Source: an optimization exercise on an open RTL-to-GDS flow (aim: small area and a short achievable clock period). Production flows keep margins and buffers that such runs may drop.
Where RTL was checked, it was by simulation tests only, not by an equivalence proof against the original.
Not every run is shown, and edits may drop behaviour that the tests do not exercise.
For run 8, only the layout was checked, not whether the RTL still works.
Power is estimated from default activity; no workload was simulated.

<file path="flow/config.mk">
export PLATFORM = sky130hd
export DESIGN_NAME = MEMCTRL_CORE
export DESIGN_NICKNAME = MEMCTRL_CORE
export VERILOG_FILES = /design/flow/design.v
export SDC_FILE = /design/flow/constraint.sdc
export NUM_CORES = 4
export LEC_CHECK = 0
export CAP_MARGIN = 20
export CORE_MARGIN = 2
export CORE_UTILIZATION = 40
export CTS_BUF_LIST = sky130_fd_sc_hd__clkbuf_16
export CTS_CLUSTER_DIAMETER = 100
export CTS_CLUSTER_SIZE = 20
export SLEW_MARGIN = 20
</file>
<file path="flow/constraint.sdc">
create_clock -name core_clock -period 350.0 [get_ports {CLK}]
set_input_delay 70.0000 -clock core_clock [delete_from_list [all_inputs] [get_ports {CLK}]]
set_output_delay 70.0000 -clock core_clock [all_outputs]
set_load 0.01 [all_outputs]
</file>
<file path="flow/design.v">
module MEMCTRL_CORE(
   BIST_PASS,
   MEM_ADDR, MEM_CE, MEM_WEB, MEM_OEB, MEM_CSB, MEM_IDATA, MEM_ODATA_SELECT,
   SPARE_MEM_ADDR, SPARE_MEM_CE, SPARE_MEM_WEB, SPARE_MEM_OEB, SPARE_MEM_CSB,
   SPARE_MEM_IDATA, SPARE_MEM_ODATA_SELECT,
   ADDR, CE, CLK, CSB, IDATA, OEB, RSTN, WEB, BIST_EN, BIST_MODE, MEM_ODATA
   );
   input  [15:0]        ADDR;
   input                CE;
   input                CLK;
   input                CSB;
   input [7:0]          IDATA;
   input                OEB;
   input                RSTN;
   input                WEB;
   input                BIST_EN;
   input [2:0]          BIST_MODE;
   input [7:0]          MEM_ODATA;
   output               BIST_PASS;
   output [9:0]         MEM_ADDR;
   output               MEM_CE;
   output               MEM_WEB;
   output [63:0]        MEM_OEB;
   output [63:0]        MEM_CSB;
   output [7:0]         MEM_IDATA;
   output [5:0]         MEM_ODATA_SELECT;
   output [6:0]         SPARE_MEM_ADDR;
   output               SPARE_MEM_CE;
   output               SPARE_MEM_WEB;
   output [24:0]        SPARE_MEM_OEB;
   output [24:0]        SPARE_MEM_CSB;
   output [7:0]         SPARE_MEM_IDATA;
   output [4:0]         SPARE_MEM_ODATA_SELECT;
   localparam NF = 25;           
   wire en0 = BIST_EN & BIST_MODE[0];    
   wire en1 = BIST_EN & BIST_MODE[1];    
   wire en2 = BIST_EN & BIST_MODE[2];    
   wire ent = en1 | en2;                 
   reg       s0, s1, s2, st;
   reg [1:0] k0, k1, k2, kt;
   wire step0 = en0 & s0 & (&k0);
   wire step1 = en1 & s1 & (&k1);
   wire step2 = en2 & s2 & (&k2);
   wire stept = ent & st & (&kt);
   always @(posedge CLK or negedge RSTN) begin
      if (!RSTN) begin
         s0 <= 1'b0; s1 <= 1'b0; s2 <= 1'b0; st <= 1'b0;
         k0 <= 2'd0; k1 <= 2'd0; k2 <= 2'd0; kt <= 2'd0;
      end
      else begin
         s0 <= en0; k0 <= en0 ? k0 + {1'b0, s0} : 2'd0;
         s1 <= en1; k1 <= en1 ? k1 + {1'b0, s1} : 2'd0;
         s2 <= en2; k2 <= en2 ? k2 + {1'b0, s2} : 2'd0;
         st <= ent; kt <= ent ? kt + {1'b0, st} : 2'd0;
      end
   end
   reg [15:0] lf16;    
   reg [7:0]  lf8;     
   reg [15:0] gcnt;    
   reg [15:0] bcnt;    
   reg        tog;     
   always @(posedge CLK or negedge RSTN) begin
      if (!RSTN) begin
         lf16 <= 16'h8000;
         lf8  <= 8'h80;
         gcnt <= 16'h0000;
         bcnt <= 16'h0000;
         tog  <= 1'b0;
      end
      else begin
         if (step0) begin
            lf16 <= {lf16[14:0], lf16[15] ^ lf16[13] ^ lf16[12] ^ lf16[10]};
            lf8  <= {lf8[6:0], lf8[7] ^ lf8[5] ^ lf8[4] ^ lf8[3]};
         end
         gcnt <= gcnt + {15'd0, step1};
         bcnt <= bcnt + {15'd0, step2};
         if (stept) tog <= ~tog;
      end
   end
   wire m001 = (BIST_MODE == 3'b001);
   wire m010 = (BIST_MODE == 3'b010);
   wire m100 = (BIST_MODE == 3'b100);
   wire [15:0] ga = ({16{m001}} & lf16)
                  | ({16{m010}} & (gcnt ^ {1'b0, gcnt[15:1]}))
                  | ({16{m100}} & bcnt);
   wire [7:0]  gd = ({8{m001}} & lf8) | {8{(m010 | m100) & tog}};
   reg [1:0] ph;
   reg       pb;
   wire sI  = (ph == 2'd0);
   wire sW1 = (ph == 2'd1);
   wire sW2 = (ph == 2'd2);
   wire sR1 = (ph == 2'd3) & ~pb;
   wire sR2 = (ph == 2'd3) & pb;
   always @(posedge CLK or negedge RSTN) begin
      if (!RSTN) begin
         ph <= 2'd0;
         pb <= 1'b0;
      end
      else begin
         case (ph)
           2'd0: begin ph <= BIST_EN ? 2'd1 : 2'd0; pb <= 1'b0; end
           2'd1: ph <= 2'd2;
           2'd2: begin ph <= 2'd3; pb <= 1'b0; end
           default: begin
              if (pb) ph <= BIST_EN ? 2'd1 : 2'd0;
              pb <= 1'b1;
           end
         endcase
      end
   end
   wire bce  = sR1 | ((ph[1] == 1'b0) & pb);    
   wire bweb = ~sR1;
   wire boon = pb & ~(ph == 2'd3);              
   reg [7:0] bidata;
   reg [9:0] baddr;
   reg [5:0] bsel;
   reg [5:0] bpidx;       
   reg [8:0] dra;         
   reg       bpass;
   always @(posedge CLK or negedge RSTN) begin
      if (!RSTN) begin
         bidata <= 8'd0;
         baddr  <= 10'd0;
         bsel   <= 6'd0;
         bpass  <= 1'b0;
      end
      else begin
         if (sI) begin
            bidata <= 8'd0;
            baddr  <= 10'd0;
            bsel   <= 6'd0;
         end
         if (sW1) baddr <= ga[9:0];
         if (sW2) begin
            bidata <= gd;
            bsel   <= ga[15:10];
         end
         bpass <= sW2 & (MEM_ODATA != bidata);
      end
   end
   always @(posedge CLK) begin
      if (sW2 | sR2) bpidx <= ga[15:10];
      if (sW1) dra <= {bsel, baddr[9:7]};
   end
   assign BIST_PASS = bpass;
   reg [9*NF-1:0] fe;
   reg [4:0]      n;        
   reg [4:0]      fbc;      
   reg [4:0]      screg;    
   reg            pend;     
   reg [5:0] ridx;
   reg [9:0] ra;
   wire [8:0] cblk = BIST_EN ? dra : ADDR[15:7];
   wire [8:0] rblk = {ridx, ra[9:7]};
   function lt9(input [8:0] a, input [8:0] nb);
      integer k;
      reg d;
      begin
         d = 1'b1;
         for (k = 0; k < 9; k = k + 1)
           d = (nb[k] & a[k]) | (nb[k] & d) | (a[k] & d);
         lt9 = ~d;
      end
   endfunction
   reg [NF-1:0] hit, below;
   integer i;
   always @(*) begin
      for (i = 0; i < NF; i = i + 1) begin
         hit[i]   = (n > i) && (fe[9*i +: 9] == cblk);
         below[i] = (n > i) && lt9(fe[9*i +: 9], ~rblk);
      end
   end
   wire flt = |hit;
   reg [4:0] cnt;
   always @(*) begin
      cnt = 5'd0;
      for (i = 0; i < NF; i = i + 1) cnt = cnt + {4'd0, below[i]};
   end
   wire [4:0] sceff = pend ? cnt : screg;
   wire wr   = bpass & (fbc != 5'd25);
   wire ins  = BIST_EN & wr;
   wire insn = ins & ~flt;
   always @(posedge CLK or negedge RSTN) begin
      if (!RSTN) begin
         n     <= 5'd0;
         fbc   <= 5'd0;
         screg <= 5'd0;
         pend  <= 1'b0;
      end
      else begin
         fbc   <= fbc + {4'd0, ins};
         n     <= insn ? n + 5'd1 : n;
         screg <= sceff;
         pend  <= ~BIST_EN & flt;
      end
   end
   always @(posedge CLK) begin
      for (i = 0; i < NF; i = i + 1)
        if (wr && (n == i)) fe[9*i +: 9] <= dra;
   end
   reg       fm, fs;       
   reg       mc, mo;       
   reg       sc, so;       
   reg [7:0] rd;
   reg       rce, rweb;
   reg [5:0] rsel;
   always @(posedge CLK or negedge RSTN) begin
      if (!RSTN) begin
         fm <= 1'b0;
         fs <= 1'b0;
         mc <= 1'b0;
         mo <= 1'b0;
         sc <= 1'b0;
         so <= 1'b0;
      end
      else begin
         fm <= BIST_EN | ~flt;
         fs <= ~BIST_EN & flt;
         mc <= BIST_EN ? bce  : (~flt & ~CSB);
         mo <= BIST_EN ? boon : (~flt & ~OEB);
         sc <= ~BIST_EN & flt & ~CSB;
         so <= ~BIST_EN & flt & ~OEB;
      end
   end
   always @(posedge CLK) begin
      ra   <= BIST_EN ? baddr  : ADDR[9:0];
      rd   <= BIST_EN ? bidata : IDATA;
      rce  <= BIST_EN ? bce    : CE;
      rweb <= BIST_EN ? bweb   : WEB;
      rsel <= BIST_EN ? bsel   : (flt ? {1'b0, sceff} : ADDR[15:10]);
      ridx <= BIST_EN ? bpidx  : ADDR[15:10];
   end
   wire [7:0] lo8 = 8'd1 << ridx[2:0];
   wire [7:0] hi8 = 8'd1 << ridx[5:3];
   wire [7:0] hic = {8{mc}} & hi8;
   wire [7:0] hio = {8{mo}} & hi8;
   wire [7:0] slo = 8'd1 << rsel[2:0];
   wire [3:0] shi = 4'd1 << rsel[4:3];
   wire [3:0] shc = {4{sc}} & shi;
   wire [3:0] sho = {4{so}} & shi;
   genvar gj;
   generate
      for (gj = 0; gj < 64; gj = gj + 1) begin : g_mem_sel
         assign MEM_CSB[gj] = ~(hic[gj / 8] & lo8[gj % 8]);
         assign MEM_OEB[gj] = ~(hio[gj / 8] & lo8[gj % 8]);
      end
      for (gj = 0; gj < 25; gj = gj + 1) begin : g_spare_sel
         assign SPARE_MEM_CSB[gj] = ~(shc[gj / 8] & slo[gj % 8]);
         assign SPARE_MEM_OEB[gj] = ~(sho[gj / 8] & slo[gj % 8]);
      end
   endgenerate
   assign MEM_ADDR         = {10{fm}} & ra;
   assign MEM_CE           = fm & rce;
   assign MEM_WEB          = ~fm | rweb;
   assign MEM_IDATA        = {8{fm}} & rd;
   assign MEM_ODATA_SELECT = {6{fm}} & rsel;
   assign SPARE_MEM_ADDR         = {7{fs}} & ra[6:0];
   assign SPARE_MEM_CE           = fs & rce;
   assign SPARE_MEM_WEB          = ~fs | rweb;
   assign SPARE_MEM_IDATA        = {8{fs}} & rd;
   assign SPARE_MEM_ODATA_SELECT = {5{fs}} & rsel[4:0];
endmodule
</file>
<file path="flow/flow/run.sh">
#!/bin/bash
# The standard layout (standard.sh: standard synthesis, floorplan, place,
# CTS, route, finish), except that the buffers put on the input and output
# ports are the smallest buffer cell instead of the resizer's default choice.
# make's full output goes to flow_make.log; each ORFS step keeps its own log
# under orfs/logs/.
set -euo pipefail
bash standard.sh "BUFFER_PORTS_ARGS=-buffer_cell sky130_fd_sc_hd__buf_1" finish > flow_make.log 2>&1
</file>
<file path="flow/standard.sh">
#!/bin/bash
# synth_recipe.tcl (not shown) runs the flow's synth.tcl, then flattens the netlist and writes it again
# the make line also repeats each setting of config.mk as NAME=value (left out here)
make -C /OpenROAD-flow-scripts/flow DESIGN_CONFIG=/design/flow/config.mk WORK_HOME=/design/flow/orfs CLKGATE_MAP_FILE= SYNTH_SCRIPT=/design/flow/synth_recipe.tcl "${@:-finish}"
</file>
**Run 1: the whole layout, all layers**

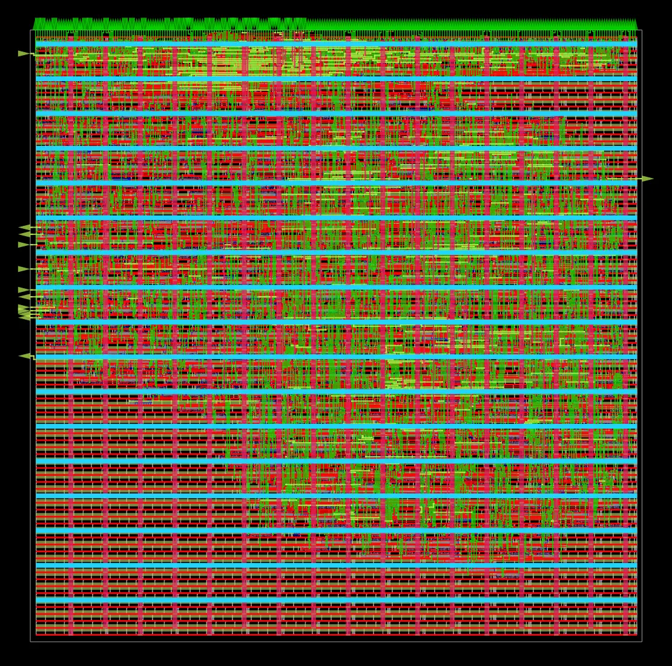
width of the chip: 239 um
number of placed I/O pins: 269
total wirelength of the detailed-routed design: 66.4 mm
cell row count: 86

**Run 1: track usage over the die**

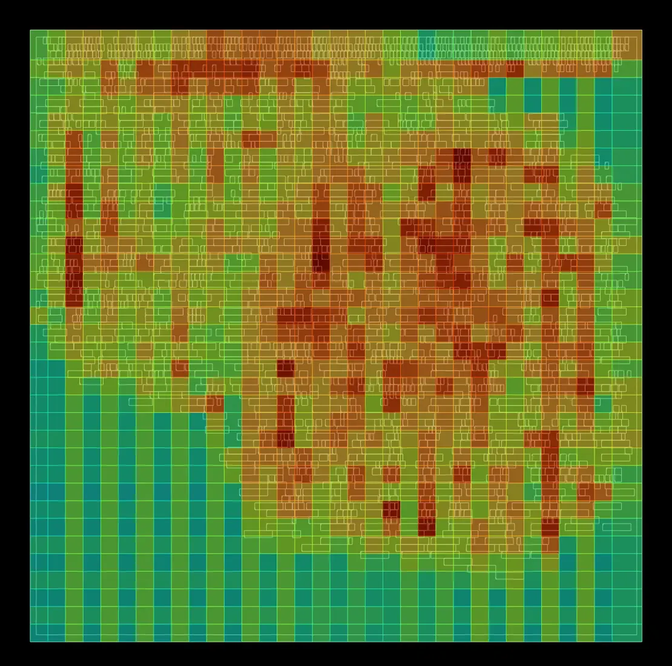
utilization of the core after routing: 0.448
global-route usage over all layers: 0.226
global route hottest layer: met2

**Run 1: the metal 3 layer**

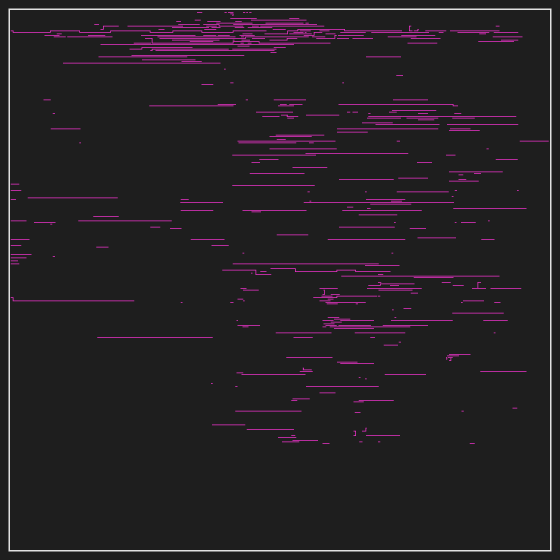
share of all routed wire: 6.3%
wire length on this layer: 4190 um
GR met3 Demand/Resource: 0.0346
vias: 16971

[run 1: cells by family after synthesis]
family / share of synthesized area
and+or+nand+nor: 0.161
DFF: 0.487
xor gates and xnor gates: 0.112
AOI/OAI and AO/OA: 0.0867
buffers and inverters: 0.0436
adders and majority gates: 0.0710
muxes: 0.0386
[run 1: power by group]
group	total, mW	internal [mW]	leakage (nW)	switching, mW
combinational	0.0864	0.0340	4.30	0.0524
clock	0.0276	0.0121	0.379	0.0155
sequential	0.0592	0.0545	4.02	0.00466
[run 1: registers in the layout, indices dropped and copies added (netlist names), 9 cells and up]
signal,flops
ra,10
baddr,10
lf16,16
fe,225
bcnt,16
dra,9
gcnt,16
[run 1: metal layers]
metal / up-vias / share of wire
met3: 109 / 0.063
li1: 7736 / -
met4: 0 / 0.024
met1: 8521 / 0.44
met5: - / 0
met2: 605 / 0.48
[run 1: how the worst min path moves through the flow]
stage | from | endpoint
after global routing | bpidx[5] | ridx[5]
after global placement | bpidx[5] | ridx[5]
after floorplan | bpidx[5] | ridx[5]
final | bpidx[5] | ridx[5]
after detailed placement | bpidx[5] | ridx[5]
after CTS | bpidx[5] | ridx[5]
[run 1: worst reg2reg max path: cells and delay by family (launching register included)]
kind                     cells  cell delay, ns
adder cells (fa/ha/maj)      7            3.49
AO/OA/AOI/OAI               10            1.89
buffers and inverters        5            1.13
flip-flops                   1            0.87
[run 1: per-stage QoR]
stage	setup slack (ns)	cell area, um^2
floorplan	277.62	22200
global placement	276.40	23900
detailed placement	276.36	23900
CTS	276.81	24600
global route	276.53	24600
finish	276.62	24600
[run 1: placed cells by master, fill, tap and decap left out, types with 39 or more instances in the layout]
master,n
xnor2_1,228
edfxtp_1,240
nand3_1,56
nor2_1,86
nand2b_1,92
nand2_1,276
xor2_1,55
dfrtp_1,116
inv_1,129
buf_4,39
and2_1,59
mux2_2,49
buf_1,266
maj3_1,75
o21ai_0,54
[run 1: layout make-up]
type | count | area, um^2
clock buffer | 23 | 576
clock inverter | 19 | 81.3
fill | 5189 | 30400
inverter | 118 | 443
multi-input combinational | 1471 | 10500
sequential | 390 | 10800
tap | 748 | 936
timing repair buffer | 307 | 1300
==> impl_results.md, run 1 <==
- Cells along the critical path: inv_2, nor3_2, nand2_1, buf_1
- Most used flip-flop cell after synthesis: edfxtp_1
- Actual transition at the worst max-transition pin: 1.21 ns
- Number of max-capacitance violations reported: 0
- Drt wl/cell: 21.6 um
- Clock insertion delay at the later pin of the skew report: 0.57 ns
- Count of state elements after synthesis: 390
- Post-synth EDFFs: 240
- Final Max Slew Viols: 0
- Maximum number of pins on one net before global-route repair: 61
- Total nets after synthesis: 2189
- Placeable Area: 55000 um^2
- Most common library cells after synthesis: nand2_1 (276), edfxtp_1 (240), xnor2_1 (228)
- Initial Util: 0.403
- Final routed DRC violation total: 0
- WP depth: 4
- Fin nets: 2408
- Cell area after technology mapping: 22200 um^2
- Die outline area: 57300 um^2
- Post-CTS resize count: 0
- Reg-to-reg setup timing slack: 342.47 ns
- Via count of the first global-routing pass: 16347
- Count of placed standard cells including taps: 3034
- Post-synthesis cell type count: 66
- Worst Hold Margin: 0.452 ns
- Total negative slack: 0 ns
- Cell chosen for the clock root: clkbuf_16
- Tot Pwr: 0.173 mW
- Portion of the post-synthesis area used by sequential elements: 0.487
- Hpwl dp: 46.0 mm
- Areal power density over the cells: 7.04 nW/um^2
- Initial antenna violation count: 0
- Most repeated cell in the gate-level netlist after synthesis: nand2_1
- Clock-pin slew on the worst setup and hold paths: 0.09 ns
- Number of H-tree levels: 1
- Endpoint arrival time on the critical path: 3.38 ns
- Congestion Overflow GR: 0
- Layout Area Growth over Synthesis: 11.1%
- TritonCTS sink count: 390
- Wire length of the first global-routing pass: 99.4 mm
- Mapped Cells: 2092
- Avg Cell Area, Syn: 10.6 um^2
- Met1 track utilization from global routing: 0.314
- Startpoint-to-endpoint class of the critical path: flop to output port
- Max Fclk: 13.6 MHz
- Ranking of synthesized cells by area: edfxtp_1 (33%), dfrtp_1 (13%), xnor2_1 (9.0%), nand2_1 (4.7%), maj3_1 (3.4%)
- Share of post-route cells with drive strength above 1: 0.0683
- Critical path required time: 280.00 ns
- Startpoint of the most critical setup path: ridx[1]
- Hold Path Cell Cnt: 2
- Clock tree skew after final layout: 0.0135 ns
- Cts bufs inserted: 23
- Buf+Inv Stages, Crit Path: 2
- Worst R2R End: rsel[4]
- Tcrit/Tclk final: 0.210
- Leading area contributor after synthesis: edfxtp_1
- Destination of the critical timing path: MEM_CSB[11]
- Sort of element at the start of the critical path: flop
- Antenna diode count: 0
- Share of Yosys cell area claimed by the top area cell type: 0.325
- Rel. slew slack: 0.191
- Top fanout value on the critical path: 34
- Reported leakage power: 8.70 nW
- Final number of hold-violating endpoints: 0
- Critical register-to-register path startpoint: ridx[1]
- 1st-pass router iterations: 6
- Number of input and output port buffers inserted: 268
- CTS tree: built
- Final cell count without fillers: 3076
- Placer congestion estimate: 0.967
- Number of buffers on the longest clock path: 3
- Vias per Instance: 5.52
- Delay-heaviest family, CP: simple AND/OR/NAND/NOR gates
- DRT antenna net count: 0
- Global routing usage on met2: 0.370
- Number of warnings printed during yosys synthesis: 1
- Number of endpoints failing setup at the final stage: 0
- Hold buffers post-CTS: 0
- Worst stage delay on the critical path: 1.01 ns
- Max stage delay cell, worst path: nor3_2
- Worst min path class: flop to flop
- R2R cell count: 22
- # Post-CTS Setup Buffers: 0
- Violation count after the first detailed-route iteration: 1553
- Result of the run: no timing/DRC/antenna violations
- RSZ-0062 raised after global routing: no
- Setup crit end kind: output port
- Minimum clock period after layout: 73.38 ns
- Fraction of synthesis flops using an asynchronous set or reset pin: 0.303
- Peak supply drop: 10.7 uV
## Run 2: what changed since run 1
--- a/flow/design.v
+++ b/flow/design.v
@@ -162,12 +162,22 @@
          lt9 = ~d;
       end
    endfunction
+   function lt9n(input [8:0] na, input [8:0] b);
+      integer k;
+      reg c;
+      begin
+         c = 1'b0;
+         for (k = 0; k < 9; k = k + 1)
+           c = (na[k] & b[k]) | (na[k] & c) | (b[k] & c);
+         lt9n = c;
+      end
+   endfunction
    reg [NF-1:0] hit, below;
    integer i;
    always @(*) begin
       for (i = 0; i < NF; i = i + 1) begin
-         hit[i]   = (n > i) && (fe[9*i +: 9] == cblk);
-         below[i] = (n > i) && lt9(fe[9*i +: 9], ~rblk);
+         hit[i]   = (n > i) && (fe[9*i +: 9] == ~cblk);
+         below[i] = (n > i) && lt9n(fe[9*i +: 9], rblk);
       end
    end
    wire flt = |hit;
@@ -196,7 +206,7 @@
    end
    always @(posedge CLK) begin
       for (i = 0; i < NF; i = i + 1)
-        if (wr && (n == i)) fe[9*i +: 9] <= dra;
+        if (wr && (n == i)) fe[9*i +: 9] <= ~dra;
    end
    reg       fm, fs;       
    reg       mc, mo;       
==> impl_results.md, run 2 <==
- Number of warnings printed during yosys synthesis: 1 (unchanged)
- Initial antenna violation count: 0 (unchanged)
- Fin nets: 2307 (-4.2%)
- Initial Util: 0.402 (-0.000867)
- Number of max-capacitance violations reported: 0 (unchanged)
- Worst min path class: flop to flop
- Number of H-tree levels: 1 (unchanged)
- Congestion Overflow GR: 0 (unchanged)
- RSZ-0062 raised after global routing: no
- 1st-pass router iterations: 6 (unchanged)
- Post-synthesis cell type count: 63 (-4.5%)
- Width of the chip: 236 um (-1.4%)
- Number of input and output port buffers inserted: 268 (unchanged)
- Global-route usage over all layers: 0.223 (-0.00325)
- Met1 track utilization from global routing: 0.311 (-0.00369)
- Most common cell after layout, fill and taps aside: nand2_1
- DRT antenna net count: 0 (unchanged)
- Mapped Cells: 2013 (-3.8%)
- Worst Hold Margin: 0.453 ns (+0.000601 ns)
- Startpoint-to-endpoint class of the critical path: input port to flop
- Violation count after the first detailed-route iteration: 1497 (-3.6%)
- Placer congestion estimate: 0.954 (-1.3%)
- Post-CTS resize count: 0 (unchanged)
- Number of placed I/O pins: 269 (unchanged)
- Total negative slack: 0 ns (unchanged)
- Register with the highest flop count: fe
- R2R cell count: 20 (-9.1%)
- Wire length of the first global-routing pass: 96.2 mm (-3.2%)
- Tcrit/Tclk final: 0.210 (+0.000437)
- Setup crit end kind: flop
- Placeable Area: 53600 um^2 (-2.5%)
- Clock tree skew after final layout: 0.0173 ns (+0.00383 ns)
- Antenna diode count: 0 (unchanged)
- Reported leakage power: 8.32 nW (-4.4%)
- Flip-flop count of the largest register, all copies and words added: 225 (unchanged)
- Critical register-to-register path startpoint: ridx[0]
- Number of buffers on the longest clock path: 3 (unchanged)
- # Post-CTS Setup Buffers: 0 (unchanged)
- Global route hottest layer: met2
- Fraction of synthesis flops using an asynchronous set or reset pin: 0.303 (unchanged)
- Final number of hold-violating endpoints: 0 (unchanged)
- Post-synth EDFFs: 240 (unchanged)
- Final routed DRC violation total: 0 (unchanged)
- Cell area after technology mapping: 21600 um^2 (-2.7%)
- Via count of the first global-routing pass: 15836 (-3.1%)
- Final Max Slew Viols: 0 (unchanged)
- Cell chosen for the clock root: clkbuf_16
- Most frequent cells in the layout: nand2_1 (309), buf_1 (266), edfxtp_1 (240)
- Hpwl dp: 43.6 mm (-5.2%)
- Fillers: 5098 (-1.8%)
- Actual transition at the worst max-transition pin: 1.14 ns (-0.0725 ns)
- Startpoint of the most critical setup path: BIST_EN
- Peak supply drop: 11.8 uV (+10%)
- Share of Yosys cell area claimed by the top area cell type: 0.334 (+0.00911)
- Result of the run: no timing/DRC/antenna violations
- Endpoint arrival time on the critical path: 74.04 ns (+70.66 ns)
- Worst R2R End: rsel[1]
- Destination of the critical timing path: rsel[5]
- Cell row count: 85 (-1.2%)
- Avg Cell Area, Syn: 10.7 um^2 (+1.1%)
- Placed standard-cell area: 23200 um^2 (-3.1%)
- Vias per Instance: 5.64 (+2.3%)
- Hold buffers post-CTS: 0 (unchanged)
- Areal power density over the cells: 7.03 nW/um^2 (about the same)
- TritonCTS sink count: 390 (unchanged)
- Die outline area: 55800 um^2 (-2.7%)
- Cts bufs inserted: 23 (unchanged)
- Count of state elements after synthesis: 390 (unchanged)
- Portion of the post-synthesis area used by sequential elements: 0.501 (+0.0137)
- Most common library cells after synthesis: nand2_1 (309), edfxtp_1 (240), xnor2_1 (193)
- Ranking of synthesized cells by area: edfxtp_1 (33%), dfrtp_1 (13%), xnor2_1 (7.8%), nand2_1 (5.4%), xor2_1 (3.7%)
- Reg-to-reg setup timing slack: 342.81 ns (+0.34 ns)
- Total nets after synthesis: 2110 (-3.6%)
- Critical path required time: 350.50 ns (+70.50 ns)
- Maximum number of pins on one net before global-route repair: 83 (+36%)
- Layout Area Growth over Synthesis: 10.6%
- Drt wl/cell: 21.9 um (+1.3%)
- Area of all placed cells without fillers: 23900 um^2 (-3.1%)
- Clock-pin slew on the worst setup and hold paths: 0.09 ns (about the same)
- Tot Pwr: 0.168 mW (-3.2%)
- Share of post-route cells with drive strength above 1: 0.0727 (+0.00444)
- Most repeated cell in the gate-level netlist after synthesis: nand2_1
- Leading area contributor after synthesis: edfxtp_1
- Height of the chip: 236 um
- Utilization of the core after routing: 0.445 (-0.00270)
- Clock insertion delay at the later pin of the skew report: 0.57 ns (about the same)
- Most used flip-flop cell after synthesis: edfxtp_1
- Sort of element at the start of the critical path: input port
- Number of endpoints failing setup at the final stage: 0 (unchanged)
- Top fanout value on the critical path: 62 (+82%)
- CTS tree: built
- Max Fclk: 13.6 MHz (-0.21%)
- Rel. slew slack: 0.240 (+0.0485)
- Minimum clock period after layout: 73.54 ns (+0.153 ns)
## run 2: logic make-up (layout without fill, tap and decap cells)
logic type      Yosys count  in the layout  share of synthesized area
simple gates            684            684                      0.151
flops                   390            390                      0.501
compound gates          310            310                     0.0969
xor+xnor                283            283                      0.115
buf+inv                 172            386                     0.0341
fa+ha+maj               105            105                     0.0614
mux                      69             69                     0.0403
## run 2: cell type report
type	count	area, um^2	area share
Clock buffer	23	576	0.0241
Inverter	44	165	0.00692
Clock inverter	19	82.6	0.00346
Tap cell	696	871	0.0365
Multi-Input combinational cell	1451	10100	0.422
Sequential cell	390	10800	0.453
Timing Repair Buffer	300	1270	0.0534
## run 2: stage by stage
step                      setup slack (ns)  std cells
final                               276.46       2923
after global routing                276.24       2923
after CTS                           276.47       2923
after detailed placement            275.91       2881
after global placement              275.95       2880
after floorplan                     277.52       2013
## run 2: routing by layer
metal	vias up	routed length, um
li1	7550	-
met1	8269	27700
met2	585	30500
met3	90	4400
met4	0	1380
met5	-	0
## run 2: worst min path at each step
stage,startpoint,to,slack (ns),cells after the start
5_1_grt,bpidx[5],ridx[5],0.48,1
6_report,bpidx[5],ridx[5],0.45,1
2_1_floorplan,bpidx[5],ridx[5],0.42,1
3_5_place_dp,bpidx[5],ridx[5],0.44,1
4_1_cts,bpidx[5],ridx[5],0.46,1
3_3_place_gp,bpidx[5],ridx[5],0.44,1
## run 2: power by group
group | switching [mW] | internal (mW) | leakage [nW]
combinational | 0.0485 | 0.0322 | 3.91
sequential | 0.00479 | 0.0545 | 4.02
clock | 0.0156 | 0.0121 | 0.382
## run 2: worst max-delay path, stage by stage
cell      delay, ns
clkbuf_4       0.10
buf_4          0.67
mux2i_4        0.34
buf_4          0.51
xnor2_1        0.15
nand3_1        0.11
nor4_1         0.06
nor4_1         0.84
nand3_1        0.43
nor3_1         0.52
a22o_1         0.20
**Run 2: met2 routing**

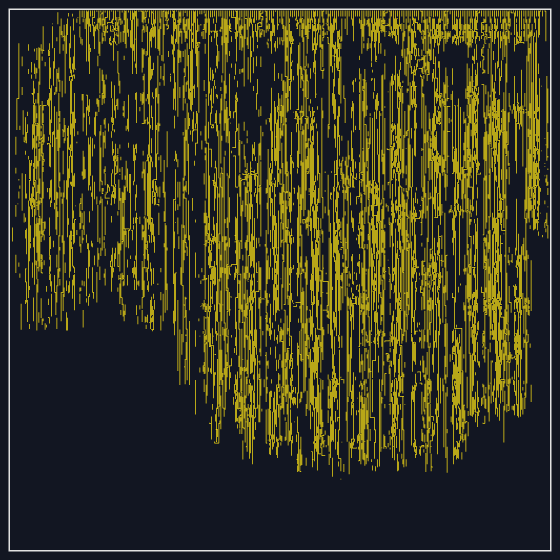
main direction: vertical
nets with wire on the layer: 1973
share of all routed wire: 48%
wire length on this layer: 30.5 mm
total wirelength of the detailed-routed design: 64.0 mm
global routing usage on met2: 0.369
vias: 16494

**Run 2: the metal 3 layer**

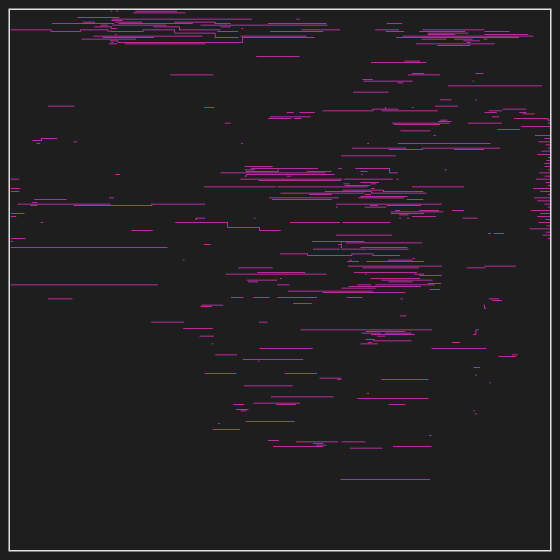
longest straight run: 68.3 um
wire length on this layer: 4400 um
main direction: horizontal
share of all routed wire: 6.9%
GR met3 Demand/Resource: 0.0319

**Run 2: PDN straps and rails**

Pins as bars on the die edge.
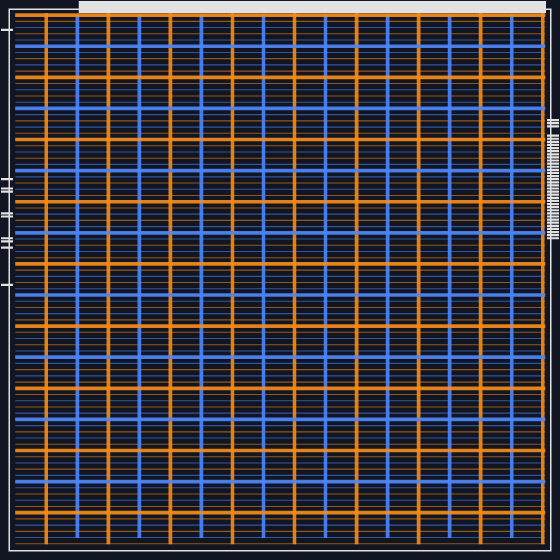
| color | net |
|---|---|
| blue | VDD |
| orange | VSS |
met4 straps: 17
met5 straps: 17
met1 rails: 86

## Run 3: what changed since run 2
--- a/flow/design.v
+++ b/flow/design.v
@@ -237,15 +237,15 @@
       rd   <= BIST_EN ? bidata : IDATA;
       rce  <= BIST_EN ? bce    : CE;
       rweb <= BIST_EN ? bweb   : WEB;
-      rsel <= BIST_EN ? bsel   : (flt ? {1'b0, sceff} : ADDR[15:10]);
+      rsel <= BIST_EN ? bsel   : ADDR[15:10];
       ridx <= BIST_EN ? bpidx  : ADDR[15:10];
    end
    wire [7:0] lo8 = 8'd1 << ridx[2:0];
    wire [7:0] hi8 = 8'd1 << ridx[5:3];
    wire [7:0] hic = {8{mc}} & hi8;
    wire [7:0] hio = {8{mo}} & hi8;
-   wire [7:0] slo = 8'd1 << rsel[2:0];
-   wire [3:0] shi = 4'd1 << rsel[4:3];
+   wire [7:0] slo = 8'd1 << screg[2:0];
+   wire [3:0] shi = 4'd1 << screg[4:3];
    wire [3:0] shc = {4{sc}} & shi;
    wire [3:0] sho = {4{so}} & shi;
    genvar gj;
@@ -268,5 +268,5 @@
    assign SPARE_MEM_CE           = fs & rce;
    assign SPARE_MEM_WEB          = ~fs | rweb;
    assign SPARE_MEM_IDATA        = {8{fs}} & rd;
-   assign SPARE_MEM_ODATA_SELECT = {5{fs}} & rsel[4:0];
+   assign SPARE_MEM_ODATA_SELECT = {5{fs}} & screg;
 endmodule
==> impl_results.md, run 3 <==
- Hold buffers post-CTS: 0 (unchanged)
- Via count of the first global-routing pass: 16552 (+4.5%)
- Avg Cell Area, Syn: 10.4 um^2 (-2.7%)
- Reg-to-reg setup timing slack: 343.03 ns (+0.22 ns)
- Most repeated cell in the gate-level netlist after synthesis: nand2_1
- Layout Area Growth over Synthesis: 10.2%
- Worst stage delay on the critical path: 0.99 ns (+0.15 ns)
- Combined area of the multi-input logic cells: 10200 um^2 (+1.4%)
- Max Fclk: 13.7 MHz (+0.59%)
- 1st-pass router iterations: 7 (+1)
- Setup crit end kind: output port
- Tcrit/Tclk final: 0.209 (-0.00124)
- Global-route usage over all layers: 0.223 (about the same)
- Most common library cells after synthesis: nand2_1 (335), edfxtp_1 (240), xnor2_1 (208)
- Violation count after the first detailed-route iteration: 1791 (+20%)
- Worst min path class: flop to flop
- Clock insertion delay at the later pin of the skew report: 0.58 ns (about the same)
- Share of Yosys cell area claimed by the top area cell type: 0.330 (-0.00472)
- Hpwl dp: 44.7 mm (+2.5%)
- Share of post-route cells with drive strength above 1: 0.0733 (+0.000564)
- Global routing usage on met2: 0.368 (-0.00129)
- P_int: 0.0947 mW (-4.1%)
- Total nets after synthesis: 2196 (+4.1%)
- Clock-pin slew on the worst setup and hold paths: 0.09 ns (about the same)
- Minimum clock period after layout: 73.10 ns (-0.434 ns)
- Met1 track utilization from global routing: 0.310 (-0.000605)
- Vias: 17139 (+3.9%)
- Number of max-capacitance violations reported: 0 (unchanged)
- Wire length of the first global-routing pass: 98.5 mm (+2.4%)
- Critical path required time: 280.00 ns (-70.50 ns)
- Cell chosen for the clock root: clkbuf_16
- Drt wl/cell: 21.6 um (-1.5%)
- Number of input and output port buffers inserted: 268 (unchanged)
- Relative contribution of sequential cells to total power: 0.373 (+0.019)
- Total negative slack: 0 ns (unchanged)
- Final routed DRC violation total: 0 (unchanged)
- Post-synthesis cell type count: 77 (+22%)
- Startpoint-to-endpoint class of the critical path: flop to output port
- Vias per Instance: 5.68 (+0.74%)
- Sort of element at the start of the critical path: flop
- Result of the run: no timing/DRC/antenna violations
- # Post-CTS Setup Buffers: 0 (unchanged)
- Max stage delay cell, worst path: nor2_1
- Most common cell after layout, fill and taps aside: nand2_1
- Top fanout value on the critical path: 30 (-52%)
- Tot Pwr: 0.160 mW (-4.8%)
- Cell area after technology mapping: 21900 um^2 (+1.4%)
- Sequential Area: 10800 um^2 (about the same)
- Actual transition at the worst max-transition pin: 1.22 ns (+0.0858 ns)
- Areal power density over the cells: 6.63 nW/um^2 (-5.8%)
- Number of H-tree levels: 1 (unchanged)
- Cts bufs inserted: 23 (unchanged)
- Fin nets: 2399 (+4.0%)
- DRT antenna net count: 0 (unchanged)
- Share of power burned in the clock network: 0.176 (+0.011)
- Leading area contributor after synthesis: edfxtp_1
- Placer congestion estimate: 0.943 (-1.2%)
- Number of buffers on the longest clock path: 3 (unchanged)
- Peak supply drop: 11.0 uV (-7.0%)
- Final Max Slew Viols: 0 (unchanged)
- TritonCTS sink count: 390 (unchanged)
- Post-CTS resize count: 0 (unchanged)
- Register with the highest flop count: fe
- Maximum number of pins on one net before global-route repair: 68 (-18%)
- Number of warnings printed during yosys synthesis: 1 (unchanged)
- Ranking of synthesized cells by area: edfxtp_1 (33%), dfrtp_1 (13%), xnor2_1 (8.3%), nand2_1 (5.7%), xor2_1 (3.0%)
- Reported leakage power: 8.50 nW (+2.2%)
- Fillers: 5033 (-1.3%)
- Portion of the post-synthesis area used by sequential elements: 0.494 (-0.00708)
- Endpoint arrival time on the critical path: 3.10 ns (-70.94 ns)
- Most frequent cells in the layout: nand2_1 (335), buf_1 (266), edfxtp_1 (240)
- Post-synth EDFFs: 240 (unchanged)
- Global route hottest layer: met2
- Antenna diode count: 0 (unchanged)
- Switching part of the total: 0.407 (-0.00399)
- Congestion Overflow GR: 0 (unchanged)
- Flip-flop count of the largest register, all copies and words added: 225 (unchanged)
- Mapped Cells: 2099 (+4.3%)
- CTS tree: built
- Switching power: 0.0650 mW (-5.7%)
- Cells along the critical path: buf_4, inv_1, nor2_1, nand2_1, buf_1
- Initial antenna violation count: 1 (+1)
- RSZ-0062 raised after global routing: no
- Number of endpoints failing setup at the final stage: 0 (unchanged)
- Logic gate share of total power: 0.451 (-0.030)
- Number of placed I/O pins: 269 (unchanged)
- Final number of hold-violating endpoints: 0 (unchanged)
- Most used flip-flop cell after synthesis: edfxtp_1
- Rel. slew slack: 0.181 (-0.0586)
- Initial Util: 0.406 (+0.00335)
- GR met3 Demand/Resource: 0.0302 (-0.00175)
- Clock tree skew after final layout: 0.0196 ns (+0.00234 ns)
- Fraction of synthesis flops using an asynchronous set or reset pin: 0.303 (unchanged)
- Count of state elements after synthesis: 390 (unchanged)
[run 3: changes by cell type after synthesis, moves of 18 or more]
cell	change
o21ai_0	+18
a21oi_1	+28
a221oi_1	-22
maj3_1	-34
a211oi_1	+18
nand2_1	+26
[run 3: stage by stage]
step	instances	setup WS (ns)	hold WS [ns]	cell area, um^2	util
5_1_grt	3015	276.94	0.479	24100	0.447
6_report	3015	276.90	0.443	24100	0.447
3_3_place_gp	2971	276.68	0.425	23400	0.434
3_5_place_dp	2972	276.68	0.431	23400	0.434
4_1_cts	3014	277.10	0.450	24100	0.447
2_1_floorplan	2099	277.84	0.415	21900	-
[run 3: path summary, 6_finish.rpt]
path                           from          to  cells after the start
hold / removal             bpidx[2]     ridx[2]                      2
hold reg to reg            bpidx[2]     ridx[2]                      2
max in group asynchronous      RSTN     bcnt[9]                      2
setup reg to reg              ra[7]    screg[2]                     20
min in group asynchronous      RSTN      lf8[6]                      1
setup / recovery            ridx[2]  MEM_OEB[4]                      5
[run 3: power by group through the flow]
stage	sequential (mW)	clock, mW	combinational (mW)
final	0.0595	0.0282	0.0720
after global routing	0.0601	0.0305	0.0809
after CTS	0.0594	0.0288	0.0724
after global placement	0.0603	0	0.0707
after floorplan	0.0573	0	0.0535
after detailed placement	0.0604	0	0.0719
[run 3: final cells by class]
type | count | area share
Sequential cell | 390 | 0.448
Multi-Input combinational cell | 1519 | 0.424
Timing Repair Buffer | 307 | 0.0544
Tap cell | 696 | 0.0361
Clock buffer | 23 | 0.0239
Inverter | 61 | 0.00950
Clock inverter | 19 | 0.00394
[run 3: layer usage]
metal | vias to the layer above | share of wire
li1 | 7823 | -
met1 | 8603 | 0.44
met2 | 620 | 0.48
met3 | 91 | 0.061
met4 | 2 | 0.024
met5 | - | 0.00020
[run 3: logic make-up after synthesis]
group	after synthesis	synth area share
flops	390	0.494
mux	64	0.0371
fa+ha+maj	71	0.0450
compound gates	383	0.116
xor+xnor	283	0.113
buf+inv	190	0.0399
simple gates	718	0.155
[run 3: worst max-delay path, delay by kind of cell, from the launching register on]
kind,cells,cell delay [ns]
buf+inv,3,0.88
simple gates,2,1.29
flops,1,0.32
**Run 3: the metal 3 layer**

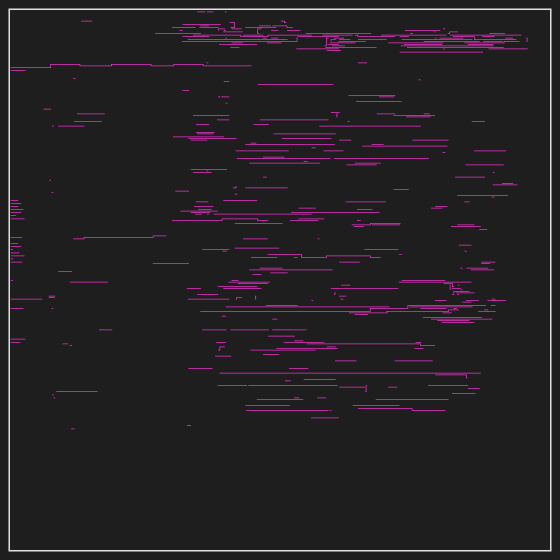
main direction: horizontal
share of all routed wire: 6.2%
nets with wire on the layer: 185

**Run 3: the whole layout, all layers**

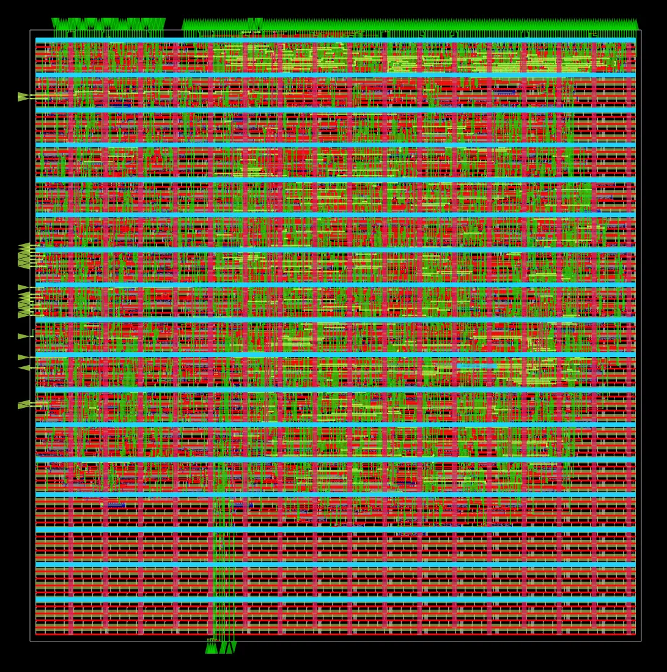
cell row count: 85
die outline area: 56600 um^2
width of the chip: 238 um
final cell count without fillers: 3015
total wirelength of the detailed-routed design: 65.0 mm

**Run 3: PDN straps and rails**

Pins as bars on the die edge.
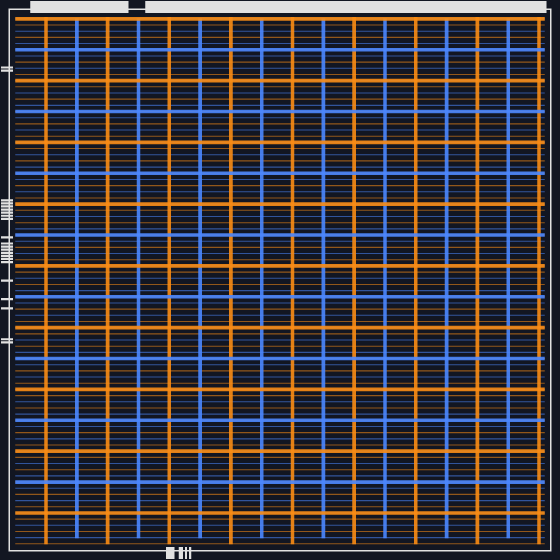
| color | net |
|---|---|
| orange | VSS |
| blue | VDD |
rows: 85
signal pins: 269
met5 straps: 17
met4 straps: 17
height of the chip: 238 um
Placeable Area: 53900 um^2

## Run 4: what changed since run 3
==> flow/flow/run.sh (replaced) <==
#!/bin/bash
# The standard layout (standard.sh: standard synthesis, floorplan, place,
# CTS, route, finish), except that the buffers put on the input and output
# ports are the smallest buffer cell instead of the resizer's default choice,
# and the clock tree is built without dummy balancing loads.
# make's full output goes to flow_make.log; each ORFS step keeps its own log
# under orfs/logs/.
set -euo pipefail
bash standard.sh \
  "BUFFER_PORTS_ARGS=-buffer_cell sky130_fd_sc_hd__buf_1" \
  "CTS_ARGS=-sink_clustering_enable -repair_clock_nets -sink_clustering_size 20 -sink_clustering_max_diameter 100 -buf_list sky130_fd_sc_hd__clkbuf_16 -dont_use_dummy_load" \
  finish > flow_make.log 2>&1
--- a/flow/config.mk
+++ b/flow/config.mk
@@ -7,7 +7,7 @@
 export LEC_CHECK = 0
 export CAP_MARGIN = 20
 export CORE_MARGIN = 2
-export CORE_UTILIZATION = 40
+export CORE_UTILIZATION = 65
 export CTS_BUF_LIST = sky130_fd_sc_hd__clkbuf_16
 export CTS_CLUSTER_DIAMETER = 100
 export CTS_CLUSTER_SIZE = 20
==> impl_results.md, run 4 <==
- # Post-CTS Setup Buffers: 0 (unchanged)
- Total nets after synthesis: 2196 (unchanged)
- P_int: 0.0943 mW (-0.45%)
- CTS tree: built
- Fin nets: 2395 (-0.17%)
- Height of the chip: 187 um (-21%)
- Avg Cell Area, Syn: 10.4 um^2 (unchanged)
- Final number of hold-violating endpoints: 0 (unchanged)
- Worst R2R End: screg[2]
- Share of synthesized cell area in full adder, half adder and majority cells: 0.0450 (unchanged)
- RSZ-0062 raised after global routing: no
- Number of input and output port buffers inserted: 268 (unchanged)
- Wire length of the first global-routing pass: 92.0 mm (-6.6%)
- Cell row count: 67 (-21%)
- Count of placed standard cells including taps: 2719 (-8.5%)
- Actual transition at the worst max-transition pin: 1.08 ns (-0.146 ns)
- Via count of the first global-routing pass: 16685 (+0.80%)
- Number of H-tree levels: 1 (unchanged)
- Ranking of synthesized cells by area: edfxtp_1 (33%), dfrtp_1 (13%), xnor2_1 (8.3%), nand2_1 (5.7%), xor2_1 (3.0%)
- Sort of element at the start of the critical path: flop
- Fraction of synthesis flops using an asynchronous set or reset pin: 0.303 (unchanged)
- Final Max Slew Viols: 0 (unchanged)
- Placeable Area: 33400 um^2 (-38%)
- WP depth: 5 (unchanged)
- Flip-flop count of the largest register, all copies and words added: 225 (unchanged)
- Most used flip-flop cell after synthesis: edfxtp_1
- Post-CTS resize count: 0 (unchanged)
- Antenna diode count: 0 (unchanged)
- Hold path startpoint: bpidx[4]
- Clock tree skew after final layout: 0.0220 ns (+0.00236 ns)
- Synthesized-area fraction occupied by xor and xnor cells: 0.113 (unchanged)
- Post-synth EDFFs: 240 (unchanged)
- Number of placed I/O pins: 269 (unchanged)
- Initial Util: 0.655 (+0.250)
- Clock insertion delay at the later pin of the skew report: 0.55 ns (-0.03 ns)
- Critical register-to-register path startpoint: ra[8]
- Setup crit end kind: output port
- Placer congestion estimate: 0.908 (-3.8%)
- Count of state elements after synthesis: 390 (unchanged)
- Clock-pin slew on the worst setup and hold paths: 0.08 ns (about the same)
- Max stage delay cell, worst path: nor3_1
- WHS Endpoint: ridx[4]
- Share of Yosys cell area claimed by the top area cell type: 0.330 (unchanged)
- Share of the synthesized area in compound gates (AO/OA/AOI/OAI): 0.116 (unchanged)
- Delay-heaviest family, CP: simple AND/OR/NAND/NOR gates
- Switching part of the total: 0.403 (-0.00419)
- Logic gate share of total power: 0.456 (+0.005)
- Violation count after the first detailed-route iteration: 1430 (-20%)
- Worst stage delay on the critical path: 0.72 ns (-0.27 ns)
- TritonCTS sink count: 390 (unchanged)
- Cell chosen for the clock root: clkbuf_16
- Hold buffers post-CTS: 0 (unchanged)
- Endpoint arrival time on the critical path: 2.67 ns (-0.43 ns)
- Most frequent cells in the layout: nand2_1 (335), buf_1 (266), edfxtp_1 (240)
- Rel. slew slack: 0.277 (+0.0962)
- Final cell count without fillers: 2744 (-9.0%)
- Main combinational cell family by area after synthesis: simple AND/OR/NAND/NOR gates
- Share of post-route cells with drive strength above 1: 0.0714 (-0.00188)
- Global-route usage over all layers: 0.334 (+0.111)
- Mapped Cells: 2099 (unchanged)
- Reg-to-reg setup timing slack: 343.07 ns (+0.04 ns)
- Worst min path class: flop to flop
- Most common library cells after synthesis: nand2_1 (335), edfxtp_1 (240), xnor2_1 (208)
- Share of power burned in the clock network: 0.167 (-0.009)
- Buf+Inv Stages, Crit Path: 2 (-1)
- Maximum number of pins on one net before global-route repair: 75 (+10%)
- Result of the run: no timing/DRC/antenna violations
- R2R cell count: 22 (+10%)
- Cts bufs inserted: 23 (unchanged)
- DRT antenna net count: 0 (unchanged)
- Initial antenna violation count: 0 (-1)
- Critical path required time: 280.00 ns (about the same)
- Number of endpoints failing setup at the final stage: 0 (unchanged)
- Cell area after technology mapping: 21900 um^2 (unchanged)
==> run 4: logic make-up after synthesis <==
group,Yosys count
and+or+nand+nor,718
DFF,390
buffers and inverters,190
muxes,64
AOI/OAI and AO/OA,383
adders and majority gates,71
xor gates and xnor gates,283
==> run 4: worst register-to-register path, stage by stage, from the launching register on <==
cell and delay [ns]:
dfxtp_1 0.31, buf_4 0.27, a31oi_1 0.23, o31ai_1 0.11, maj3_1 0.37, maj3_1 0.36, maj3_1 0.40, a2bb2oi_1 0.15
maj3_1 0.36, o211ai_1 0.16, fa_1 0.50, fa_1 0.55, inv_1 0.07, fa_1 0.50, inv_1 0.06, fa_1 0.48
inv_1 0.09, fa_1 0.54, inv_1 0.05, fa_1 0.45, fa_1 0.42, xnor2_1 0.14, mux2_2 0.25
==> run 4: power by group through the flow <==
stage               Sequential [mW]  Combinational (mW)  Clock, mW
floorplan                    0.0573              0.0535          0
global placement             0.0600              0.0686          0
detailed placement           0.0602              0.0710          0
CTS                          0.0592              0.0719     0.0266
global route                 0.0600              0.0798     0.0278
finish                       0.0594              0.0721     0.0264
==> run 4: layout make-up <==
cell class | instances | area [um^2]
Clock buffer | 23 | 576
Fill cell | 2571 | 9640
Inverter | 61 | 229
Multi-Input combinational cell | 1519 | 10200
Sequential cell | 390 | 10800
Tap cell | 448 | 561
Timing Repair Buffer | 303 | 1320
==> run 4: layer usage <==
layer  up-vias  GRT usage  share of wire
met2       749      0.570           0.49
met5         -          0              0
li1       7802          -              -
met1      8278      0.439           0.40
met4         0      0.131          0.039
met3       146     0.0407          0.073
==> run 4: worst max-delay path by stage <==
stage	start	end	slack, ns
finish	ridx[3]	MEM_OEB[9]	277.33
floorplan	BIST_EN	n[1]	277.84
detailed placement	BIST_EN	n[1]	276.93
global route	ridx[3]	MEM_CSB[9]	277.17
global placement	BIST_EN	n[1]	276.99
CTS	ridx[2]	MEM_CSB[45]	277.36
==> run 4: metrics by stage <==
stage                     setup slack (ns)  instance area [um^2]  power [mW]  hold WS (ns)  utilization
final                               277.33                 23700       0.158         0.449        0.711
after global routing                277.17                 23700       0.168         0.479        0.711
after CTS                           277.36                 23700       0.158         0.449        0.709
after detailed placement            276.93                 23100       0.131         0.429        0.692
after global placement              276.99                 23100       0.129         0.424        0.691
after floorplan                     277.84                 21900       0.111         0.415            -
**Run 4: track usage over the die**

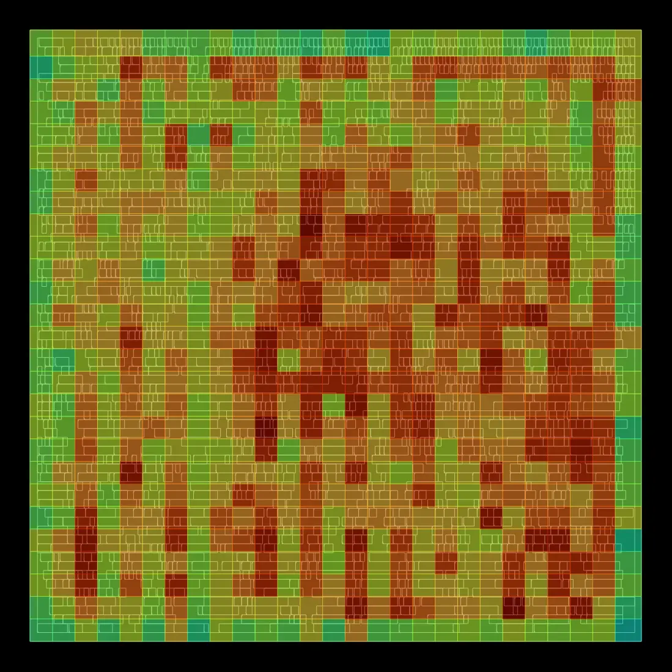
utilization of the core after routing: 0.711
drt wl/cell: 21.6 um

**Run 4: met2 routing**

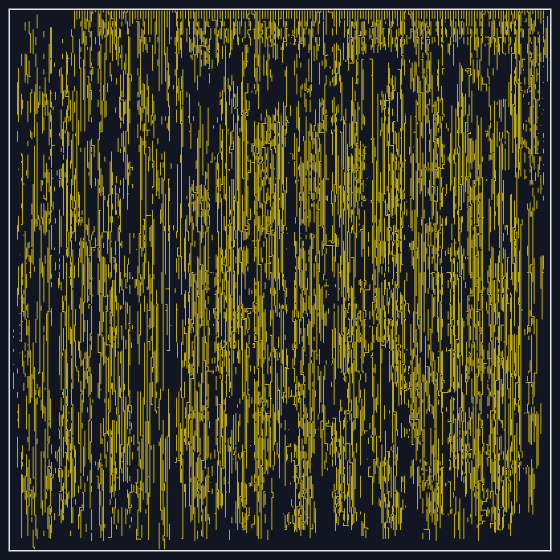
wire length on this layer: 29.0 mm
longest straight run: 80.8 um
vias: 16975
total wirelength of the detailed-routed design: 59.3 mm
global routing usage on met2: 0.570

**Run 4: sequential cells colored by netlist name**

Bar = 50 um. Other sequential cells in the stronger gray, the rest of the logic in the fainter gray.
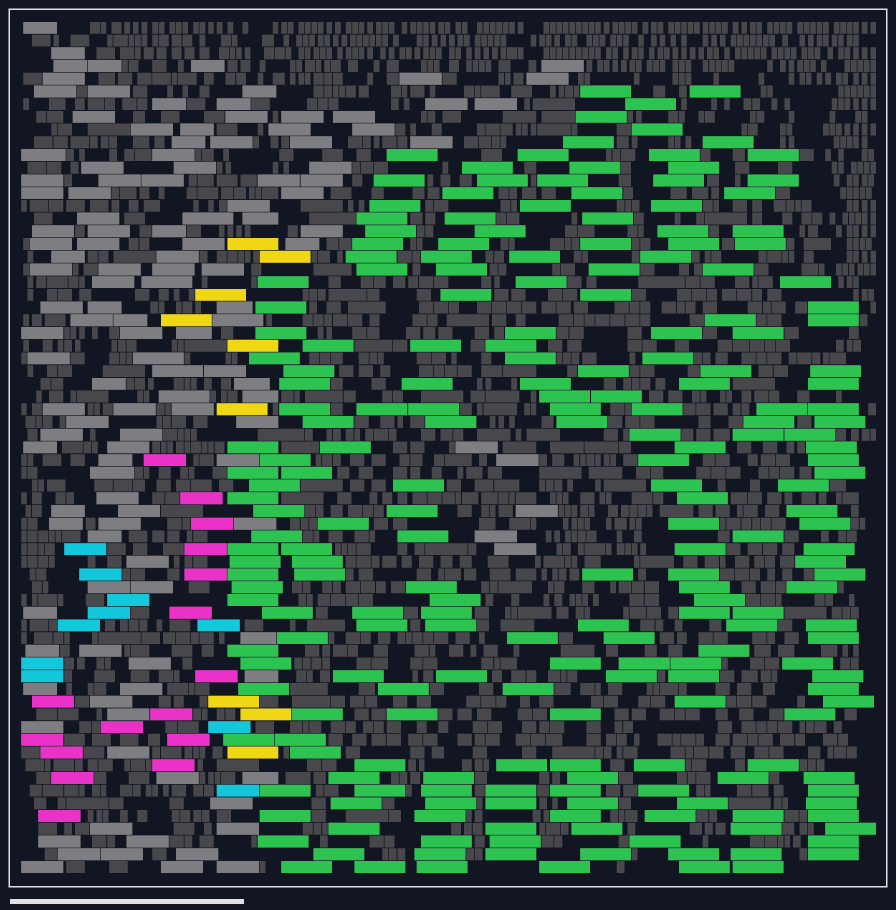
| color | netlist name | sequential cells |
|---|---|---|
| green | fe | 225 |
| yellow | dra | 9 |
| magenta | gcnt | 16 |
| cyan | baddr | 10 |
power consumed by sequential cells: 0.0594 mW
Sequential Area: 10800 um^2
sequential portion of the cell area: 0.456

## Run 5: what changed since run 4
--- a/flow/design.v
+++ b/flow/design.v
@@ -237,15 +237,15 @@
       rd   <= BIST_EN ? bidata : IDATA;
       rce  <= BIST_EN ? bce    : CE;
       rweb <= BIST_EN ? bweb   : WEB;
-      rsel <= BIST_EN ? bsel   : ADDR[15:10];
+      rsel <= BIST_EN ? bsel   : (flt ? {1'b0, sceff} : ADDR[15:10]);
       ridx <= BIST_EN ? bpidx  : ADDR[15:10];
    end
    wire [7:0] lo8 = 8'd1 << ridx[2:0];
    wire [7:0] hi8 = 8'd1 << ridx[5:3];
    wire [7:0] hic = {8{mc}} & hi8;
    wire [7:0] hio = {8{mo}} & hi8;
-   wire [7:0] slo = 8'd1 << screg[2:0];
-   wire [3:0] shi = 4'd1 << screg[4:3];
+   wire [7:0] slo = 8'd1 << rsel[2:0];
+   wire [3:0] shi = 4'd1 << rsel[4:3];
    wire [3:0] shc = {4{sc}} & shi;
    wire [3:0] sho = {4{so}} & shi;
    genvar gj;
@@ -268,5 +268,5 @@
    assign SPARE_MEM_CE           = fs & rce;
    assign SPARE_MEM_WEB          = ~fs | rweb;
    assign SPARE_MEM_IDATA        = {8{fs}} & rd;
-   assign SPARE_MEM_ODATA_SELECT = {5{fs}} & screg;
+   assign SPARE_MEM_ODATA_SELECT = {5{fs}} & rsel[4:0];
 endmodule
==> impl_results.md, run 5 <==
- Vias: 16842 (-0.78%)
- Count of state elements after synthesis: 390 (unchanged)
- Peak supply drop: 17.0 uV
- Initial antenna violation count: 2 (+2)
- Wire length of the first global-routing pass: 90.9 mm (-1.2%)
- Initial Util: 0.661 (+0.00551)
- Areal power density over the cells: 7.04 nW/um^2
- Cell row count: 66 (-1.5%)
- Number of input and output port buffers inserted: 268 (unchanged)
- Clock-pin slew on the worst setup and hold paths: 0.08 ns (about the same)
- Number of buffers on the longest clock path: 3
- Post-synthesis cell type count: 63
- TritonCTS sink count: 390 (unchanged)
- Number of H-tree levels: 1 (unchanged)
- Most repeated cell in the gate-level netlist after synthesis: nand2_1
- Tcrit/Tclk final: 0.210
- Hold buffers post-CTS: 0 (unchanged)
- WHS Endpoint: ridx[3]
- Most common cell after layout, fill and taps aside: nand2_1
- # Post-CTS Setup Buffers: 0 (unchanged)
- Smallest setup slack after layout: 276.62 ns (-0.703 ns)
- R2R cell count: 22 (unchanged)
- Clock tree skew after final layout: 0.0277 ns (+0.00570 ns)
- DRT antenna net count: 0 (unchanged)
- Synthesized-area fraction occupied by xor and xnor cells: 0.115 (+0.00162)
- Hold path startpoint: bpidx[3]
- Fraction of synthesis flops using an asynchronous set or reset pin: 0.303 (unchanged)
- Total negative slack: 0 ns
- Final Max Slew Viols: 0 (unchanged)
- Fin nets: 2306 (-3.7%)
- Actual transition at the worst max-transition pin: 1.17 ns (+0.0895 ns)
- Startpoint-to-endpoint class of the critical path: input port to flop
- Portion of netlist area occupied by mux cells: 0.0403
- CTS tree: built
- Layout Area Growth over Synthesis: 8.69%
- Share of synthesized cell area in full adder, half adder and majority cells: 0.0614 (+0.0164)
- Most common library cells after synthesis: nand2_1 (309), edfxtp_1 (240), xnor2_1 (193)
- Most frequent cells in the layout: nand2_1 (309), buf_1 (266), edfxtp_1 (240)
- Ranking of synthesized cells by area: edfxtp_1 (33%), dfrtp_1 (13%), xnor2_1 (7.8%), nand2_1 (5.4%), xor2_1 (3.7%)
- Switching part of the total: 0.406 (+0.00364)
- Switching power: 0.0670 mW
- Total nets after synthesis: 2110 (-3.9%)
- P_int: 0.0979 mW (+3.8%)
- Flip-flop count of the largest register, all copies and words added: 225 (unchanged)
- Number of endpoints failing setup at the final stage: 0 (unchanged)
- Final number of hold-violating endpoints: 0 (unchanged)
- Startpoint of the most critical setup path: BIST_EN
- Congestion Overflow GR: 0
- Via count of the first global-routing pass: 15752 (-5.6%)
- Top fanout value on the critical path: 62
- Max Fclk: 13.6 MHz
- Max stage delay cell, worst path: buf_4
- Placeable Area: 32600 um^2 (-2.2%)
- Avg Cell Area, Syn: 10.7 um^2 (+2.8%)
- Worst Hold Margin: 0.479 ns (+0.0299 ns)
- Share of Yosys cell area claimed by the top area cell type: 0.334 (+0.00472)
- Antenna diode count: 0 (unchanged)
- Setup crit end kind: flop
- Simple-gate share of the synthesized area: 0.151
- 1st-pass router iterations: 6
- Leading area contributor after synthesis: edfxtp_1
- Reg-to-reg setup timing slack: 342.71 ns (-0.36 ns)
- Critical register-to-register path startpoint: ra[7]
- Post-synth EDFFs: 240 (unchanged)
- Endpoint arrival time on the critical path: 73.86 ns (+71.19 ns)
- Logic gate share of total power: 0.483 (+0.027)
- Final routed DRC violation total: 0
- Clock insertion delay at the later pin of the skew report: 0.55 ns (about the same)
- Cell chosen for the clock root: clkbuf_16
- Worst R2R End: rsel[4]
- Maximum number of pins on one net before global-route repair: 78 (+4.0%)
- Mapped Cells: 2013 (-4.1%)
- Number of placed I/O pins: 269 (unchanged)
- Share of power burned in the clock network: 0.158 (-0.009)
- Register with the highest flop count: fe
- Post-CTS resize count: 0 (unchanged)
- Share of the synthesized area in compound gates (AO/OA/AOI/OAI): 0.0969 (-0.0187)
- Count of placed standard cells including taps: 2626 (-3.4%)
- Hold Path Cell Cnt: 1
- Cells along the critical path: clkbuf_4, buf_4, mux2i_4, buf_4, xor2_1, nor4_1, and4_1, a2111oi_2, nand3_1, nor3_1, a22o_1
- Vias per Instance: 6.36
- Relative contribution of sequential cells to total power: 0.359
- Hpwl dp: 40.9 mm
- Worst stage delay on the critical path: 0.67 ns (-0.05 ns)
- Worst min path class: flop to flop
- Rel. slew slack: 0.219 (-0.0586)
- DP Worst Slack: 276.11 ns (-0.825 ns)
- Number of warnings printed during yosys synthesis: 1
- Placer congestion estimate: 0.904 (-0.45%)
- Cts bufs inserted: 23 (unchanged)
- Die outline area: 34600 um^2
- Minimum clock period after layout: 73.38 ns
- RSZ-0062 raised after global routing: no
- Portion of the post-synthesis area used by sequential elements: 0.501
- Sort of element at the start of the critical path: input port
- Critical path required time: 350.49 ns (+70.49 ns)
- Reported leakage power: 8.21 nW
- Result of the run: no timing/DRC/antenna violations
- Most used flip-flop cell after synthesis: edfxtp_1
- Main combinational cell family by area after synthesis: simple AND/OR/NAND/NOR gates
- Number of max-capacitance violations reported: 0
- Violation count after the first detailed-route iteration: 1782 (+25%)
- Most frequent cell on the critical path: buf_4
- Share of post-route cells with drive strength above 1: 0.0716 (+0.000162)
- Cell area after technology mapping: 21600 um^2 (-1.4%)
## run 5: routing by layer
metal,GRT usage,routed length [um]
met1,0.460,23600
met2,0.570,29400
met3,0.0671,5810
met4,0.129,2400
met5,0,21
## run 5: final cells by class
cell class                 instances  area (um^2)
sequential                       390        10800
multi-input combinational       1451        10100
inverter                          44          165
clock buffer                      23          576
timing repair buffer             299         1270
fill                            2422         9190
tap                              442          553
## run 5: per-stage QoR
| stage | area [um^2] | total power [mW] |
|---|---|---|
| 2_1_floorplan | 21600 | 0.114 |
| 3_3_place_gp | 22800 | 0.135 |
| 3_5_place_dp | 22800 | 0.137 |
| 4_1_cts | 23400 | 0.163 |
| 5_1_grt | 23400 | 0.174 |
| 6_report | 23400 | 0.165 |
## run 5: critical path: cells and delay by family
family	cells	cell delay, ns
multiplexers	1	0.33
AO/OA/AOI/OAI	2	0.73
AND/OR/NAND/NOR	4	1.24
XOR/XNOR	1	0.20
buffers and inverters	3	1.29
## run 5: how the worst max path moves through the flow
stage	endpoint	slack [ns]
CTS	n[1]	276.70
floorplan	n[1]	277.52
global route	rsel[5]	276.42
detailed placement	n[1]	276.11
global placement	n[1]	276.16
finish	rsel[5]	276.62
## run 5: logic make-up (layout without fill, tap and decap cells)
family,Yosys count,in the layout
AND/OR/NAND/NOR,684,684
AO/OA/AOI/OAI,310,310
XOR/XNOR,283,283
adder cells (fa/ha/maj),105,105
flip-flops,390,390
multiplexers,69,69
buffers and inverters,172,366
## run 5: power by group through the flow
stage	combinational, mW	sequential [mW]	clock (mW)
floorplan	0.0567	0.0575	0
global placement	0.0750	0.0598	0
detailed placement	0.0768	0.0600	0
CTS	0.0778	0.0590	0.0263
global route	0.0869	0.0597	0.0276
finish	0.0796	0.0593	0.0261
**Run 5: track usage over the die**

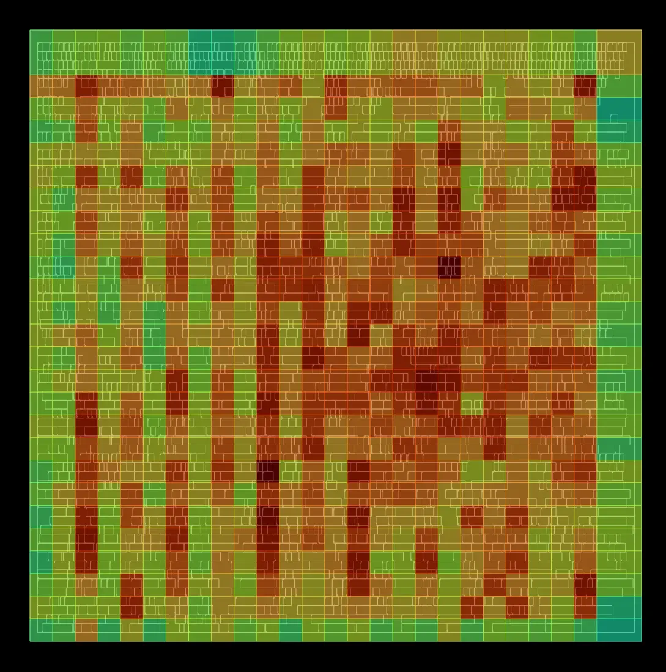
drt wl/cell: 23.1 um
global-route usage over all layers: 0.347
utilization of the core after routing: 0.718
global routing usage on met2: 0.570
met1 track utilization from global routing: 0.460

**Run 5: the whole layout, all layers**

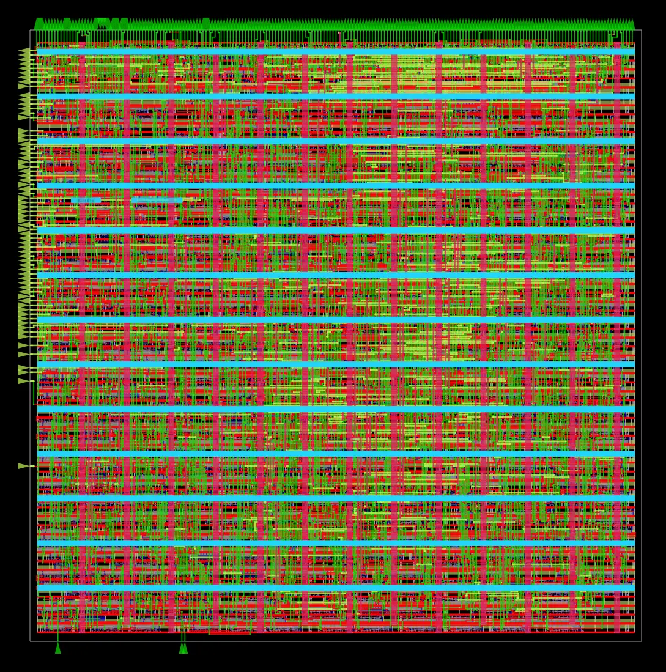
width of the chip: 186 um
total wirelength of the detailed-routed design: 61.3 mm
final cell count without fillers: 2649

**Run 5: the metal 3 layer**

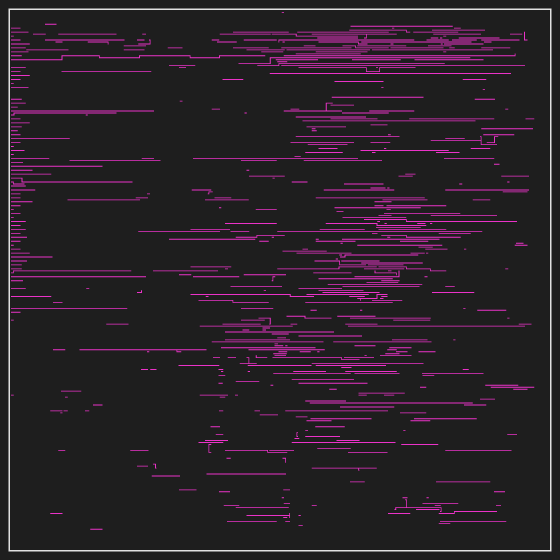
wire length on this layer: 5810 um
share of all routed wire: 9.5%
longest straight run: 83.7 um

## Run 6: what changed since run 5
--- a/flow/config.mk
+++ b/flow/config.mk
@@ -5,10 +5,10 @@
 export SDC_FILE = /design/flow/constraint.sdc
 export NUM_CORES = 4
 export LEC_CHECK = 0
-export CAP_MARGIN = 20
+export CAP_MARGIN = 0
 export CORE_MARGIN = 2
 export CORE_UTILIZATION = 65
 export CTS_BUF_LIST = sky130_fd_sc_hd__clkbuf_16
 export CTS_CLUSTER_DIAMETER = 100
 export CTS_CLUSTER_SIZE = 20
-export SLEW_MARGIN = 20
+export SLEW_MARGIN = 0
==> impl_results.md, run 6 <==
- P_int: 0.0974 mW (-0.46%)
- Number of input and output port buffers inserted: 268 (unchanged)
- Fillers: 2409 (-0.54%)
- Actual transition at the worst max-transition pin: 1.41 ns (+0.237 ns)
- Clock insertion delay at the later pin of the skew report: 0.57 ns (+0.02 ns)
- Final routed DRC violation total: 0 (unchanged)
- Setup crit end kind: flop
- Register with the highest flop count: fe
- Cell chosen for the clock root: clkbuf_16
- Violation count after the first detailed-route iteration: 1712 (-3.9%)
- Cell area after technology mapping: 21600 um^2 (unchanged)
- Vias: 16774 (-0.40%)
- Ranking of synthesized cells by area: edfxtp_1 (33%), dfrtp_1 (13%), xnor2_1 (7.8%), nand2_1 (5.4%), xor2_1 (3.7%)
- Initial antenna violation count: 2 (unchanged)
- Placed standard-cell area: 22800 um^2 (-0.19%)
- Initial Util: 0.661 (unchanged)
- Total nets after synthesis: 2110 (unchanged)
- Peak supply drop: 12.9 uV (-25%)
- Number of H-tree levels: 1 (unchanged)
- Most repeated cell in the gate-level netlist after synthesis: nand2_1
- Critical register-to-register path startpoint: ra[7]
- # Post-CTS Setup Buffers: 0 (unchanged)
- Number of placed I/O pins: 269 (unchanged)
- Areal power density over the cells: 7.03 nW/um^2 (about the same)
- Relative contribution of sequential cells to total power: 0.360 (about the same)
- Fin nets: 2304 (-0.087%)
- Number of max-capacitance violations reported: 0 (unchanged)
- Sort of element at the start of the critical path: input port
- Count of state elements after synthesis: 390 (unchanged)
- R2R cell count: 20 (-9.1%)
- Most used flip-flop cell after synthesis: edfxtp_1
- Avg Cell Area, Syn: 10.7 um^2 (unchanged)
- Critical path required time: 350.45 ns (-0.04 ns)
- Worst R2R End: rsel[1]
- Worst Hold Margin: 0.474 ns (-0.00447 ns)
- Congestion Overflow GR: 0 (unchanged)
- Total wirelength of the detailed-routed design: 61.0 mm (-0.44%)
- Clock-pin slew on the worst setup and hold paths: 0.08 ns (about the same)
- Post-synth EDFFs: 240 (unchanged)
- Clock tree skew after final layout: 0.0540 ns (+0.0263 ns)
- Mapped Cells: 2013 (unchanged)
- Width of the chip: 186 um (unchanged)
- Hold path startpoint: bpidx[5]
- Flip-flop count of the largest register, all copies and words added: 225 (unchanged)
- Leading area contributor after synthesis: edfxtp_1
- Logic gate share of total power: 0.482 (about the same)
- Share of post-route cells with drive strength above 1: 0.0680 (-0.00356)
- Global-route usage over all layers: 0.346 (-0.000361)
- Post-synthesis cell type count: 63 (unchanged)
- Max Fclk: 13.6 MHz (about the same)
- Wire length of the first global-routing pass: 91.0 mm (+0.16%)
- Fraction of synthesis flops using an asynchronous set or reset pin: 0.303 (unchanged)
- Switching part of the total: 0.408 (+0.00123)
- Reg-to-reg setup timing slack: 342.79 ns (+0.08 ns)
- Share of Yosys cell area claimed by the top area cell type: 0.334 (unchanged)
- Number of warnings printed during yosys synthesis: 1 (unchanged)
- Worst min path class: flop to flop
- Vias per Instance: 6.33 (-0.37%)
- Rel. slew slack: 0.0622 (-0.156)
- Final number of hold-violating endpoints: 0 (unchanged)
- CTS tree: built
- Cts bufs inserted: 23 (unchanged)
- Result of the run: no timing/DRC/antenna violations
- Maximum number of pins on one net before global-route repair: 78 (unchanged)
- Height of the chip: 186 um
- Most common cell after layout, fill and taps aside: nand2_1
- Post-CTS resize count: 0 (unchanged)
- Hpwl dp: 40.6 mm (-0.72%)
- Endpoint arrival time on the critical path: 73.82 ns (-0.04 ns)
- Number of endpoints failing setup at the final stage: 0 (unchanged)
- Final Max Slew Viols: 0 (unchanged)
- Minimum clock period after layout: 73.37 ns (-0.00500 ns)
- 1st-pass router iterations: 7 (+1)
- Area of all placed cells without fillers: 23400 um^2 (-0.22%)
- Placeable Area: 32600 um^2 (unchanged)
- Reported leakage power: 8.19 nW (-0.23%)
- Hold buffers post-CTS: 0 (unchanged)
- Number of buffers on the longest clock path: 3 (unchanged)
- Hold Path Cell Cnt: 1 (unchanged)
- DRT antenna net count: 0 (unchanged)
- TritonCTS sink count: 390 (unchanged)
- Tot Pwr: 0.164 mW (-0.25%)
- Most common library cells after synthesis: nand2_1 (309), edfxtp_1 (240), xnor2_1 (193)
- Share of power burned in the clock network: 0.158 (about the same)
- WHS Endpoint: ridx[5]
- Most frequent cells in the layout: nand2_1 (309), buf_1 (266), edfxtp_1 (240)
- Total negative slack: 0 ns (unchanged)
- Portion of the post-synthesis area used by sequential elements: 0.501 (unchanged)
- Layout Area Growth over Synthesis: 8.44%
- Startpoint-to-endpoint class of the critical path: input port to flop
- Placer congestion estimate: 0.904 (unchanged)
- RSZ-0062 raised after global routing: no
- Via count of the first global-routing pass: 15791 (+0.25%)
- Switching power: 0.0670 mW (about the same)
- Tcrit/Tclk final: 0.210 (about the same)
- Top fanout value on the critical path: 62 (unchanged)
-- run 6: final cells by class --
cell class	count	area (um^2)	share of cell area
antenna	1	2.50	0.000107
tap	442	553	0.0237
multi-input combinational	1451	10000	0.430
sequential	390	10800	0.462
inverter	44	165	0.00706
timing repair buffer	297	1230	0.0527
clock buffer	23	576	0.0246
-- run 6: how the worst max path moves through the flow --
| stage | startpoint | to | slack [ns] |
|---|---|---|---|
| 2_1_floorplan | BIST_EN | n[1] | 277.52 |
| 3_3_place_gp | BIST_EN | n[1] | 276.16 |
| 3_5_place_dp | BIST_EN | n[1] | 276.10 |
| 4_1_cts | BIST_EN | n[1] | 276.70 |
| 5_1_grt | BIST_EN | n[1] | 276.47 |
| 6_report | BIST_EN | n[1] | 276.63 |
-- run 6: routing by layer --
| layer | vias to the layer above | global-route usage | part of all wire |
|---|---|---|---|
| li1 | 7537 | - | - |
| met1 | 8246 | 0.466 | 0.39 |
| met2 | 820 | 0.577 | 0.49 |
| met3 | 167 | 0.0562 | 0.086 |
| met4 | 4 | 0.115 | 0.034 |
| met5 | - | 0 | 0.00044 |
-- run 6: metrics by stage --
step | cells | setup slack, ns
after floorplan | 2013 | 277.52
after global placement | 2624 | 276.16
after detailed placement | 2624 | 276.10
after CTS | 2647 | 276.70
after global routing | 2647 | 276.47
final | 2648 | 276.63
-- run 6: critical path, stage by stage --
cell      delay [ns]
clkbuf_4        0.10
buf_4           0.68
mux2i_4         0.34
buf_4           0.52
xnor2_1         0.19
nand3_1         0.09
nor4_1          0.77
nor4_1          0.23
and3_1          0.30
and4_4          0.24
mux2_4          0.30
-- run 6: cells by family (layout without fill, tap and decap cells) --
kind of cell	after synthesis	count (layout)	share of synthesized area
simple gates	684	684	0.151
flops	390	390	0.501
compound gates	310	310	0.0969
xor+xnor	283	283	0.115
buf+inv	172	364	0.0341
fa+ha+maj	105	105	0.0614
mux	69	69	0.0403
other cells	0	1	0
-- run 6: power by group through the flow --
stage / clock (mW) / combinational (mW) / sequential (mW)
floorplan: 0 / 0.0567 / 0.0575
global placement: 0 / 0.0750 / 0.0598
detailed placement: 0 / 0.0768 / 0.0600
CTS: 0.0262 / 0.0779 / 0.0590
global route: 0.0277 / 0.0868 / 0.0597
finish: 0.0259 / 0.0793 / 0.0592
**Run 6: the metal 3 layer**

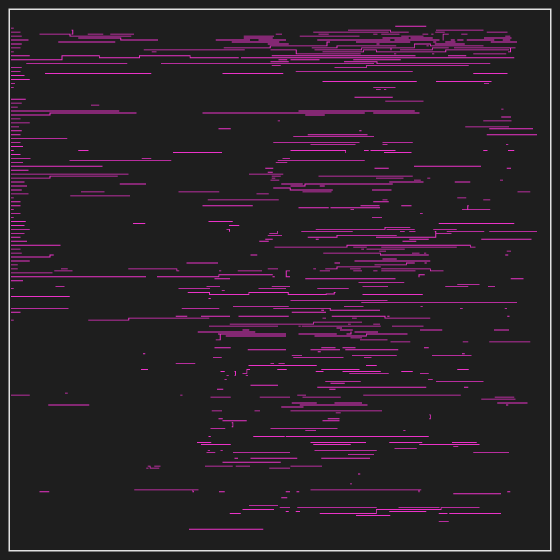
longest straight run: 93.8 um
wire length on this layer: 5220 um
nets with wire on the layer: 254
share of all routed wire: 8.6%
main direction: horizontal

**Run 6: track usage over the die**

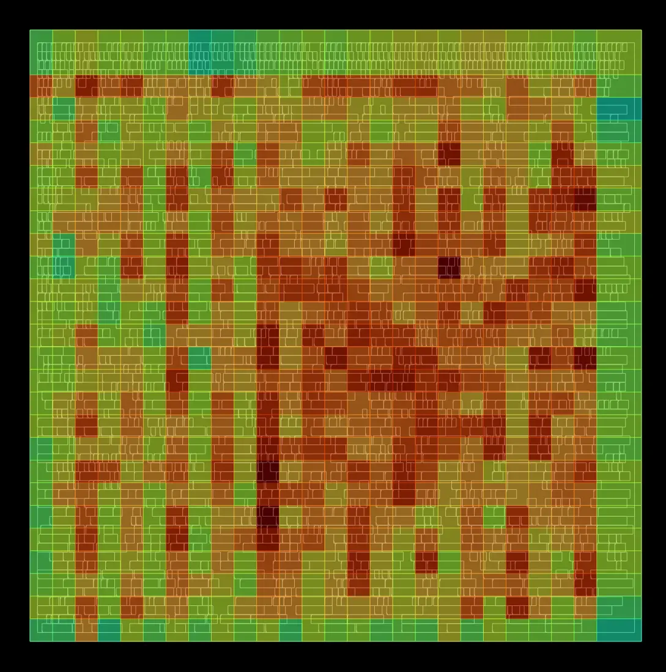
GR met3 Demand/Resource: 0.0562
drt wl/cell: 23.0 um
met1 track utilization from global routing: 0.466

**Run 6: the whole layout, all layers**

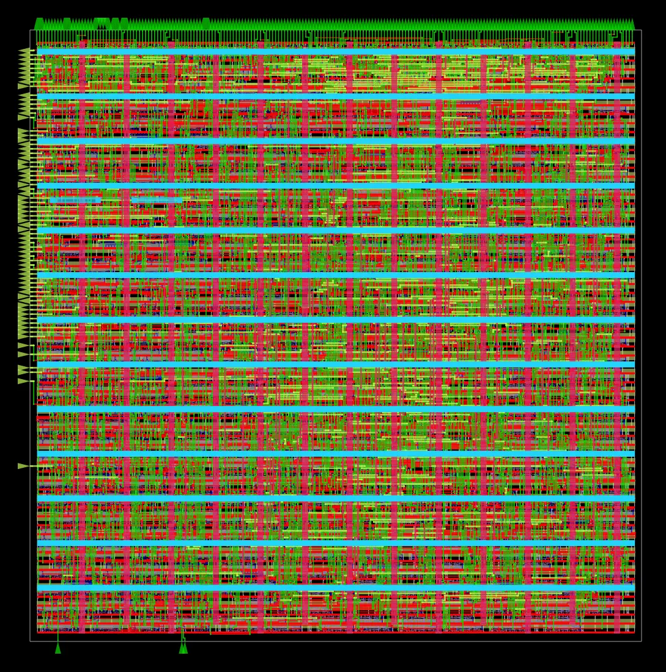
die outline area: 34600 um^2
cell row count: 66
utilization of the core after routing: 0.717

## Run 7: what changed since run 6
--- a/flow/flow/run.sh
+++ b/flow/flow/run.sh
@@ -8,5 +8,5 @@
 set -euo pipefail
 bash standard.sh \
   "BUFFER_PORTS_ARGS=-buffer_cell sky130_fd_sc_hd__buf_1" \
-  "CTS_ARGS=-sink_clustering_enable -repair_clock_nets -sink_clustering_size 20 -sink_clustering_max_diameter 100 -buf_list sky130_fd_sc_hd__clkbuf_16 -dont_use_dummy_load" \
+  "CTS_ARGS=-sink_clustering_enable -repair_clock_nets -sink_clustering_size 12 -sink_clustering_max_diameter 80 -buf_list sky130_fd_sc_hd__clkbuf_8 -dont_use_dummy_load" \
   finish > flow_make.log 2>&1
==> impl_results.md, run 7 <==
- Cell chosen for the clock root: clkbuf_8
- Initial antenna violation count: 1 (-1)
- Cell row count: 66 (unchanged)
- Register with the highest flop count: fe
- Layout Area Growth over Synthesis: 8.19%
- Critical path required time: 350.44 ns (about the same)
- Count of placed standard cells including taps: 2624 (unchanged)
- # Post-CTS Setup Buffers: 0 (unchanged)
- Most used flip-flop cell after synthesis: edfxtp_1
- Total nets after synthesis: 2110 (unchanged)
- Global routing usage on met2: 0.572 (-0.00476)
- Reg-to-reg setup timing slack: 342.76 ns (-0.03 ns)
- Share of Yosys cell area claimed by the top area cell type: 0.334 (unchanged)
- Result of the run: no timing/DRC/antenna violations
- Startpoint-to-endpoint class of the critical path: input port to flop
- Total negative slack: 0 ns (unchanged)
- Cts bufs inserted: 38 (+65%)
- Fin nets: 2319 (+0.65%)
- 1st-pass router iterations: 6 (-1)
- R2R cell count: 22 (+10%)
- Most frequent cells in the layout: nand2_1 (309), buf_1 (266), edfxtp_1 (240)
- Vias per Instance: 6.30 (-0.49%)
- Setup crit end kind: flop
- Synthesized-area fraction occupied by xor and xnor cells: 0.115 (unchanged)
- RSZ-0062 raised after global routing: no
- Count of state elements after synthesis: 390 (unchanged)
- Post-synthesis cell type count: 63 (unchanged)
- Initial Util: 0.661 (unchanged)
- Clock-pin slew on the worst setup and hold paths: 0.08 ns (about the same)
- Avg Cell Area, Syn: 10.7 um^2 (unchanged)
- Rel. slew slack: 0.0830 (+0.0208)
- Portion of netlist area occupied by mux cells: 0.0403 (unchanged)
- Reported leakage power: 8.18 nW (-0.12%)
- Width of the chip: 186 um (unchanged)
- Antenna diode count: 0 (-1)
- Cell area after technology mapping: 21600 um^2 (unchanged)
- Flip-flop count of the largest register, all copies and words added: 225 (unchanged)
- Tot Pwr: 0.163 mW (-0.91%)
- Portion of the post-synthesis area used by sequential elements: 0.501 (unchanged)
- Minimum clock period after layout: 73.44 ns (+0.0710 ns)
- Hold path startpoint: bpidx[5]
- Final number of hold-violating endpoints: 0 (unchanged)
- Via count of the first global-routing pass: 15867 (+0.48%)
- Number of max-capacitance violations reported: 0 (unchanged)
- Simple-gate share of the synthesized area: 0.151 (unchanged)
- Share of the synthesized area in compound gates (AO/OA/AOI/OAI): 0.0969 (unchanged)
- TritonCTS sink count: 390 (unchanged)
- DRT antenna net count: 0 (unchanged)
- Placer congestion estimate: 0.904 (unchanged)
- Final routed DRC violation total: 0 (unchanged)
- Worst R2R End: rsel[4]
- Number of endpoints failing setup at the final stage: 0 (unchanged)
- Number of H-tree levels: 2 (+1)
- Vias: 16780 (+0.036%)
- WHS Endpoint: ridx[5]
- Total wirelength of the detailed-routed design: 61.3 mm (+0.54%)
- Congestion Overflow GR: 0 (unchanged)
- Mapped Cells: 2013 (unchanged)
- DP Worst Slack: 276.10 ns (unchanged)
- Worst min path class: flop to flop
- Most repeated cell in the gate-level netlist after synthesis: nand2_1
- Clock insertion delay at the later pin of the skew report: 0.57 ns (about the same)
- Fraction of synthesis flops using an asynchronous set or reset pin: 0.303 (unchanged)
- Final Max Slew Viols: 0 (unchanged)
- Endpoint arrival time on the critical path: 73.89 ns (+0.07 ns)
- Maximum number of pins on one net before global-route repair: 78 (unchanged)
- Number of placed I/O pins: 269 (unchanged)
- Share of post-route cells with drive strength above 1: 0.0743 (+0.00630)
- Final cell count without fillers: 2662 (+0.53%)
- Main combinational cell family by area after synthesis: simple AND/OR/NAND/NOR gates
- Violation count after the first detailed-route iteration: 1698 (-0.82%)
- Tcrit/Tclk final: 0.210 (about the same)
- CTS tree: built
- Number of warnings printed during yosys synthesis: 1 (unchanged)
- Number of buffers on the longest clock path: 3 (unchanged)
- Hold buffers post-CTS: 0 (unchanged)
- Clock tree skew after final layout: 0.0428 ns (-0.0113 ns)
- Number of input and output port buffers inserted: 268 (unchanged)
- Max Fclk: 13.6 MHz (about the same)
- Leading area contributor after synthesis: edfxtp_1
- Top fanout value on the critical path: 62 (unchanged)
- Most common library cells after synthesis: nand2_1 (309), edfxtp_1 (240), xnor2_1 (193)
- Smallest setup slack after layout: 276.56 ns (-0.0710 ns)
- Post-synth EDFFs: 240 (unchanged)
- Die outline area: 34600 um^2 (unchanged)
- Wire length of the first global-routing pass: 91.3 mm (+0.28%)
- Sort of element at the start of the critical path: input port
- Areal power density over the cells: 6.99 nW/um^2 (-0.67%)
- Hold Path Cell Cnt: 1 (unchanged)
- Global route hottest layer: met2
- Critical register-to-register path startpoint: ra[7]
- Ranking of synthesized cells by area: edfxtp_1 (33%), dfrtp_1 (13%), xnor2_1 (7.8%), nand2_1 (5.4%), xor2_1 (3.7%)
- Most common cell after layout, fill and taps aside: nand2_1
- Post-CTS resize count: 0 (unchanged)
- Share of synthesized cell area in full adder, half adder and majority cells: 0.0614 (unchanged)
- Actual transition at the worst max-transition pin: 1.37 ns (-0.0312 ns)
- Hpwl dp: 40.6 mm (unchanged)
[run 7: cells by family after synthesis]
group,Yosys count
DFF,390
xor gates and xnor gates,283
muxes,69
buffers and inverters,172
and+or+nand+nor,684
adders and majority gates,105
AOI/OAI and AO/OA,310
[run 7: metrics by stage]
step | utilization | hold slack, ns | area (um^2)
final | 0.715 | 0.469 | 23300
after global routing | 0.715 | 0.480 | 23300
after CTS | 0.715 | 0.468 | 23300
after detailed placement | 0.699 | 0.442 | 22800
after global placement | 0.699 | 0.447 | 22800
after floorplan | - | 0.423 | 21600
[run 7: cell type report]
type	instances	area (um^2)
timing repair buffer	297	1230
sequential	390	10800
multi-input combinational	1451	10000
fill	2421	9290
tap	442	553
clock buffer	38	523
inverter	44	165
[run 7: report_power, final]
group	switching [mW]	internal [mW]
sequential	0.00470	0.0546
clock	0.0146	0.00973
combinational	0.0481	0.0313
total	0.0673	0.0956
[run 7: how the worst max path moves through the flow]
stage | start | endpoint | cells after the start
6_report | BIST_EN | n[1] | 11
5_1_grt | BIST_EN | rsel[5] | 11
4_1_cts | BIST_EN | n[1] | 11
3_5_place_dp | BIST_EN | n[1] | 11
3_3_place_gp | BIST_EN | n[1] | 11
2_1_floorplan | BIST_EN | n[1] | 11
[run 7: routing by layer]
layer | wire length, um | up-vias
met4 | 1910 | 2
li1 | - | 7550
met3 | 5460 | 156
met5 | 13 | -
met1 | 24200 | 8222
met2 | 29700 | 850
[run 7: worst max-delay path: stages]
cell and delay [ns]:
clkbuf_4 0.10, buf_4 0.68, mux2i_4 0.34, buf_4 0.52
xnor2_1 0.19, nand3_1 0.10, nor4_1 0.82, nor4_1 0.24
and3_1 0.30, and4_4 0.24, mux2_4 0.30
**Run 7: track usage over the die**

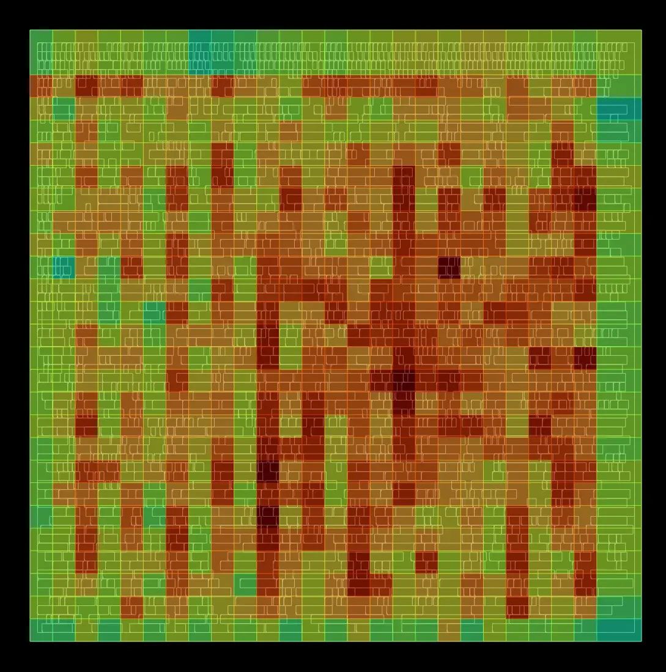
GR met3 Demand/Resource: 0.0591
drt wl/cell: 23.0 um
global-route usage over all layers: 0.349
utilization of the core after routing: 0.715
met1 track utilization from global routing: 0.471

**Run 7: PDN straps and rails**

Pins as bars on the die edge.
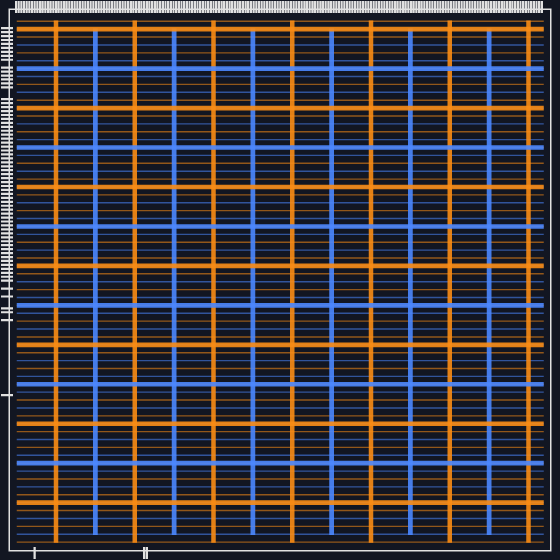
| color | net |
|---|---|
| orange | VSS |
| blue | VDD |
rows: 66
signal pins: 269
met1 rails: 67
met5 straps: 13
met4 straps: 13
height of the chip: 186 um
Placeable Area: 32600 um^2
peak supply drop: 13.6 uV

**Run 7: met2 routing**

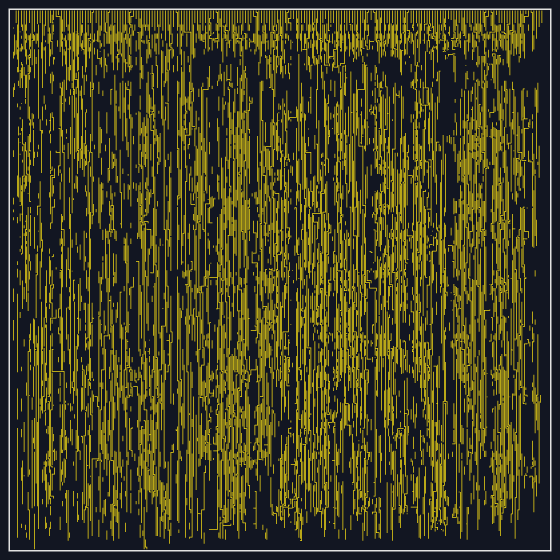
longest straight run: 69.7 um
main direction: vertical

## Run 8: what changed since run 7
--- a/flow/design.v
+++ b/flow/design.v
@@ -237,22 +237,22 @@
       rd   <= BIST_EN ? bidata : IDATA;
       rce  <= BIST_EN ? bce    : CE;
       rweb <= BIST_EN ? bweb   : WEB;
-      rsel <= BIST_EN ? bsel   : (flt ? {1'b0, sceff} : ADDR[15:10]);
+      rsel <= BIST_EN ? bsel   : ADDR[15:10];
       ridx <= BIST_EN ? bpidx  : ADDR[15:10];
    end
    wire [7:0] lo8 = 8'd1 << ridx[2:0];
    wire [7:0] hi8 = 8'd1 << ridx[5:3];
-   wire [7:0] hic = {8{mc}} & hi8;
-   wire [7:0] hio = {8{mo}} & hi8;
-   wire [7:0] slo = 8'd1 << rsel[2:0];
-   wire [3:0] shi = 4'd1 << rsel[4:3];
+   wire [7:0] loc = {8{mc}} & lo8;
+   wire [7:0] loo = {8{mo}} & lo8;
+   wire [7:0] slo = 8'd1 << screg[2:0];
+   wire [3:0] shi = 4'd1 << screg[4:3];
    wire [3:0] shc = {4{sc}} & shi;
    wire [3:0] sho = {4{so}} & shi;
    genvar gj;
    generate
       for (gj = 0; gj < 64; gj = gj + 1) begin : g_mem_sel
-         assign MEM_CSB[gj] = ~(hic[gj / 8] & lo8[gj % 8]);
-         assign MEM_OEB[gj] = ~(hio[gj / 8] & lo8[gj % 8]);
+         assign MEM_CSB[gj] = ~(hi8[gj / 8] & loc[gj % 8]);
+         assign MEM_OEB[gj] = ~(hi8[gj / 8] & loo[gj % 8]);
       end
       for (gj = 0; gj < 25; gj = gj + 1) begin : g_spare_sel
          assign SPARE_MEM_CSB[gj] = ~(shc[gj / 8] & slo[gj % 8]);
@@ -268,5 +268,5 @@
    assign SPARE_MEM_CE           = fs & rce;
    assign SPARE_MEM_WEB          = ~fs | rweb;
    assign SPARE_MEM_IDATA        = {8{fs}} & rd;
-   assign SPARE_MEM_ODATA_SELECT = {5{fs}} & rsel[4:0];
+   assign SPARE_MEM_ODATA_SELECT = {5{fs}} & screg;
 endmodule
--- a/flow/flow/run.sh
+++ b/flow/flow/run.sh
@@ -8,5 +8,5 @@
 set -euo pipefail
 bash standard.sh \
   "BUFFER_PORTS_ARGS=-buffer_cell sky130_fd_sc_hd__buf_1" \
-  "CTS_ARGS=-sink_clustering_enable -repair_clock_nets -sink_clustering_size 12 -sink_clustering_max_diameter 80 -buf_list sky130_fd_sc_hd__clkbuf_8 -dont_use_dummy_load" \
+  "CTS_ARGS=-sink_clustering_enable -repair_clock_nets -sink_clustering_size 20 -sink_clustering_max_diameter 100 -buf_list sky130_fd_sc_hd__clkbuf_16 -dont_use_dummy_load" \
   finish > flow_make.log 2>&1
--- a/flow/config.mk
+++ b/flow/config.mk
@@ -5,10 +5,10 @@
 export SDC_FILE = /design/flow/constraint.sdc
 export NUM_CORES = 4
 export LEC_CHECK = 0
-export CAP_MARGIN = 0
+export CAP_MARGIN = 20
 export CORE_MARGIN = 2
 export CORE_UTILIZATION = 65
 export CTS_BUF_LIST = sky130_fd_sc_hd__clkbuf_16
 export CTS_CLUSTER_DIAMETER = 100
 export CTS_CLUSTER_SIZE = 20
-export SLEW_MARGIN = 0
+export SLEW_MARGIN = 20
==> impl_results.md, run 8 <==
- Result of the run: no timing/DRC/antenna violations
- Startpoint-to-endpoint class of the critical path: input port to flop
- Number of endpoints failing setup at the final stage: 0 (unchanged)
- Layout Area Growth over Synthesis: 8.59%
- Placer congestion estimate: 0.941 (+4.1%)
- Number of max-capacitance violations reported: 0 (unchanged)
- # Post-CTS Setup Buffers: 0 (unchanged)
- Peak supply drop: 10.4 uV (-23%)
- TritonCTS sink count: 390 (unchanged)
- Critical register-to-register path startpoint: ra[7]
- Number of warnings printed during yosys synthesis: 1 (unchanged)
- Top fanout value on the critical path: 40 (-35%)
- CTS tree: built
- Fraction of synthesis flops using an asynchronous set or reset pin: 0.303 (unchanged)
- Hold buffers post-CTS: 0 (unchanged)
- Setup crit end kind: flop
- Most common library cells after synthesis: nand2_1 (327), edfxtp_1 (240), xnor2_1 (197)
- Most common cell after layout, fill and taps aside: nand2_1
- DRT antenna net count: 0 (unchanged)
- Max stage delay cell, worst path: nor4_1
- Cell area after technology mapping: 21800 um^2 (+1.2%)
- Sort of element at the start of the critical path: input port
- Initial antenna violation count: 0 (-1)
- Final routed DRC violation total: 0 (unchanged)
- Die outline area: 35100 um^2 (+1.2%)
- Leading area contributor after synthesis: edfxtp_1
- Final number of hold-violating endpoints: 0 (unchanged)
- Post-CTS resize count: 0 (unchanged)
- Register with the highest flop count: fe
- Most used flip-flop cell after synthesis: edfxtp_1
- Worst Hold Margin: 0.456 ns (-0.0130 ns)
- Reg-to-reg setup timing slack: 342.96 ns (+0.20 ns)
- Vias per Instance: 6.36 (+0.83%)
- Synthesized-area fraction occupied by xor and xnor cells: 0.114 (-0.00137)
- Height of the chip: 187 um (+0.59%)
- Total nets after synthesis: 2180 (+3.3%)
- Simple-gate share of the synthesized area: 0.155 (+0.00399)
- Placeable Area: 33300 um^2 (+2.0%)
- Global-route usage over all layers: 0.356 (+0.00709)
- Endpoint arrival time on the critical path: 73.68 ns (-0.21 ns)
- Total negative slack: 0 ns (unchanged)
- Ranking of synthesized cells by area: edfxtp_1 (33%), dfrtp_1 (13%), xnor2_1 (7.9%), nand2_1 (5.6%), xor2_1 (3.5%)
- Worst stage delay on the critical path: 0.63 ns (-0.19 ns)
- Hpwl dp: 43.1 mm (+6.2%)
- Worst min path class: flop to flop
- Cell chosen for the clock root: clkbuf_16
- Reported leakage power: 8.42 nW (+2.9%)
- Number of placed I/O pins: 269 (unchanged)
- Worst R2R End: screg[2]
- Initial Util: 0.656 (-0.00533)
- Tcrit/Tclk final: 0.209 (-0.000617)
- Critical path required time: 350.45 ns (about the same)
- Post-synth EDFFs: 240 (unchanged)
- Areal power density over the cells: 6.65 nW/um^2 (-4.7%)
- Share of synthesized cell area in full adder, half adder and majority cells: 0.0474 (-0.0140)
- Fillers: 2514 (+3.8%)
- Most repeated cell in the gate-level netlist after synthesis: nand2_1
- Max Fclk: 13.7 MHz (+0.29%)
- Avg Cell Area, Syn: 10.5 um^2 (-2.2%)
- Number of H-tree levels: 1 (-1)
- Portion of the post-synthesis area used by sequential elements: 0.495 (-0.00598)
- Flip-flop count of the largest register, all copies and words added: 225 (unchanged)
- Portion of netlist area occupied by mux cells: 0.0372 (-0.00306)
- Startpoint of the most critical setup path: BIST_EN
- Cells along the critical path: clkbuf_4, buf_4, mux2i_4, buf_4, xor2_1, nor4_1, and3_1, nor4_1, nand2_1, nor3_4, a32o_1
- Share of post-route cells with drive strength above 1: 0.0743 (about the same)
- Share of the synthesized area in compound gates (AO/OA/AOI/OAI): 0.113 (+0.0160)
- 1st-pass router iterations: 6 (unchanged)
- Number of buffers on the longest clock path: 3 (unchanged)
- Congestion Overflow GR: 0 (unchanged)
- Most frequent cells in the layout: nand2_1 (327), buf_1 (266), edfxtp_1 (240)
- Cell row count: 67 (+1.5%)
- Share of Yosys cell area claimed by the top area cell type: 0.330 (-0.00399)
- R2R cell count: 20 (-9.1%)
- Maximum number of pins on one net before global-route repair: 65 (-17%)
- Hold Path Cell Cnt: 0 (-1)
- Cts bufs inserted: 23 (-39%)
- Minimum clock period after layout: 73.23 ns (-0.216 ns)
- Post-synthesis cell type count: 74 (+17%)
- Wire length of the first global-routing pass: 96.4 mm (+5.6%)
- Actual transition at the worst max-transition pin: 1.17 ns (-0.204 ns)
- WHS Endpoint: dra[1]
- Via count of the first global-routing pass: 16678 (+5.1%)
- Mapped Cells: 2083 (+3.5%)
- Width of the chip: 187 um (+0.59%)
- Main combinational cell family by area after synthesis: simple AND/OR/NAND/NOR gates
- Count of state elements after synthesis: 390 (unchanged)
- Clock-pin slew on the worst setup and hold paths: 0.08 ns (about the same)
- Number of input and output port buffers inserted: 268 (unchanged)
- Clock tree skew after final layout: 0.0474 ns (+0.00468 ns)
- Rel. slew slack: 0.215 (+0.132)
- Antenna diode count: 0 (unchanged)
- Hold path startpoint: baddr[8]
- Clock insertion delay at the later pin of the skew report: 0.56 ns (about the same)
- Violation count after the first detailed-route iteration: 2018 (+19%)
- RSZ-0062 raised after global routing: no
- Final Max Slew Viols: 0 (unchanged)
- Fin nets: 2386 (+2.9%)
run 8: cell count changes in the layout (fill, tap and decap cells not counted), sizes merged, moves of 18 or more:
cell,delta
maj3,-29
a21oi,+28
a221oi,-25
o21ai,+22
nand2,+18
or2,+18
run 8: how the worst max path moves through the flow:
stage,cells after the start,to,slack [ns]
final,11,mo,276.77
after CTS,11,mo,276.80
after detailed placement,11,n[1],276.26
after global placement,11,n[1],276.32
after floorplan,9,n[1],277.85
after global routing,11,mo,276.65
run 8: area by class of cell:
type | instances | area, um^2 | area share
inverter | 56 | 210 | 0.00887
tap | 448 | 561 | 0.0237
clock buffer | 23 | 576 | 0.0243
timing repair buffer | 306 | 1320 | 0.0557
sequential | 390 | 10800 | 0.456
multi-input combinational | 1512 | 10200 | 0.431
run 8: where the power goes:
part	total [mW]	internal (mW)	switching, mW
registers	0.0590	0.0543	0.00471
clock network	0.0260	0.0117	0.0144
logic	0.0726	0.0281	0.0446
run 8: cells by family after synthesis:
family,count (synthesis)
adders and majority gates,76
and+or+nand+nor,714
xor gates and xnor gates,283
DFF,390
muxes,64
AOI/OAI and AO/OA,375
buffers and inverters,181
run 8: worst max-delay path: cells and delay by family:
family | cells | cell delay, ns
and+or+nand+nor | 5 | 1.49
buffers and inverters | 3 | 1.43
muxes | 1 | 0.32
xor gates and xnor gates | 1 | 0.21
AOI/OAI and AO/OA | 1 | 0.20
run 8: per-layer routing:
metal / up-vias / share of wire / GRT usage
met4: 0 / 0.029 / 0.103
li1: 7747 / - / -
met2: 885 / 0.47 / 0.580
met3: 143 / 0.097 / 0.0642
met1: 8608 / 0.40 / 0.493
met5: - / 0 / 0
run 8: per-stage QoR:
step	area (um^2)	std cells	total power, mW	util	setup WS, ns
CTS	23700	2734	0.157	0.711	276.80
finish	23700	2735	0.158	0.712	276.77
global route	23700	2735	0.167	0.712	276.65
detailed placement	23100	2711	0.131	0.693	276.26
global placement	23100	2710	0.129	0.693	276.32
floorplan	21800	2083	0.110	-	277.85
**Run 8: track usage over the die**

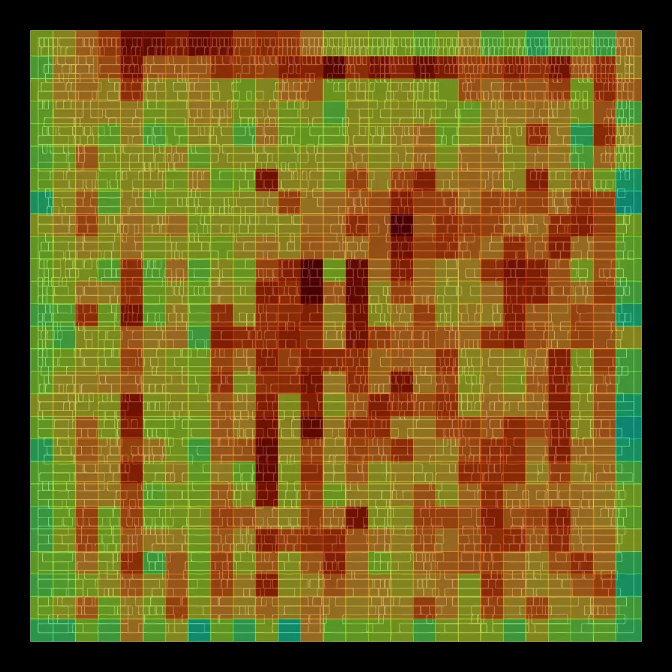
drt wl/cell: 23.1 um
global routing usage on met2: 0.580

**Run 8: met2 routing**

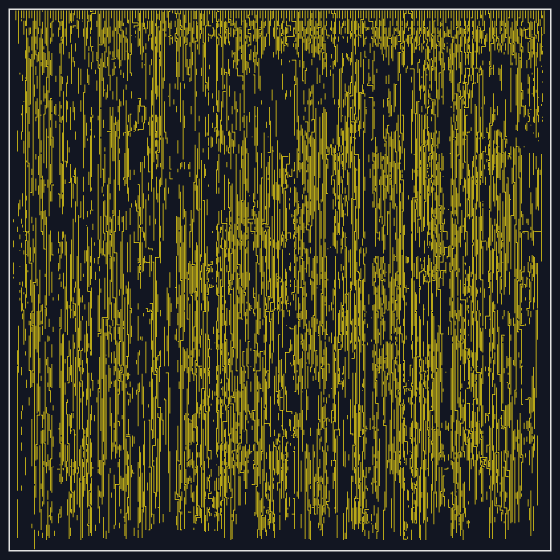
longest straight run: 77.9 um
main direction: vertical
share of all routed wire: 47%
total wirelength of the detailed-routed design: 63.2 mm
vias: 17383

**Run 8: sequential cells colored by netlist name**

Bar = 50 um. Other sequential cells in the stronger gray, the rest of the logic in the fainter gray.
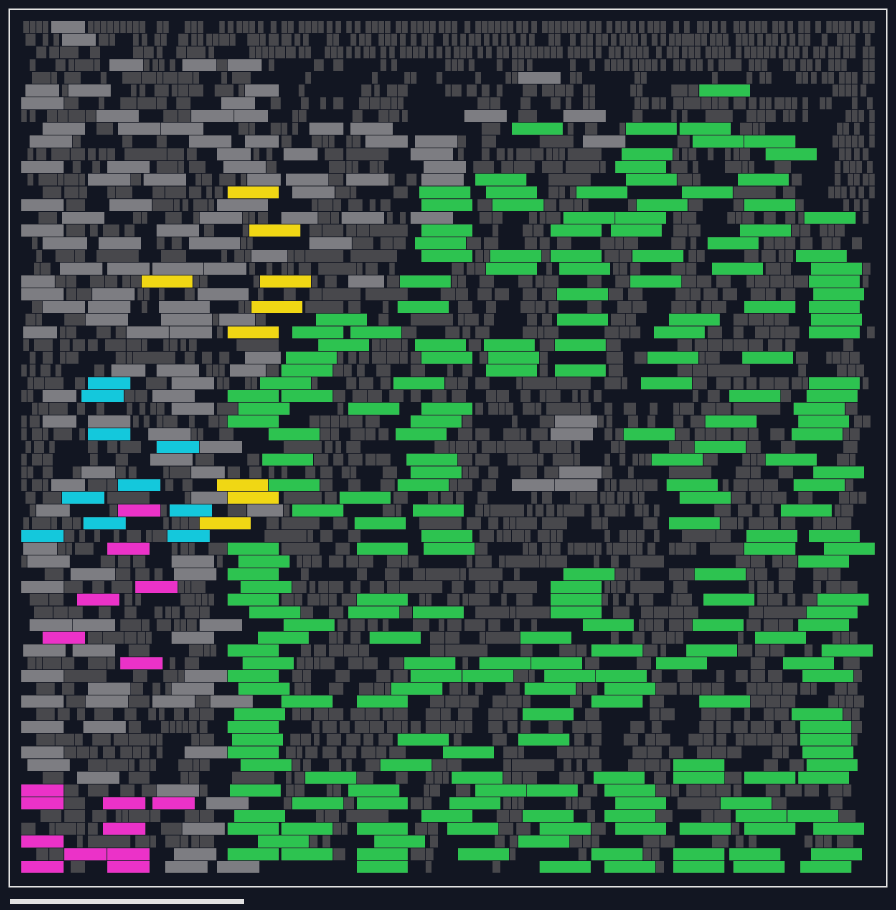
| color | netlist name | sequential cells |
|---|---|---|
| green | fe | 225 |
| magenta | gcnt | 16 |
| cyan | baddr | 10 |
| yellow | dra | 9 |
sequential portion of the cell area: 0.456
Sequential Area: 10800 um^2
power consumed by sequential cells: 0.0590 mW

## Run 9: what changed since run 8
--- a/flow/design.v
+++ b/flow/design.v
@@ -162,22 +162,12 @@
          lt9 = ~d;
       end
    endfunction
-   function lt9n(input [8:0] na, input [8:0] b);
-      integer k;
-      reg c;
-      begin
-         c = 1'b0;
-         for (k = 0; k < 9; k = k + 1)
-           c = (na[k] & b[k]) | (na[k] & c) | (b[k] & c);
-         lt9n = c;
-      end
-   endfunction
    reg [NF-1:0] hit, below;
    integer i;
    always @(*) begin
       for (i = 0; i < NF; i = i + 1) begin
-         hit[i]   = (n > i) && (fe[9*i +: 9] == ~cblk);
-         below[i] = (n > i) && lt9n(fe[9*i +: 9], rblk);
+         hit[i]   = (n > i) && (fe[9*i +: 9] == cblk);
+         below[i] = (n > i) && lt9(fe[9*i +: 9], ~rblk);
       end
    end
    wire flt = |hit;
@@ -206,7 +196,7 @@
    end
    always @(posedge CLK) begin
       for (i = 0; i < NF; i = i + 1)
-        if (wr && (n == i)) fe[9*i +: 9] <= ~dra;
+        if (wr && (n == i)) fe[9*i +: 9] <= dra;
    end
    reg       fm, fs;       
    reg       mc, mo;       
@@ -237,36 +227,23 @@
       rd   <= BIST_EN ? bidata : IDATA;
       rce  <= BIST_EN ? bce    : CE;
       rweb <= BIST_EN ? bweb   : WEB;
-      rsel <= BIST_EN ? bsel   : ADDR[15:10];
+      rsel <= BIST_EN ? bsel   : (flt ? {1'b0, sceff} : ADDR[15:10]);
       ridx <= BIST_EN ? bpidx  : ADDR[15:10];
    end
-   wire [7:0] lo8 = 8'd1 << ridx[2:0];
-   wire [7:0] hi8 = 8'd1 << ridx[5:3];
-   wire [7:0] loc = {8{mc}} & lo8;
-   wire [7:0] loo = {8{mo}} & lo8;
-   wire [7:0] slo = 8'd1 << screg[2:0];
-   wire [3:0] shi = 4'd1 << screg[4:3];
-   wire [3:0] shc = {4{sc}} & shi;
-   wire [3:0] sho = {4{so}} & shi;
-   genvar gj;
-   generate
-      for (gj = 0; gj < 64; gj = gj + 1) begin : g_mem_sel
-         assign MEM_CSB[gj] = ~(hi8[gj / 8] & loc[gj % 8]);
-         assign MEM_OEB[gj] = ~(hi8[gj / 8] & loo[gj % 8]);
-      end
-      for (gj = 0; gj < 25; gj = gj + 1) begin : g_spare_sel
-         assign SPARE_MEM_CSB[gj] = ~(shc[gj / 8] & slo[gj % 8]);
-         assign SPARE_MEM_OEB[gj] = ~(sho[gj / 8] & slo[gj % 8]);
-      end
-   endgenerate
+   wire [63:0] dec64 = 64'd1 << ridx;
+   wire [24:0] dec25 = 25'd1 << rsel[4:0];
    assign MEM_ADDR         = {10{fm}} & ra;
    assign MEM_CE           = fm & rce;
    assign MEM_WEB          = ~fm | rweb;
    assign MEM_IDATA        = {8{fm}} & rd;
    assign MEM_ODATA_SELECT = {6{fm}} & rsel;
+   assign MEM_CSB          = ~({64{mc}} & dec64);
+   assign MEM_OEB          = ~({64{mo}} & dec64);
    assign SPARE_MEM_ADDR         = {7{fs}} & ra[6:0];
    assign SPARE_MEM_CE           = fs & rce;
    assign SPARE_MEM_WEB          = ~fs | rweb;
    assign SPARE_MEM_IDATA        = {8{fs}} & rd;
-   assign SPARE_MEM_ODATA_SELECT = {5{fs}} & screg;
+   assign SPARE_MEM_ODATA_SELECT = {5{fs}} & rsel[4:0];
+   assign SPARE_MEM_CSB          = ~({25{sc}} & dec25);
+   assign SPARE_MEM_OEB          = ~({25{so}} & dec25);
 endmodule
==> flow/flow/run.sh (replaced) <==
#!/bin/bash
# The standard layout (standard.sh: standard synthesis, floorplan, place,
# CTS, route, finish), except that the buffers put on the input and output
# ports are the smallest buffer cell instead of the resizer's default choice.
# make's full output goes to flow_make.log; each ORFS step keeps its own log
# under orfs/logs/.
set -euo pipefail
bash standard.sh "BUFFER_PORTS_ARGS=-buffer_cell sky130_fd_sc_hd__buf_1" finish > flow_make.log 2>&1
--- a/flow/config.mk
+++ b/flow/config.mk
@@ -7,8 +7,6 @@
 export LEC_CHECK = 0
 export CAP_MARGIN = 20
 export CORE_MARGIN = 2
-export CORE_UTILIZATION = 65
-export CTS_BUF_LIST = sky130_fd_sc_hd__clkbuf_16
-export CTS_CLUSTER_DIAMETER = 100
-export CTS_CLUSTER_SIZE = 20
+export CORE_UTILIZATION = 40
+export CTS_BUF_LIST = sky130_fd_sc_hd__clkbuf_8
 export SLEW_MARGIN = 20
==> impl_results.md, run 9 <==
- Wire length of the first global-routing pass: 100 mm (+4.3%)
- Share of post-route cells with drive strength above 1: 0.0905 (+0.0162)
- Cells along the critical path: inv_1, buf_4, nand2_1, nor3_1, nand2_1, buf_1
- Setup crit end kind: output port
- Global-route usage over all layers: 0.230 (-0.126)
- Initial Util: 0.404 (-0.251)
- Worst stage delay on the critical path: 0.73 ns (+0.10 ns)
- Avg Cell Area, Syn: 10.6 um^2 (+1.0%)
- Ranking of synthesized cells by area: edfxtp_1 (32%), dfrtp_1 (13%), xnor2_1 (9.3%), nand2_1 (4.3%), maj3_1 (3.4%)
- Smallest setup slack after layout: 276.87 ns (+0.0940 ns)
- Fraction of synthesis flops using an asynchronous set or reset pin: 0.303 (unchanged)
- Portion of the post-synthesis area used by sequential elements: 0.486 (-0.00922)
- Most repeated cell in the gate-level netlist after synthesis: nand2_1
- Number of warnings printed during yosys synthesis: 1 (unchanged)
- Post-synth EDFFs: 240 (unchanged)
- Cell chosen for the clock root: clkbuf_8
- Violation count after the first detailed-route iteration: 1553 (-23%)
- Maximum number of pins on one net before global-route repair: 70 (+7.7%)
- Peak supply drop: 8.81 uV (-15%)
- Tcrit/Tclk final: 0.209 (-0.000269)
- Clock tree skew after final layout: 0.0510 ns (+0.00359 ns)
- Final routed DRC violation total: 0 (unchanged)
- Actual transition at the worst max-transition pin: 1.07 ns (-0.103 ns)
- Initial antenna violation count: 2 (+2)
- Clock-pin slew on the worst setup and hold paths: 0.06 ns (-0.02 ns)
- TritonCTS sink count: 390 (unchanged)
- Cell row count: 86 (+28%)
- Fin nets: 2463 (+3.2%)
- Hold buffers post-CTS: 0 (unchanged)
- Number of max-capacitance violations reported: 0 (unchanged)
- Most used flip-flop cell after synthesis: edfxtp_1
- Via count of the first global-routing pass: 16833 (+0.93%)
- Cts bufs inserted: 70 (+200%)
- Number of placed I/O pins: 269 (unchanged)
- Total nets after synthesis: 2198 (+0.83%)
- Leading area contributor after synthesis: edfxtp_1
- Mapped Cells: 2101 (+0.86%)
- Most common cell after layout, fill and taps aside: buf_1
- Total negative slack: 0 ns (unchanged)
- Share of Yosys cell area claimed by the top area cell type: 0.324 (-0.00615)
- Number of endpoints failing setup at the final stage: 0 (unchanged)
- RSZ-0062 raised after global routing: no
- Placed standard-cell area: 24000 um^2 (+3.9%)
- Register with the highest flop count: fe
- Drt wl/cell: 21.1 um (-8.7%)
- Congestion Overflow GR: 0 (unchanged)
- Most frequent cell on the critical path: nand2_1
- Areal power density over the cells: 7.09 nW/um^2 (+6.6%)
- Post-CTS resize count: 0 (unchanged)
- Layout Area Growth over Synthesis: 13.8%
- Reported leakage power: 9.15 nW (+8.8%)
- Height of the chip: 240 um (+28%)
- Sort of element at the start of the critical path: flop
- Placer congestion estimate: 0.863 (-8.2%)
- Number of buffers on the longest clock path: 3 (unchanged)
- Max Fclk: 13.7 MHz (+0.13%)
- DRT antenna net count: 0 (unchanged)
- Number of H-tree levels: 3 (+2)
- Startpoint-to-endpoint class of the critical path: flop to output port
- Minimum clock period after layout: 73.13 ns (-0.0940 ns)
- Die outline area: 57500 um^2 (+64%)
- Hpwl dp: 44.8 mm (+3.7%)
- Rel. slew slack: 0.279 (+0.0632)
- DP Worst Slack: 276.25 ns (-0.00800 ns)
- Clock insertion delay at the later pin of the skew report: 0.66 ns (+0.10 ns)
- Cell area after technology mapping: 22200 um^2 (+1.9%)
- Top fanout value on the critical path: 49 (+23%)
- Post-synthesis cell type count: 69 (-6.8%)
- Endpoint arrival time on the critical path: 3.13 ns (-70.55 ns)
- Flip-flop count of the largest register, all copies and words added: 225 (unchanged)
- Tot Pwr: 0.180 mW (+14%)
- Worst min path class: flop to flop
- Max stage delay cell, worst path: nor3_1
- Critical path required time: 280.00 ns (-70.45 ns)
- Number of input and output port buffers inserted: 268 (unchanged)
- Count of state elements after synthesis: 390 (unchanged)
- Width of the chip: 240 um (+28%)
- Result of the run: no timing/DRC/antenna violations
- Area of all placed cells without fillers: 25300 um^2 (+6.8%)
- Vias per Instance: 5.44 (-14%)
- Final number of hold-violating endpoints: 0 (unchanged)
- Most common library cells after synthesis: nand2_1 (255), edfxtp_1 (240), xnor2_1 (237)
- Most frequent cells in the layout: buf_1 (266), nand2_1 (255), edfxtp_1 (240)
- 1st-pass router iterations: 6 (unchanged)
- Placeable Area: 55000 um^2 (+65%)
- CTS tree: built
- # Post-CTS Setup Buffers: 0 (unchanged)
- Final Max Slew Viols: 0 (unchanged)
## run 9: cell types whose count changed after synthesis, moves of 31 or more
cell	delta
maj3_1	+54
a221oi_1	+31
a21oi_1	-40
inv_1	+63
o21ai_0	-39
xnor2_1	+40
nand2b_1	+53
nand2_1	-72
xor2_1	-40
## run 9: layer usage
layer	vias up	global-route usage	wire length, um
met3	111	0.0423	4750
met2	635	0.373	32100
met4	0	0.0697	1350
met1	8580	0.312	28600
met5	-	0	0
li1	7908	-	-
## run 9: final cells by class
cell class,instances,area [um^2]
antenna,1,2.50
inverter,121,454
tap,748,936
fill,5175,29700
timing repair buffer,311,1330
clock buffer,79,1090
multi-input combinational,1472,10500
sequential,390,10800
clock inverter,47,219
## run 9: path summary, 6_finish.rpt
kind	start	to	slack [ns]	cells after the start
max	ridx[0]	MEM_CSB[38]	276.87	6
max reg2reg	ra[8]	rsel[4]	342.88	24
min	bpidx[5]	ridx[5]	0.47	2
max in group asynchronous	RSTN	gcnt[4]	279.21	2
min reg2reg	bpidx[5]	ridx[5]	0.47	2
min in group asynchronous	RSTN	baddr[2]	69.42	1
## run 9: worst max-delay path: cells and delay by family (launching register included)
family        cells  cell delay [ns]
simple gates      3             1.17
buf+inv           3             0.84
flops             1             0.47
## run 9: stage by stage
stage / hold WS [ns] / util / instances
finish: 0.469 / 0.460 / 3169
global placement: 0.442 / 0.436 / 3041
CTS: 0.472 / 0.460 / 3167
detailed placement: 0.454 / 0.436 / 3041
global route: 0.491 / 0.460 / 3169
floorplan: 0.419 / - / 2101
## run 9: logic make-up after synthesis
family | after synthesis | synth area share
mux | 69 | 0.0385
flops | 390 | 0.486
compound gates | 266 | 0.0861
xor+xnor | 283 | 0.111
simple gates | 724 | 0.163
buf+inv | 239 | 0.0444
fa+ha+maj | 130 | 0.0708
## run 9: where the power goes
part	switching [mW]	internal (mW)	leakage (nW)
sequential	0.00432	0.0544	4.02
combinational	0.0481	0.0322	4.38
clock	0.0197	0.0208	0.758
**Run 9: met2 routing**

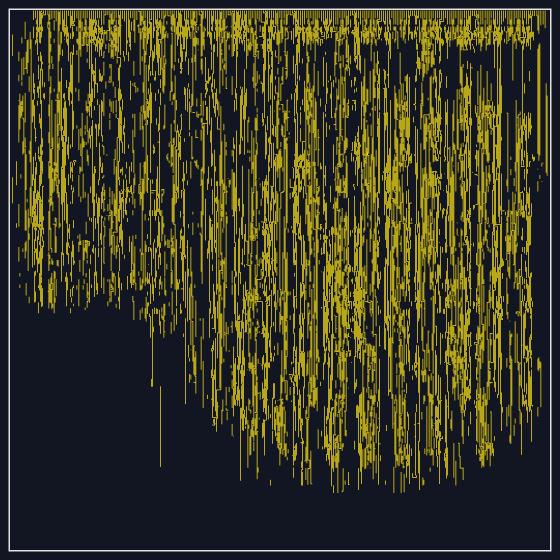
wire length on this layer: 32.1 mm
nets with wire on the layer: 2176
share of all routed wire: 48%
main direction: vertical
longest straight run: 81.6 um
vias: 17234
global routing usage on met2: 0.373
total wirelength of the detailed-routed design: 66.8 mm

**Run 9: sequential cells colored by netlist name**

Bar = 50 um. Other sequential cells in the stronger gray, the rest of the logic in the fainter gray.
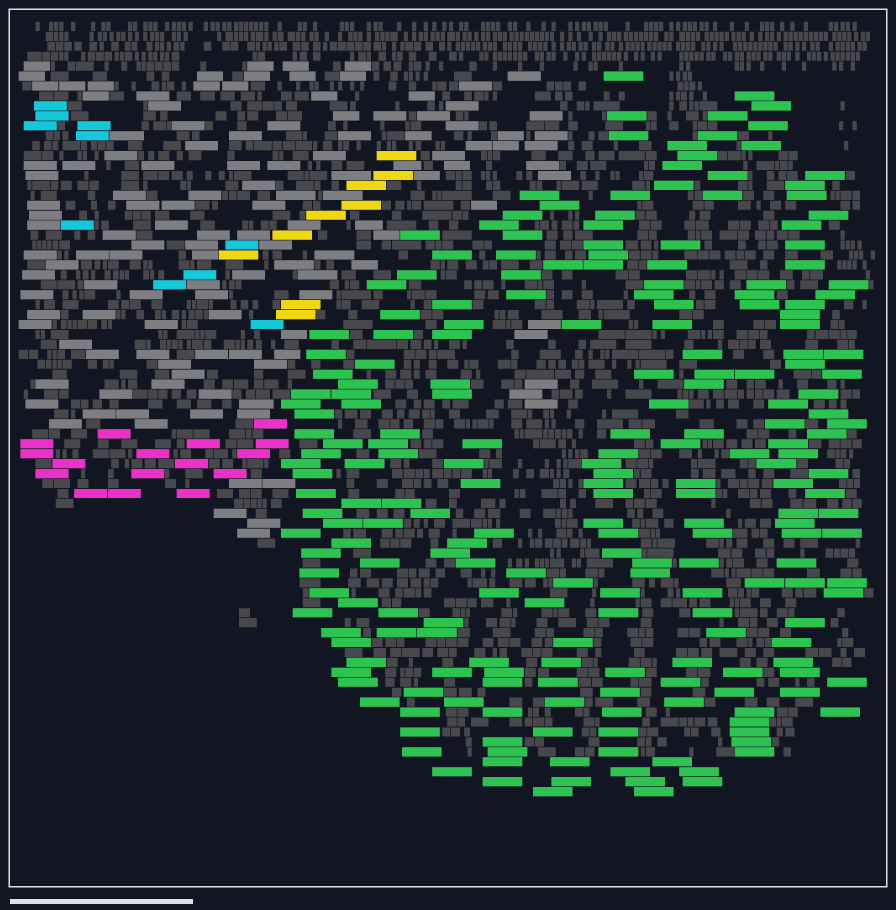
| color | netlist name | sequential cells |
|---|---|---|
| cyan | baddr | 10 |
| yellow | dra | 9 |
| magenta | gcnt | 16 |
| green | fe | 225 |
sequential portion of the cell area: 0.427
utilization of the core after routing: 0.460
Sequential Area: 10800 um^2
power consumed by sequential cells: 0.0588 mW

**Run 9: the metal 3 layer**

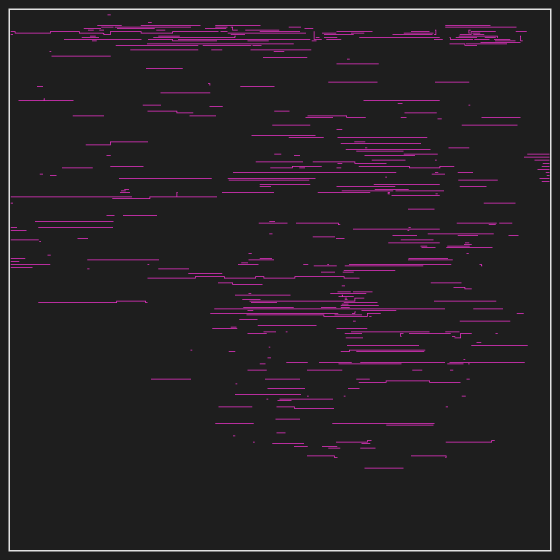
wire length on this layer: 4750 um
nets with wire on the layer: 193
main direction: horizontal
GR met3 Demand/Resource: 0.0423

## Run 10: what changed since run 9
==> flow/run.sh (new file) <==
#!/bin/bash
# synth_recipe.tcl (not shown) runs the flow's synth.tcl, then flattens the netlist and writes it again
# the make line also repeats each setting of config.mk as NAME=value (left out here)
make -C /OpenROAD-flow-scripts/flow DESIGN_CONFIG=/design/flow/config.mk WORK_HOME=/design/flow/orfs CLKGATE_MAP_FILE= SYNTH_SCRIPT=/design/flow/synth_recipe.tcl finish
removed: flow/flow/run.sh
removed: flow/standard.sh
==> impl_results.md, run 10 <==
- Result of the run: no timing/DRC/antenna violations
- Cell row count: 86 (unchanged)
- Rel. slew slack: 0.280 (+0.00130)
- Count of state elements after synthesis: 390 (unchanged)
- Most repeated cell in the gate-level netlist after synthesis: nand2_1
- Fraction of synthesis flops using an asynchronous set or reset pin: 0.303 (unchanged)
- Hold buffers post-CTS: 0 (unchanged)
- Mapped Cells: 2101 (unchanged)
- Placer congestion estimate: 0.884 (+2.4%)
- Endpoint arrival time on the critical path: 3.57 ns (+0.44 ns)
- Share of Yosys cell area claimed by the top area cell type: 0.324 (unchanged)
- Post-synthesis cell type count: 69 (unchanged)
- Reg-to-reg setup timing slack: 342.50 ns (-0.38 ns)
- Placed standard-cell area: 25600 um^2 (+6.9%)
- Global-route usage over all layers: 0.235 (+0.00537)
- Wire length of the first global-routing pass: 103 mm (+2.4%)
- Setup crit end kind: output port
- Number of max-capacitance violations reported: 0 (unchanged)
- Vias per Instance: 5.35 (-1.7%)
- RSZ-0062 raised after global routing: no
- Number of input and output port buffers inserted: 268 (unchanged)
- TritonCTS sink count: 390 (unchanged)
- DP Worst Slack: 276.36 ns (+0.107 ns)
- Switching power: 0.0706 mW (-2.2%)
- Clock insertion delay at the later pin of the skew report: 0.66 ns (about the same)
- Post-synth EDFFs: 240 (unchanged)
- Utilization of the core after routing: 0.491 (+0.0305)
- Register with the highest flop count: fe
- Number of warnings printed during yosys synthesis: 1 (unchanged)
- Clock tree skew after final layout: 0.0312 ns (-0.0198 ns)
- Height of the chip: 240 um (unchanged)
- Flip-flop count of the largest register, all copies and words added: 225 (unchanged)
- Sort of element at the start of the critical path: flop
- Maximum number of pins on one net before global-route repair: 72 (+2.9%)
- Number of H-tree levels: 3 (unchanged)
- Worst Hold Margin: 0.453 ns (-0.0158 ns)
- Destination of the critical timing path: MEM_OEB[24]
- Areal power density over the cells: 6.64 nW/um^2 (-6.4%)
- Total negative slack: 0 ns (unchanged)
- R2R cell count: 21 (-13%)
- Critical path required time: 280.00 ns (about the same)
- # Post-CTS Setup Buffers: 0 (unchanged)
- Most common library cells after synthesis: nand2_1 (255), edfxtp_1 (240), xnor2_1 (237)
- Tcrit/Tclk final: 0.210 (+0.00125)
- Switching part of the total: 0.394 (-0.00807)
- DRT antenna net count: 0 (unchanged)
- Logic gate share of total power: 0.439 (-0.008)
- Minimum clock period after layout: 73.57 ns (+0.439 ns)
- Placeable Area: 55000 um^2 (unchanged)
- Share of post-route cells with drive strength above 1: 0.0906 (+0.000112)
- Violation count after the first detailed-route iteration: 1176 (-24%)
- Final routed DRC violation total: 0 (unchanged)
- Max Fclk: 13.6 MHz (-0.60%)
- Initial antenna violation count: 2 (unchanged)
- Area of all placed cells without fillers: 27000 um^2 (+6.6%)
- P_int: 0.109 mW (+1.2%)
- Critical register-to-register path startpoint: ridx[1]
- Startpoint-to-endpoint class of the critical path: flop to output port
- Number of endpoints failing setup at the final stage: 0 (unchanged)
- Cell chosen for the clock root: clkbuf_8
==> run 10: logic make-up after synthesis <==
family | after synthesis | synth area share
AOI/OAI and AO/OA | 266 | 0.0861
xor gates and xnor gates | 283 | 0.111
adders and majority gates | 130 | 0.0708
buffers and inverters | 239 | 0.0444
DFF | 390 | 0.486
muxes | 69 | 0.0385
and+or+nand+nor | 724 | 0.163
==> run 10: stage by stage <==
stage                     cells  total power [mW]
after floorplan            2101             0.114
after global placement     3040             0.138
after detailed placement   3040             0.139
after CTS                  3165             0.181
after global routing       3166             0.194
final                      3167             0.179
==> run 10: how the worst min path moves through the flow <==
stage              from  cells past startpoint  slack, ns      end
2_1_floorplan  bpidx[5]                      2       0.42  ridx[5]
3_3_place_gp   bpidx[5]                      2       0.44  ridx[5]
3_5_place_dp   bpidx[5]                      2       0.44  ridx[5]
4_1_cts        bpidx[5]                      2       0.45  ridx[5]
5_1_grt        baddr[8]                      0       0.48   dra[1]
6_report       bpidx[5]                      2       0.45  ridx[5]
==> run 10: power groups by stage <==
stage	clock network, mW	logic (mW)	registers, mW
6_report	0.0416	0.0787	0.0590
4_1_cts	0.0427	0.0793	0.0588
3_3_place_gp	0	0.0782	0.0595
5_1_grt	0.0447	0.0899	0.0594
2_1_floorplan	0	0.0560	0.0580
3_5_place_dp	0	0.0789	0.0597
==> run 10: layout make-up <==
| cell class | count | area [um^2] | area share |
|---|---|---|---|
| Clock buffer | 74 | 1020 | 0.0377 |
| Tap cell | 748 | 936 | 0.0347 |
| Clock inverter | 51 | 317 | 0.0117 |
| Multi-Input combinational cell | 1472 | 10500 | 0.388 |
| Antenna cell | 2 | 5.00 | 0.000185 |
| Sequential cell | 390 | 10800 | 0.400 |
| Inverter | 121 | 454 | 0.0168 |
| Timing Repair Buffer | 309 | 2990 | 0.111 |
==> run 10: critical path, stage by stage (launching register included) <==
cell,delay [ns]
dfxtp_2,0.76
buf_4,0.46
nand2_1,0.17
nor3_1,0.85
nand2_1,0.14
clkdlybuf4s50_1,0.53
==> run 10: routing by layer <==
layer / global-route usage / vias up / wire length (um) / part of all wire
met3: 0.0422 / 106 / 3390 / 0.050
met1: 0.311 / 8439 / 29400 / 0.43
li1: - / 7905 / - / -
met4: 0.0748 / 2 / 1610 / 0.024
met5: 0 / - / 10 / 0.00015
met2: 0.391 / 482 / 33600 / 0.49
**Run 10: track usage over the die**

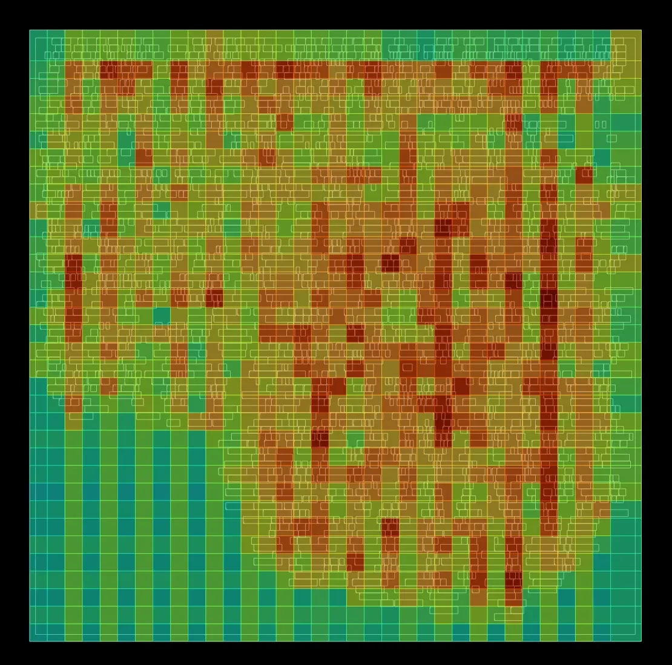
drt wl/cell: 21.5 um
GR met3 Demand/Resource: 0.0422

**Run 10: sequential cells colored by netlist name**

Bar = 50 um. Other sequential cells in the stronger gray, the rest of the logic in the fainter gray.
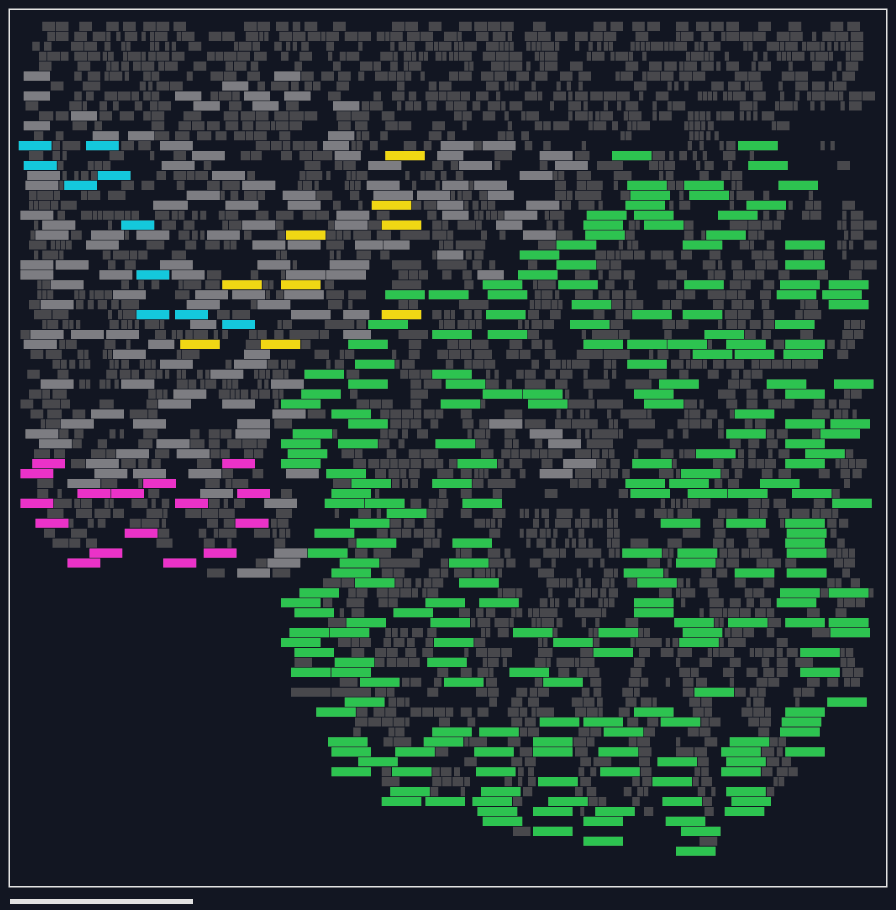
| color | netlist name | sequential cells |
|---|---|---|
| yellow | dra | 9 |
| magenta | gcnt | 16 |
| cyan | baddr | 10 |
| green | fe | 225 |
not colored: 130

**Run 10: met2 routing**

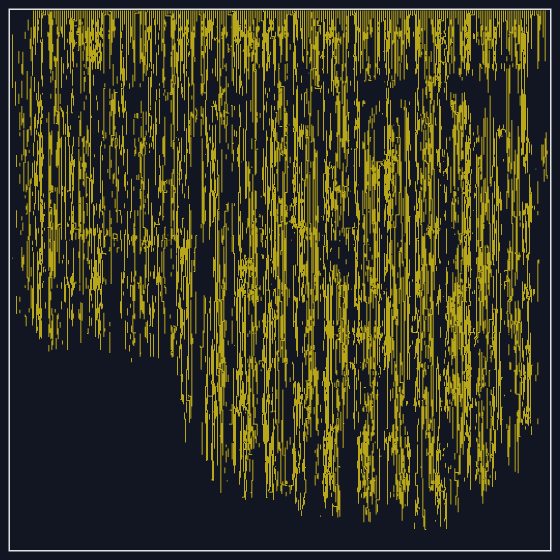
wire length on this layer: 33.6 mm
main direction: vertical
share of all routed wire: 49%
nets with wire on the layer: 2130
total wirelength of the detailed-routed design: 68.0 mm
global routing usage on met2: 0.391
vias: 16934

[static timing again, ports no longer ideal]
The flow's constraints put no driver on any port. The routed layouts listed below were extracted and timed again, unchanged, in two steps.
Step 1 sets driving cells, clkbuf_16 on the clock port and buf_2 on the other inputs (assumed; they add their load-dependent delay and slew).
Step 2 times the ports against the registers' clock, not the clock port: input delays grow and output delays shrink by t, the midpoint of the rising clock arrivals with the driver on.
a / b / c = ideal / step 1 / step 2; a / b = the first two.
| run | t, ns | slack for setup (ns) |
|---|---|---|
| run 1 | 0.629 | 276.615 / 276.549 / 276.305 |
| run 2 | 0.625 | 276.462 / 276.498 / 275.873 |
| run 3 | 0.629 | 276.896 / 276.839 / 276.690 |
| run 4 | 0.594 | 277.326 / 277.273 / 276.887 |
| run 5 | 0.589 | 276.623 / 276.656 / 276.068 |
| run 6 | 0.593 | 276.628 / 276.659 / 276.066 |
| run 7 | 0.603 | 276.557 / 276.585 / 275.981 |
| run 8 | 0.599 | 276.773 / 276.784 / 276.184 |
| run 9 | 0.691 | 276.867 / 276.807 / 276.248 |
| run 10 | 0.702 | 276.428 / 276.368 / 276.327 |
After both steps setup and hold are still met in every run listed.
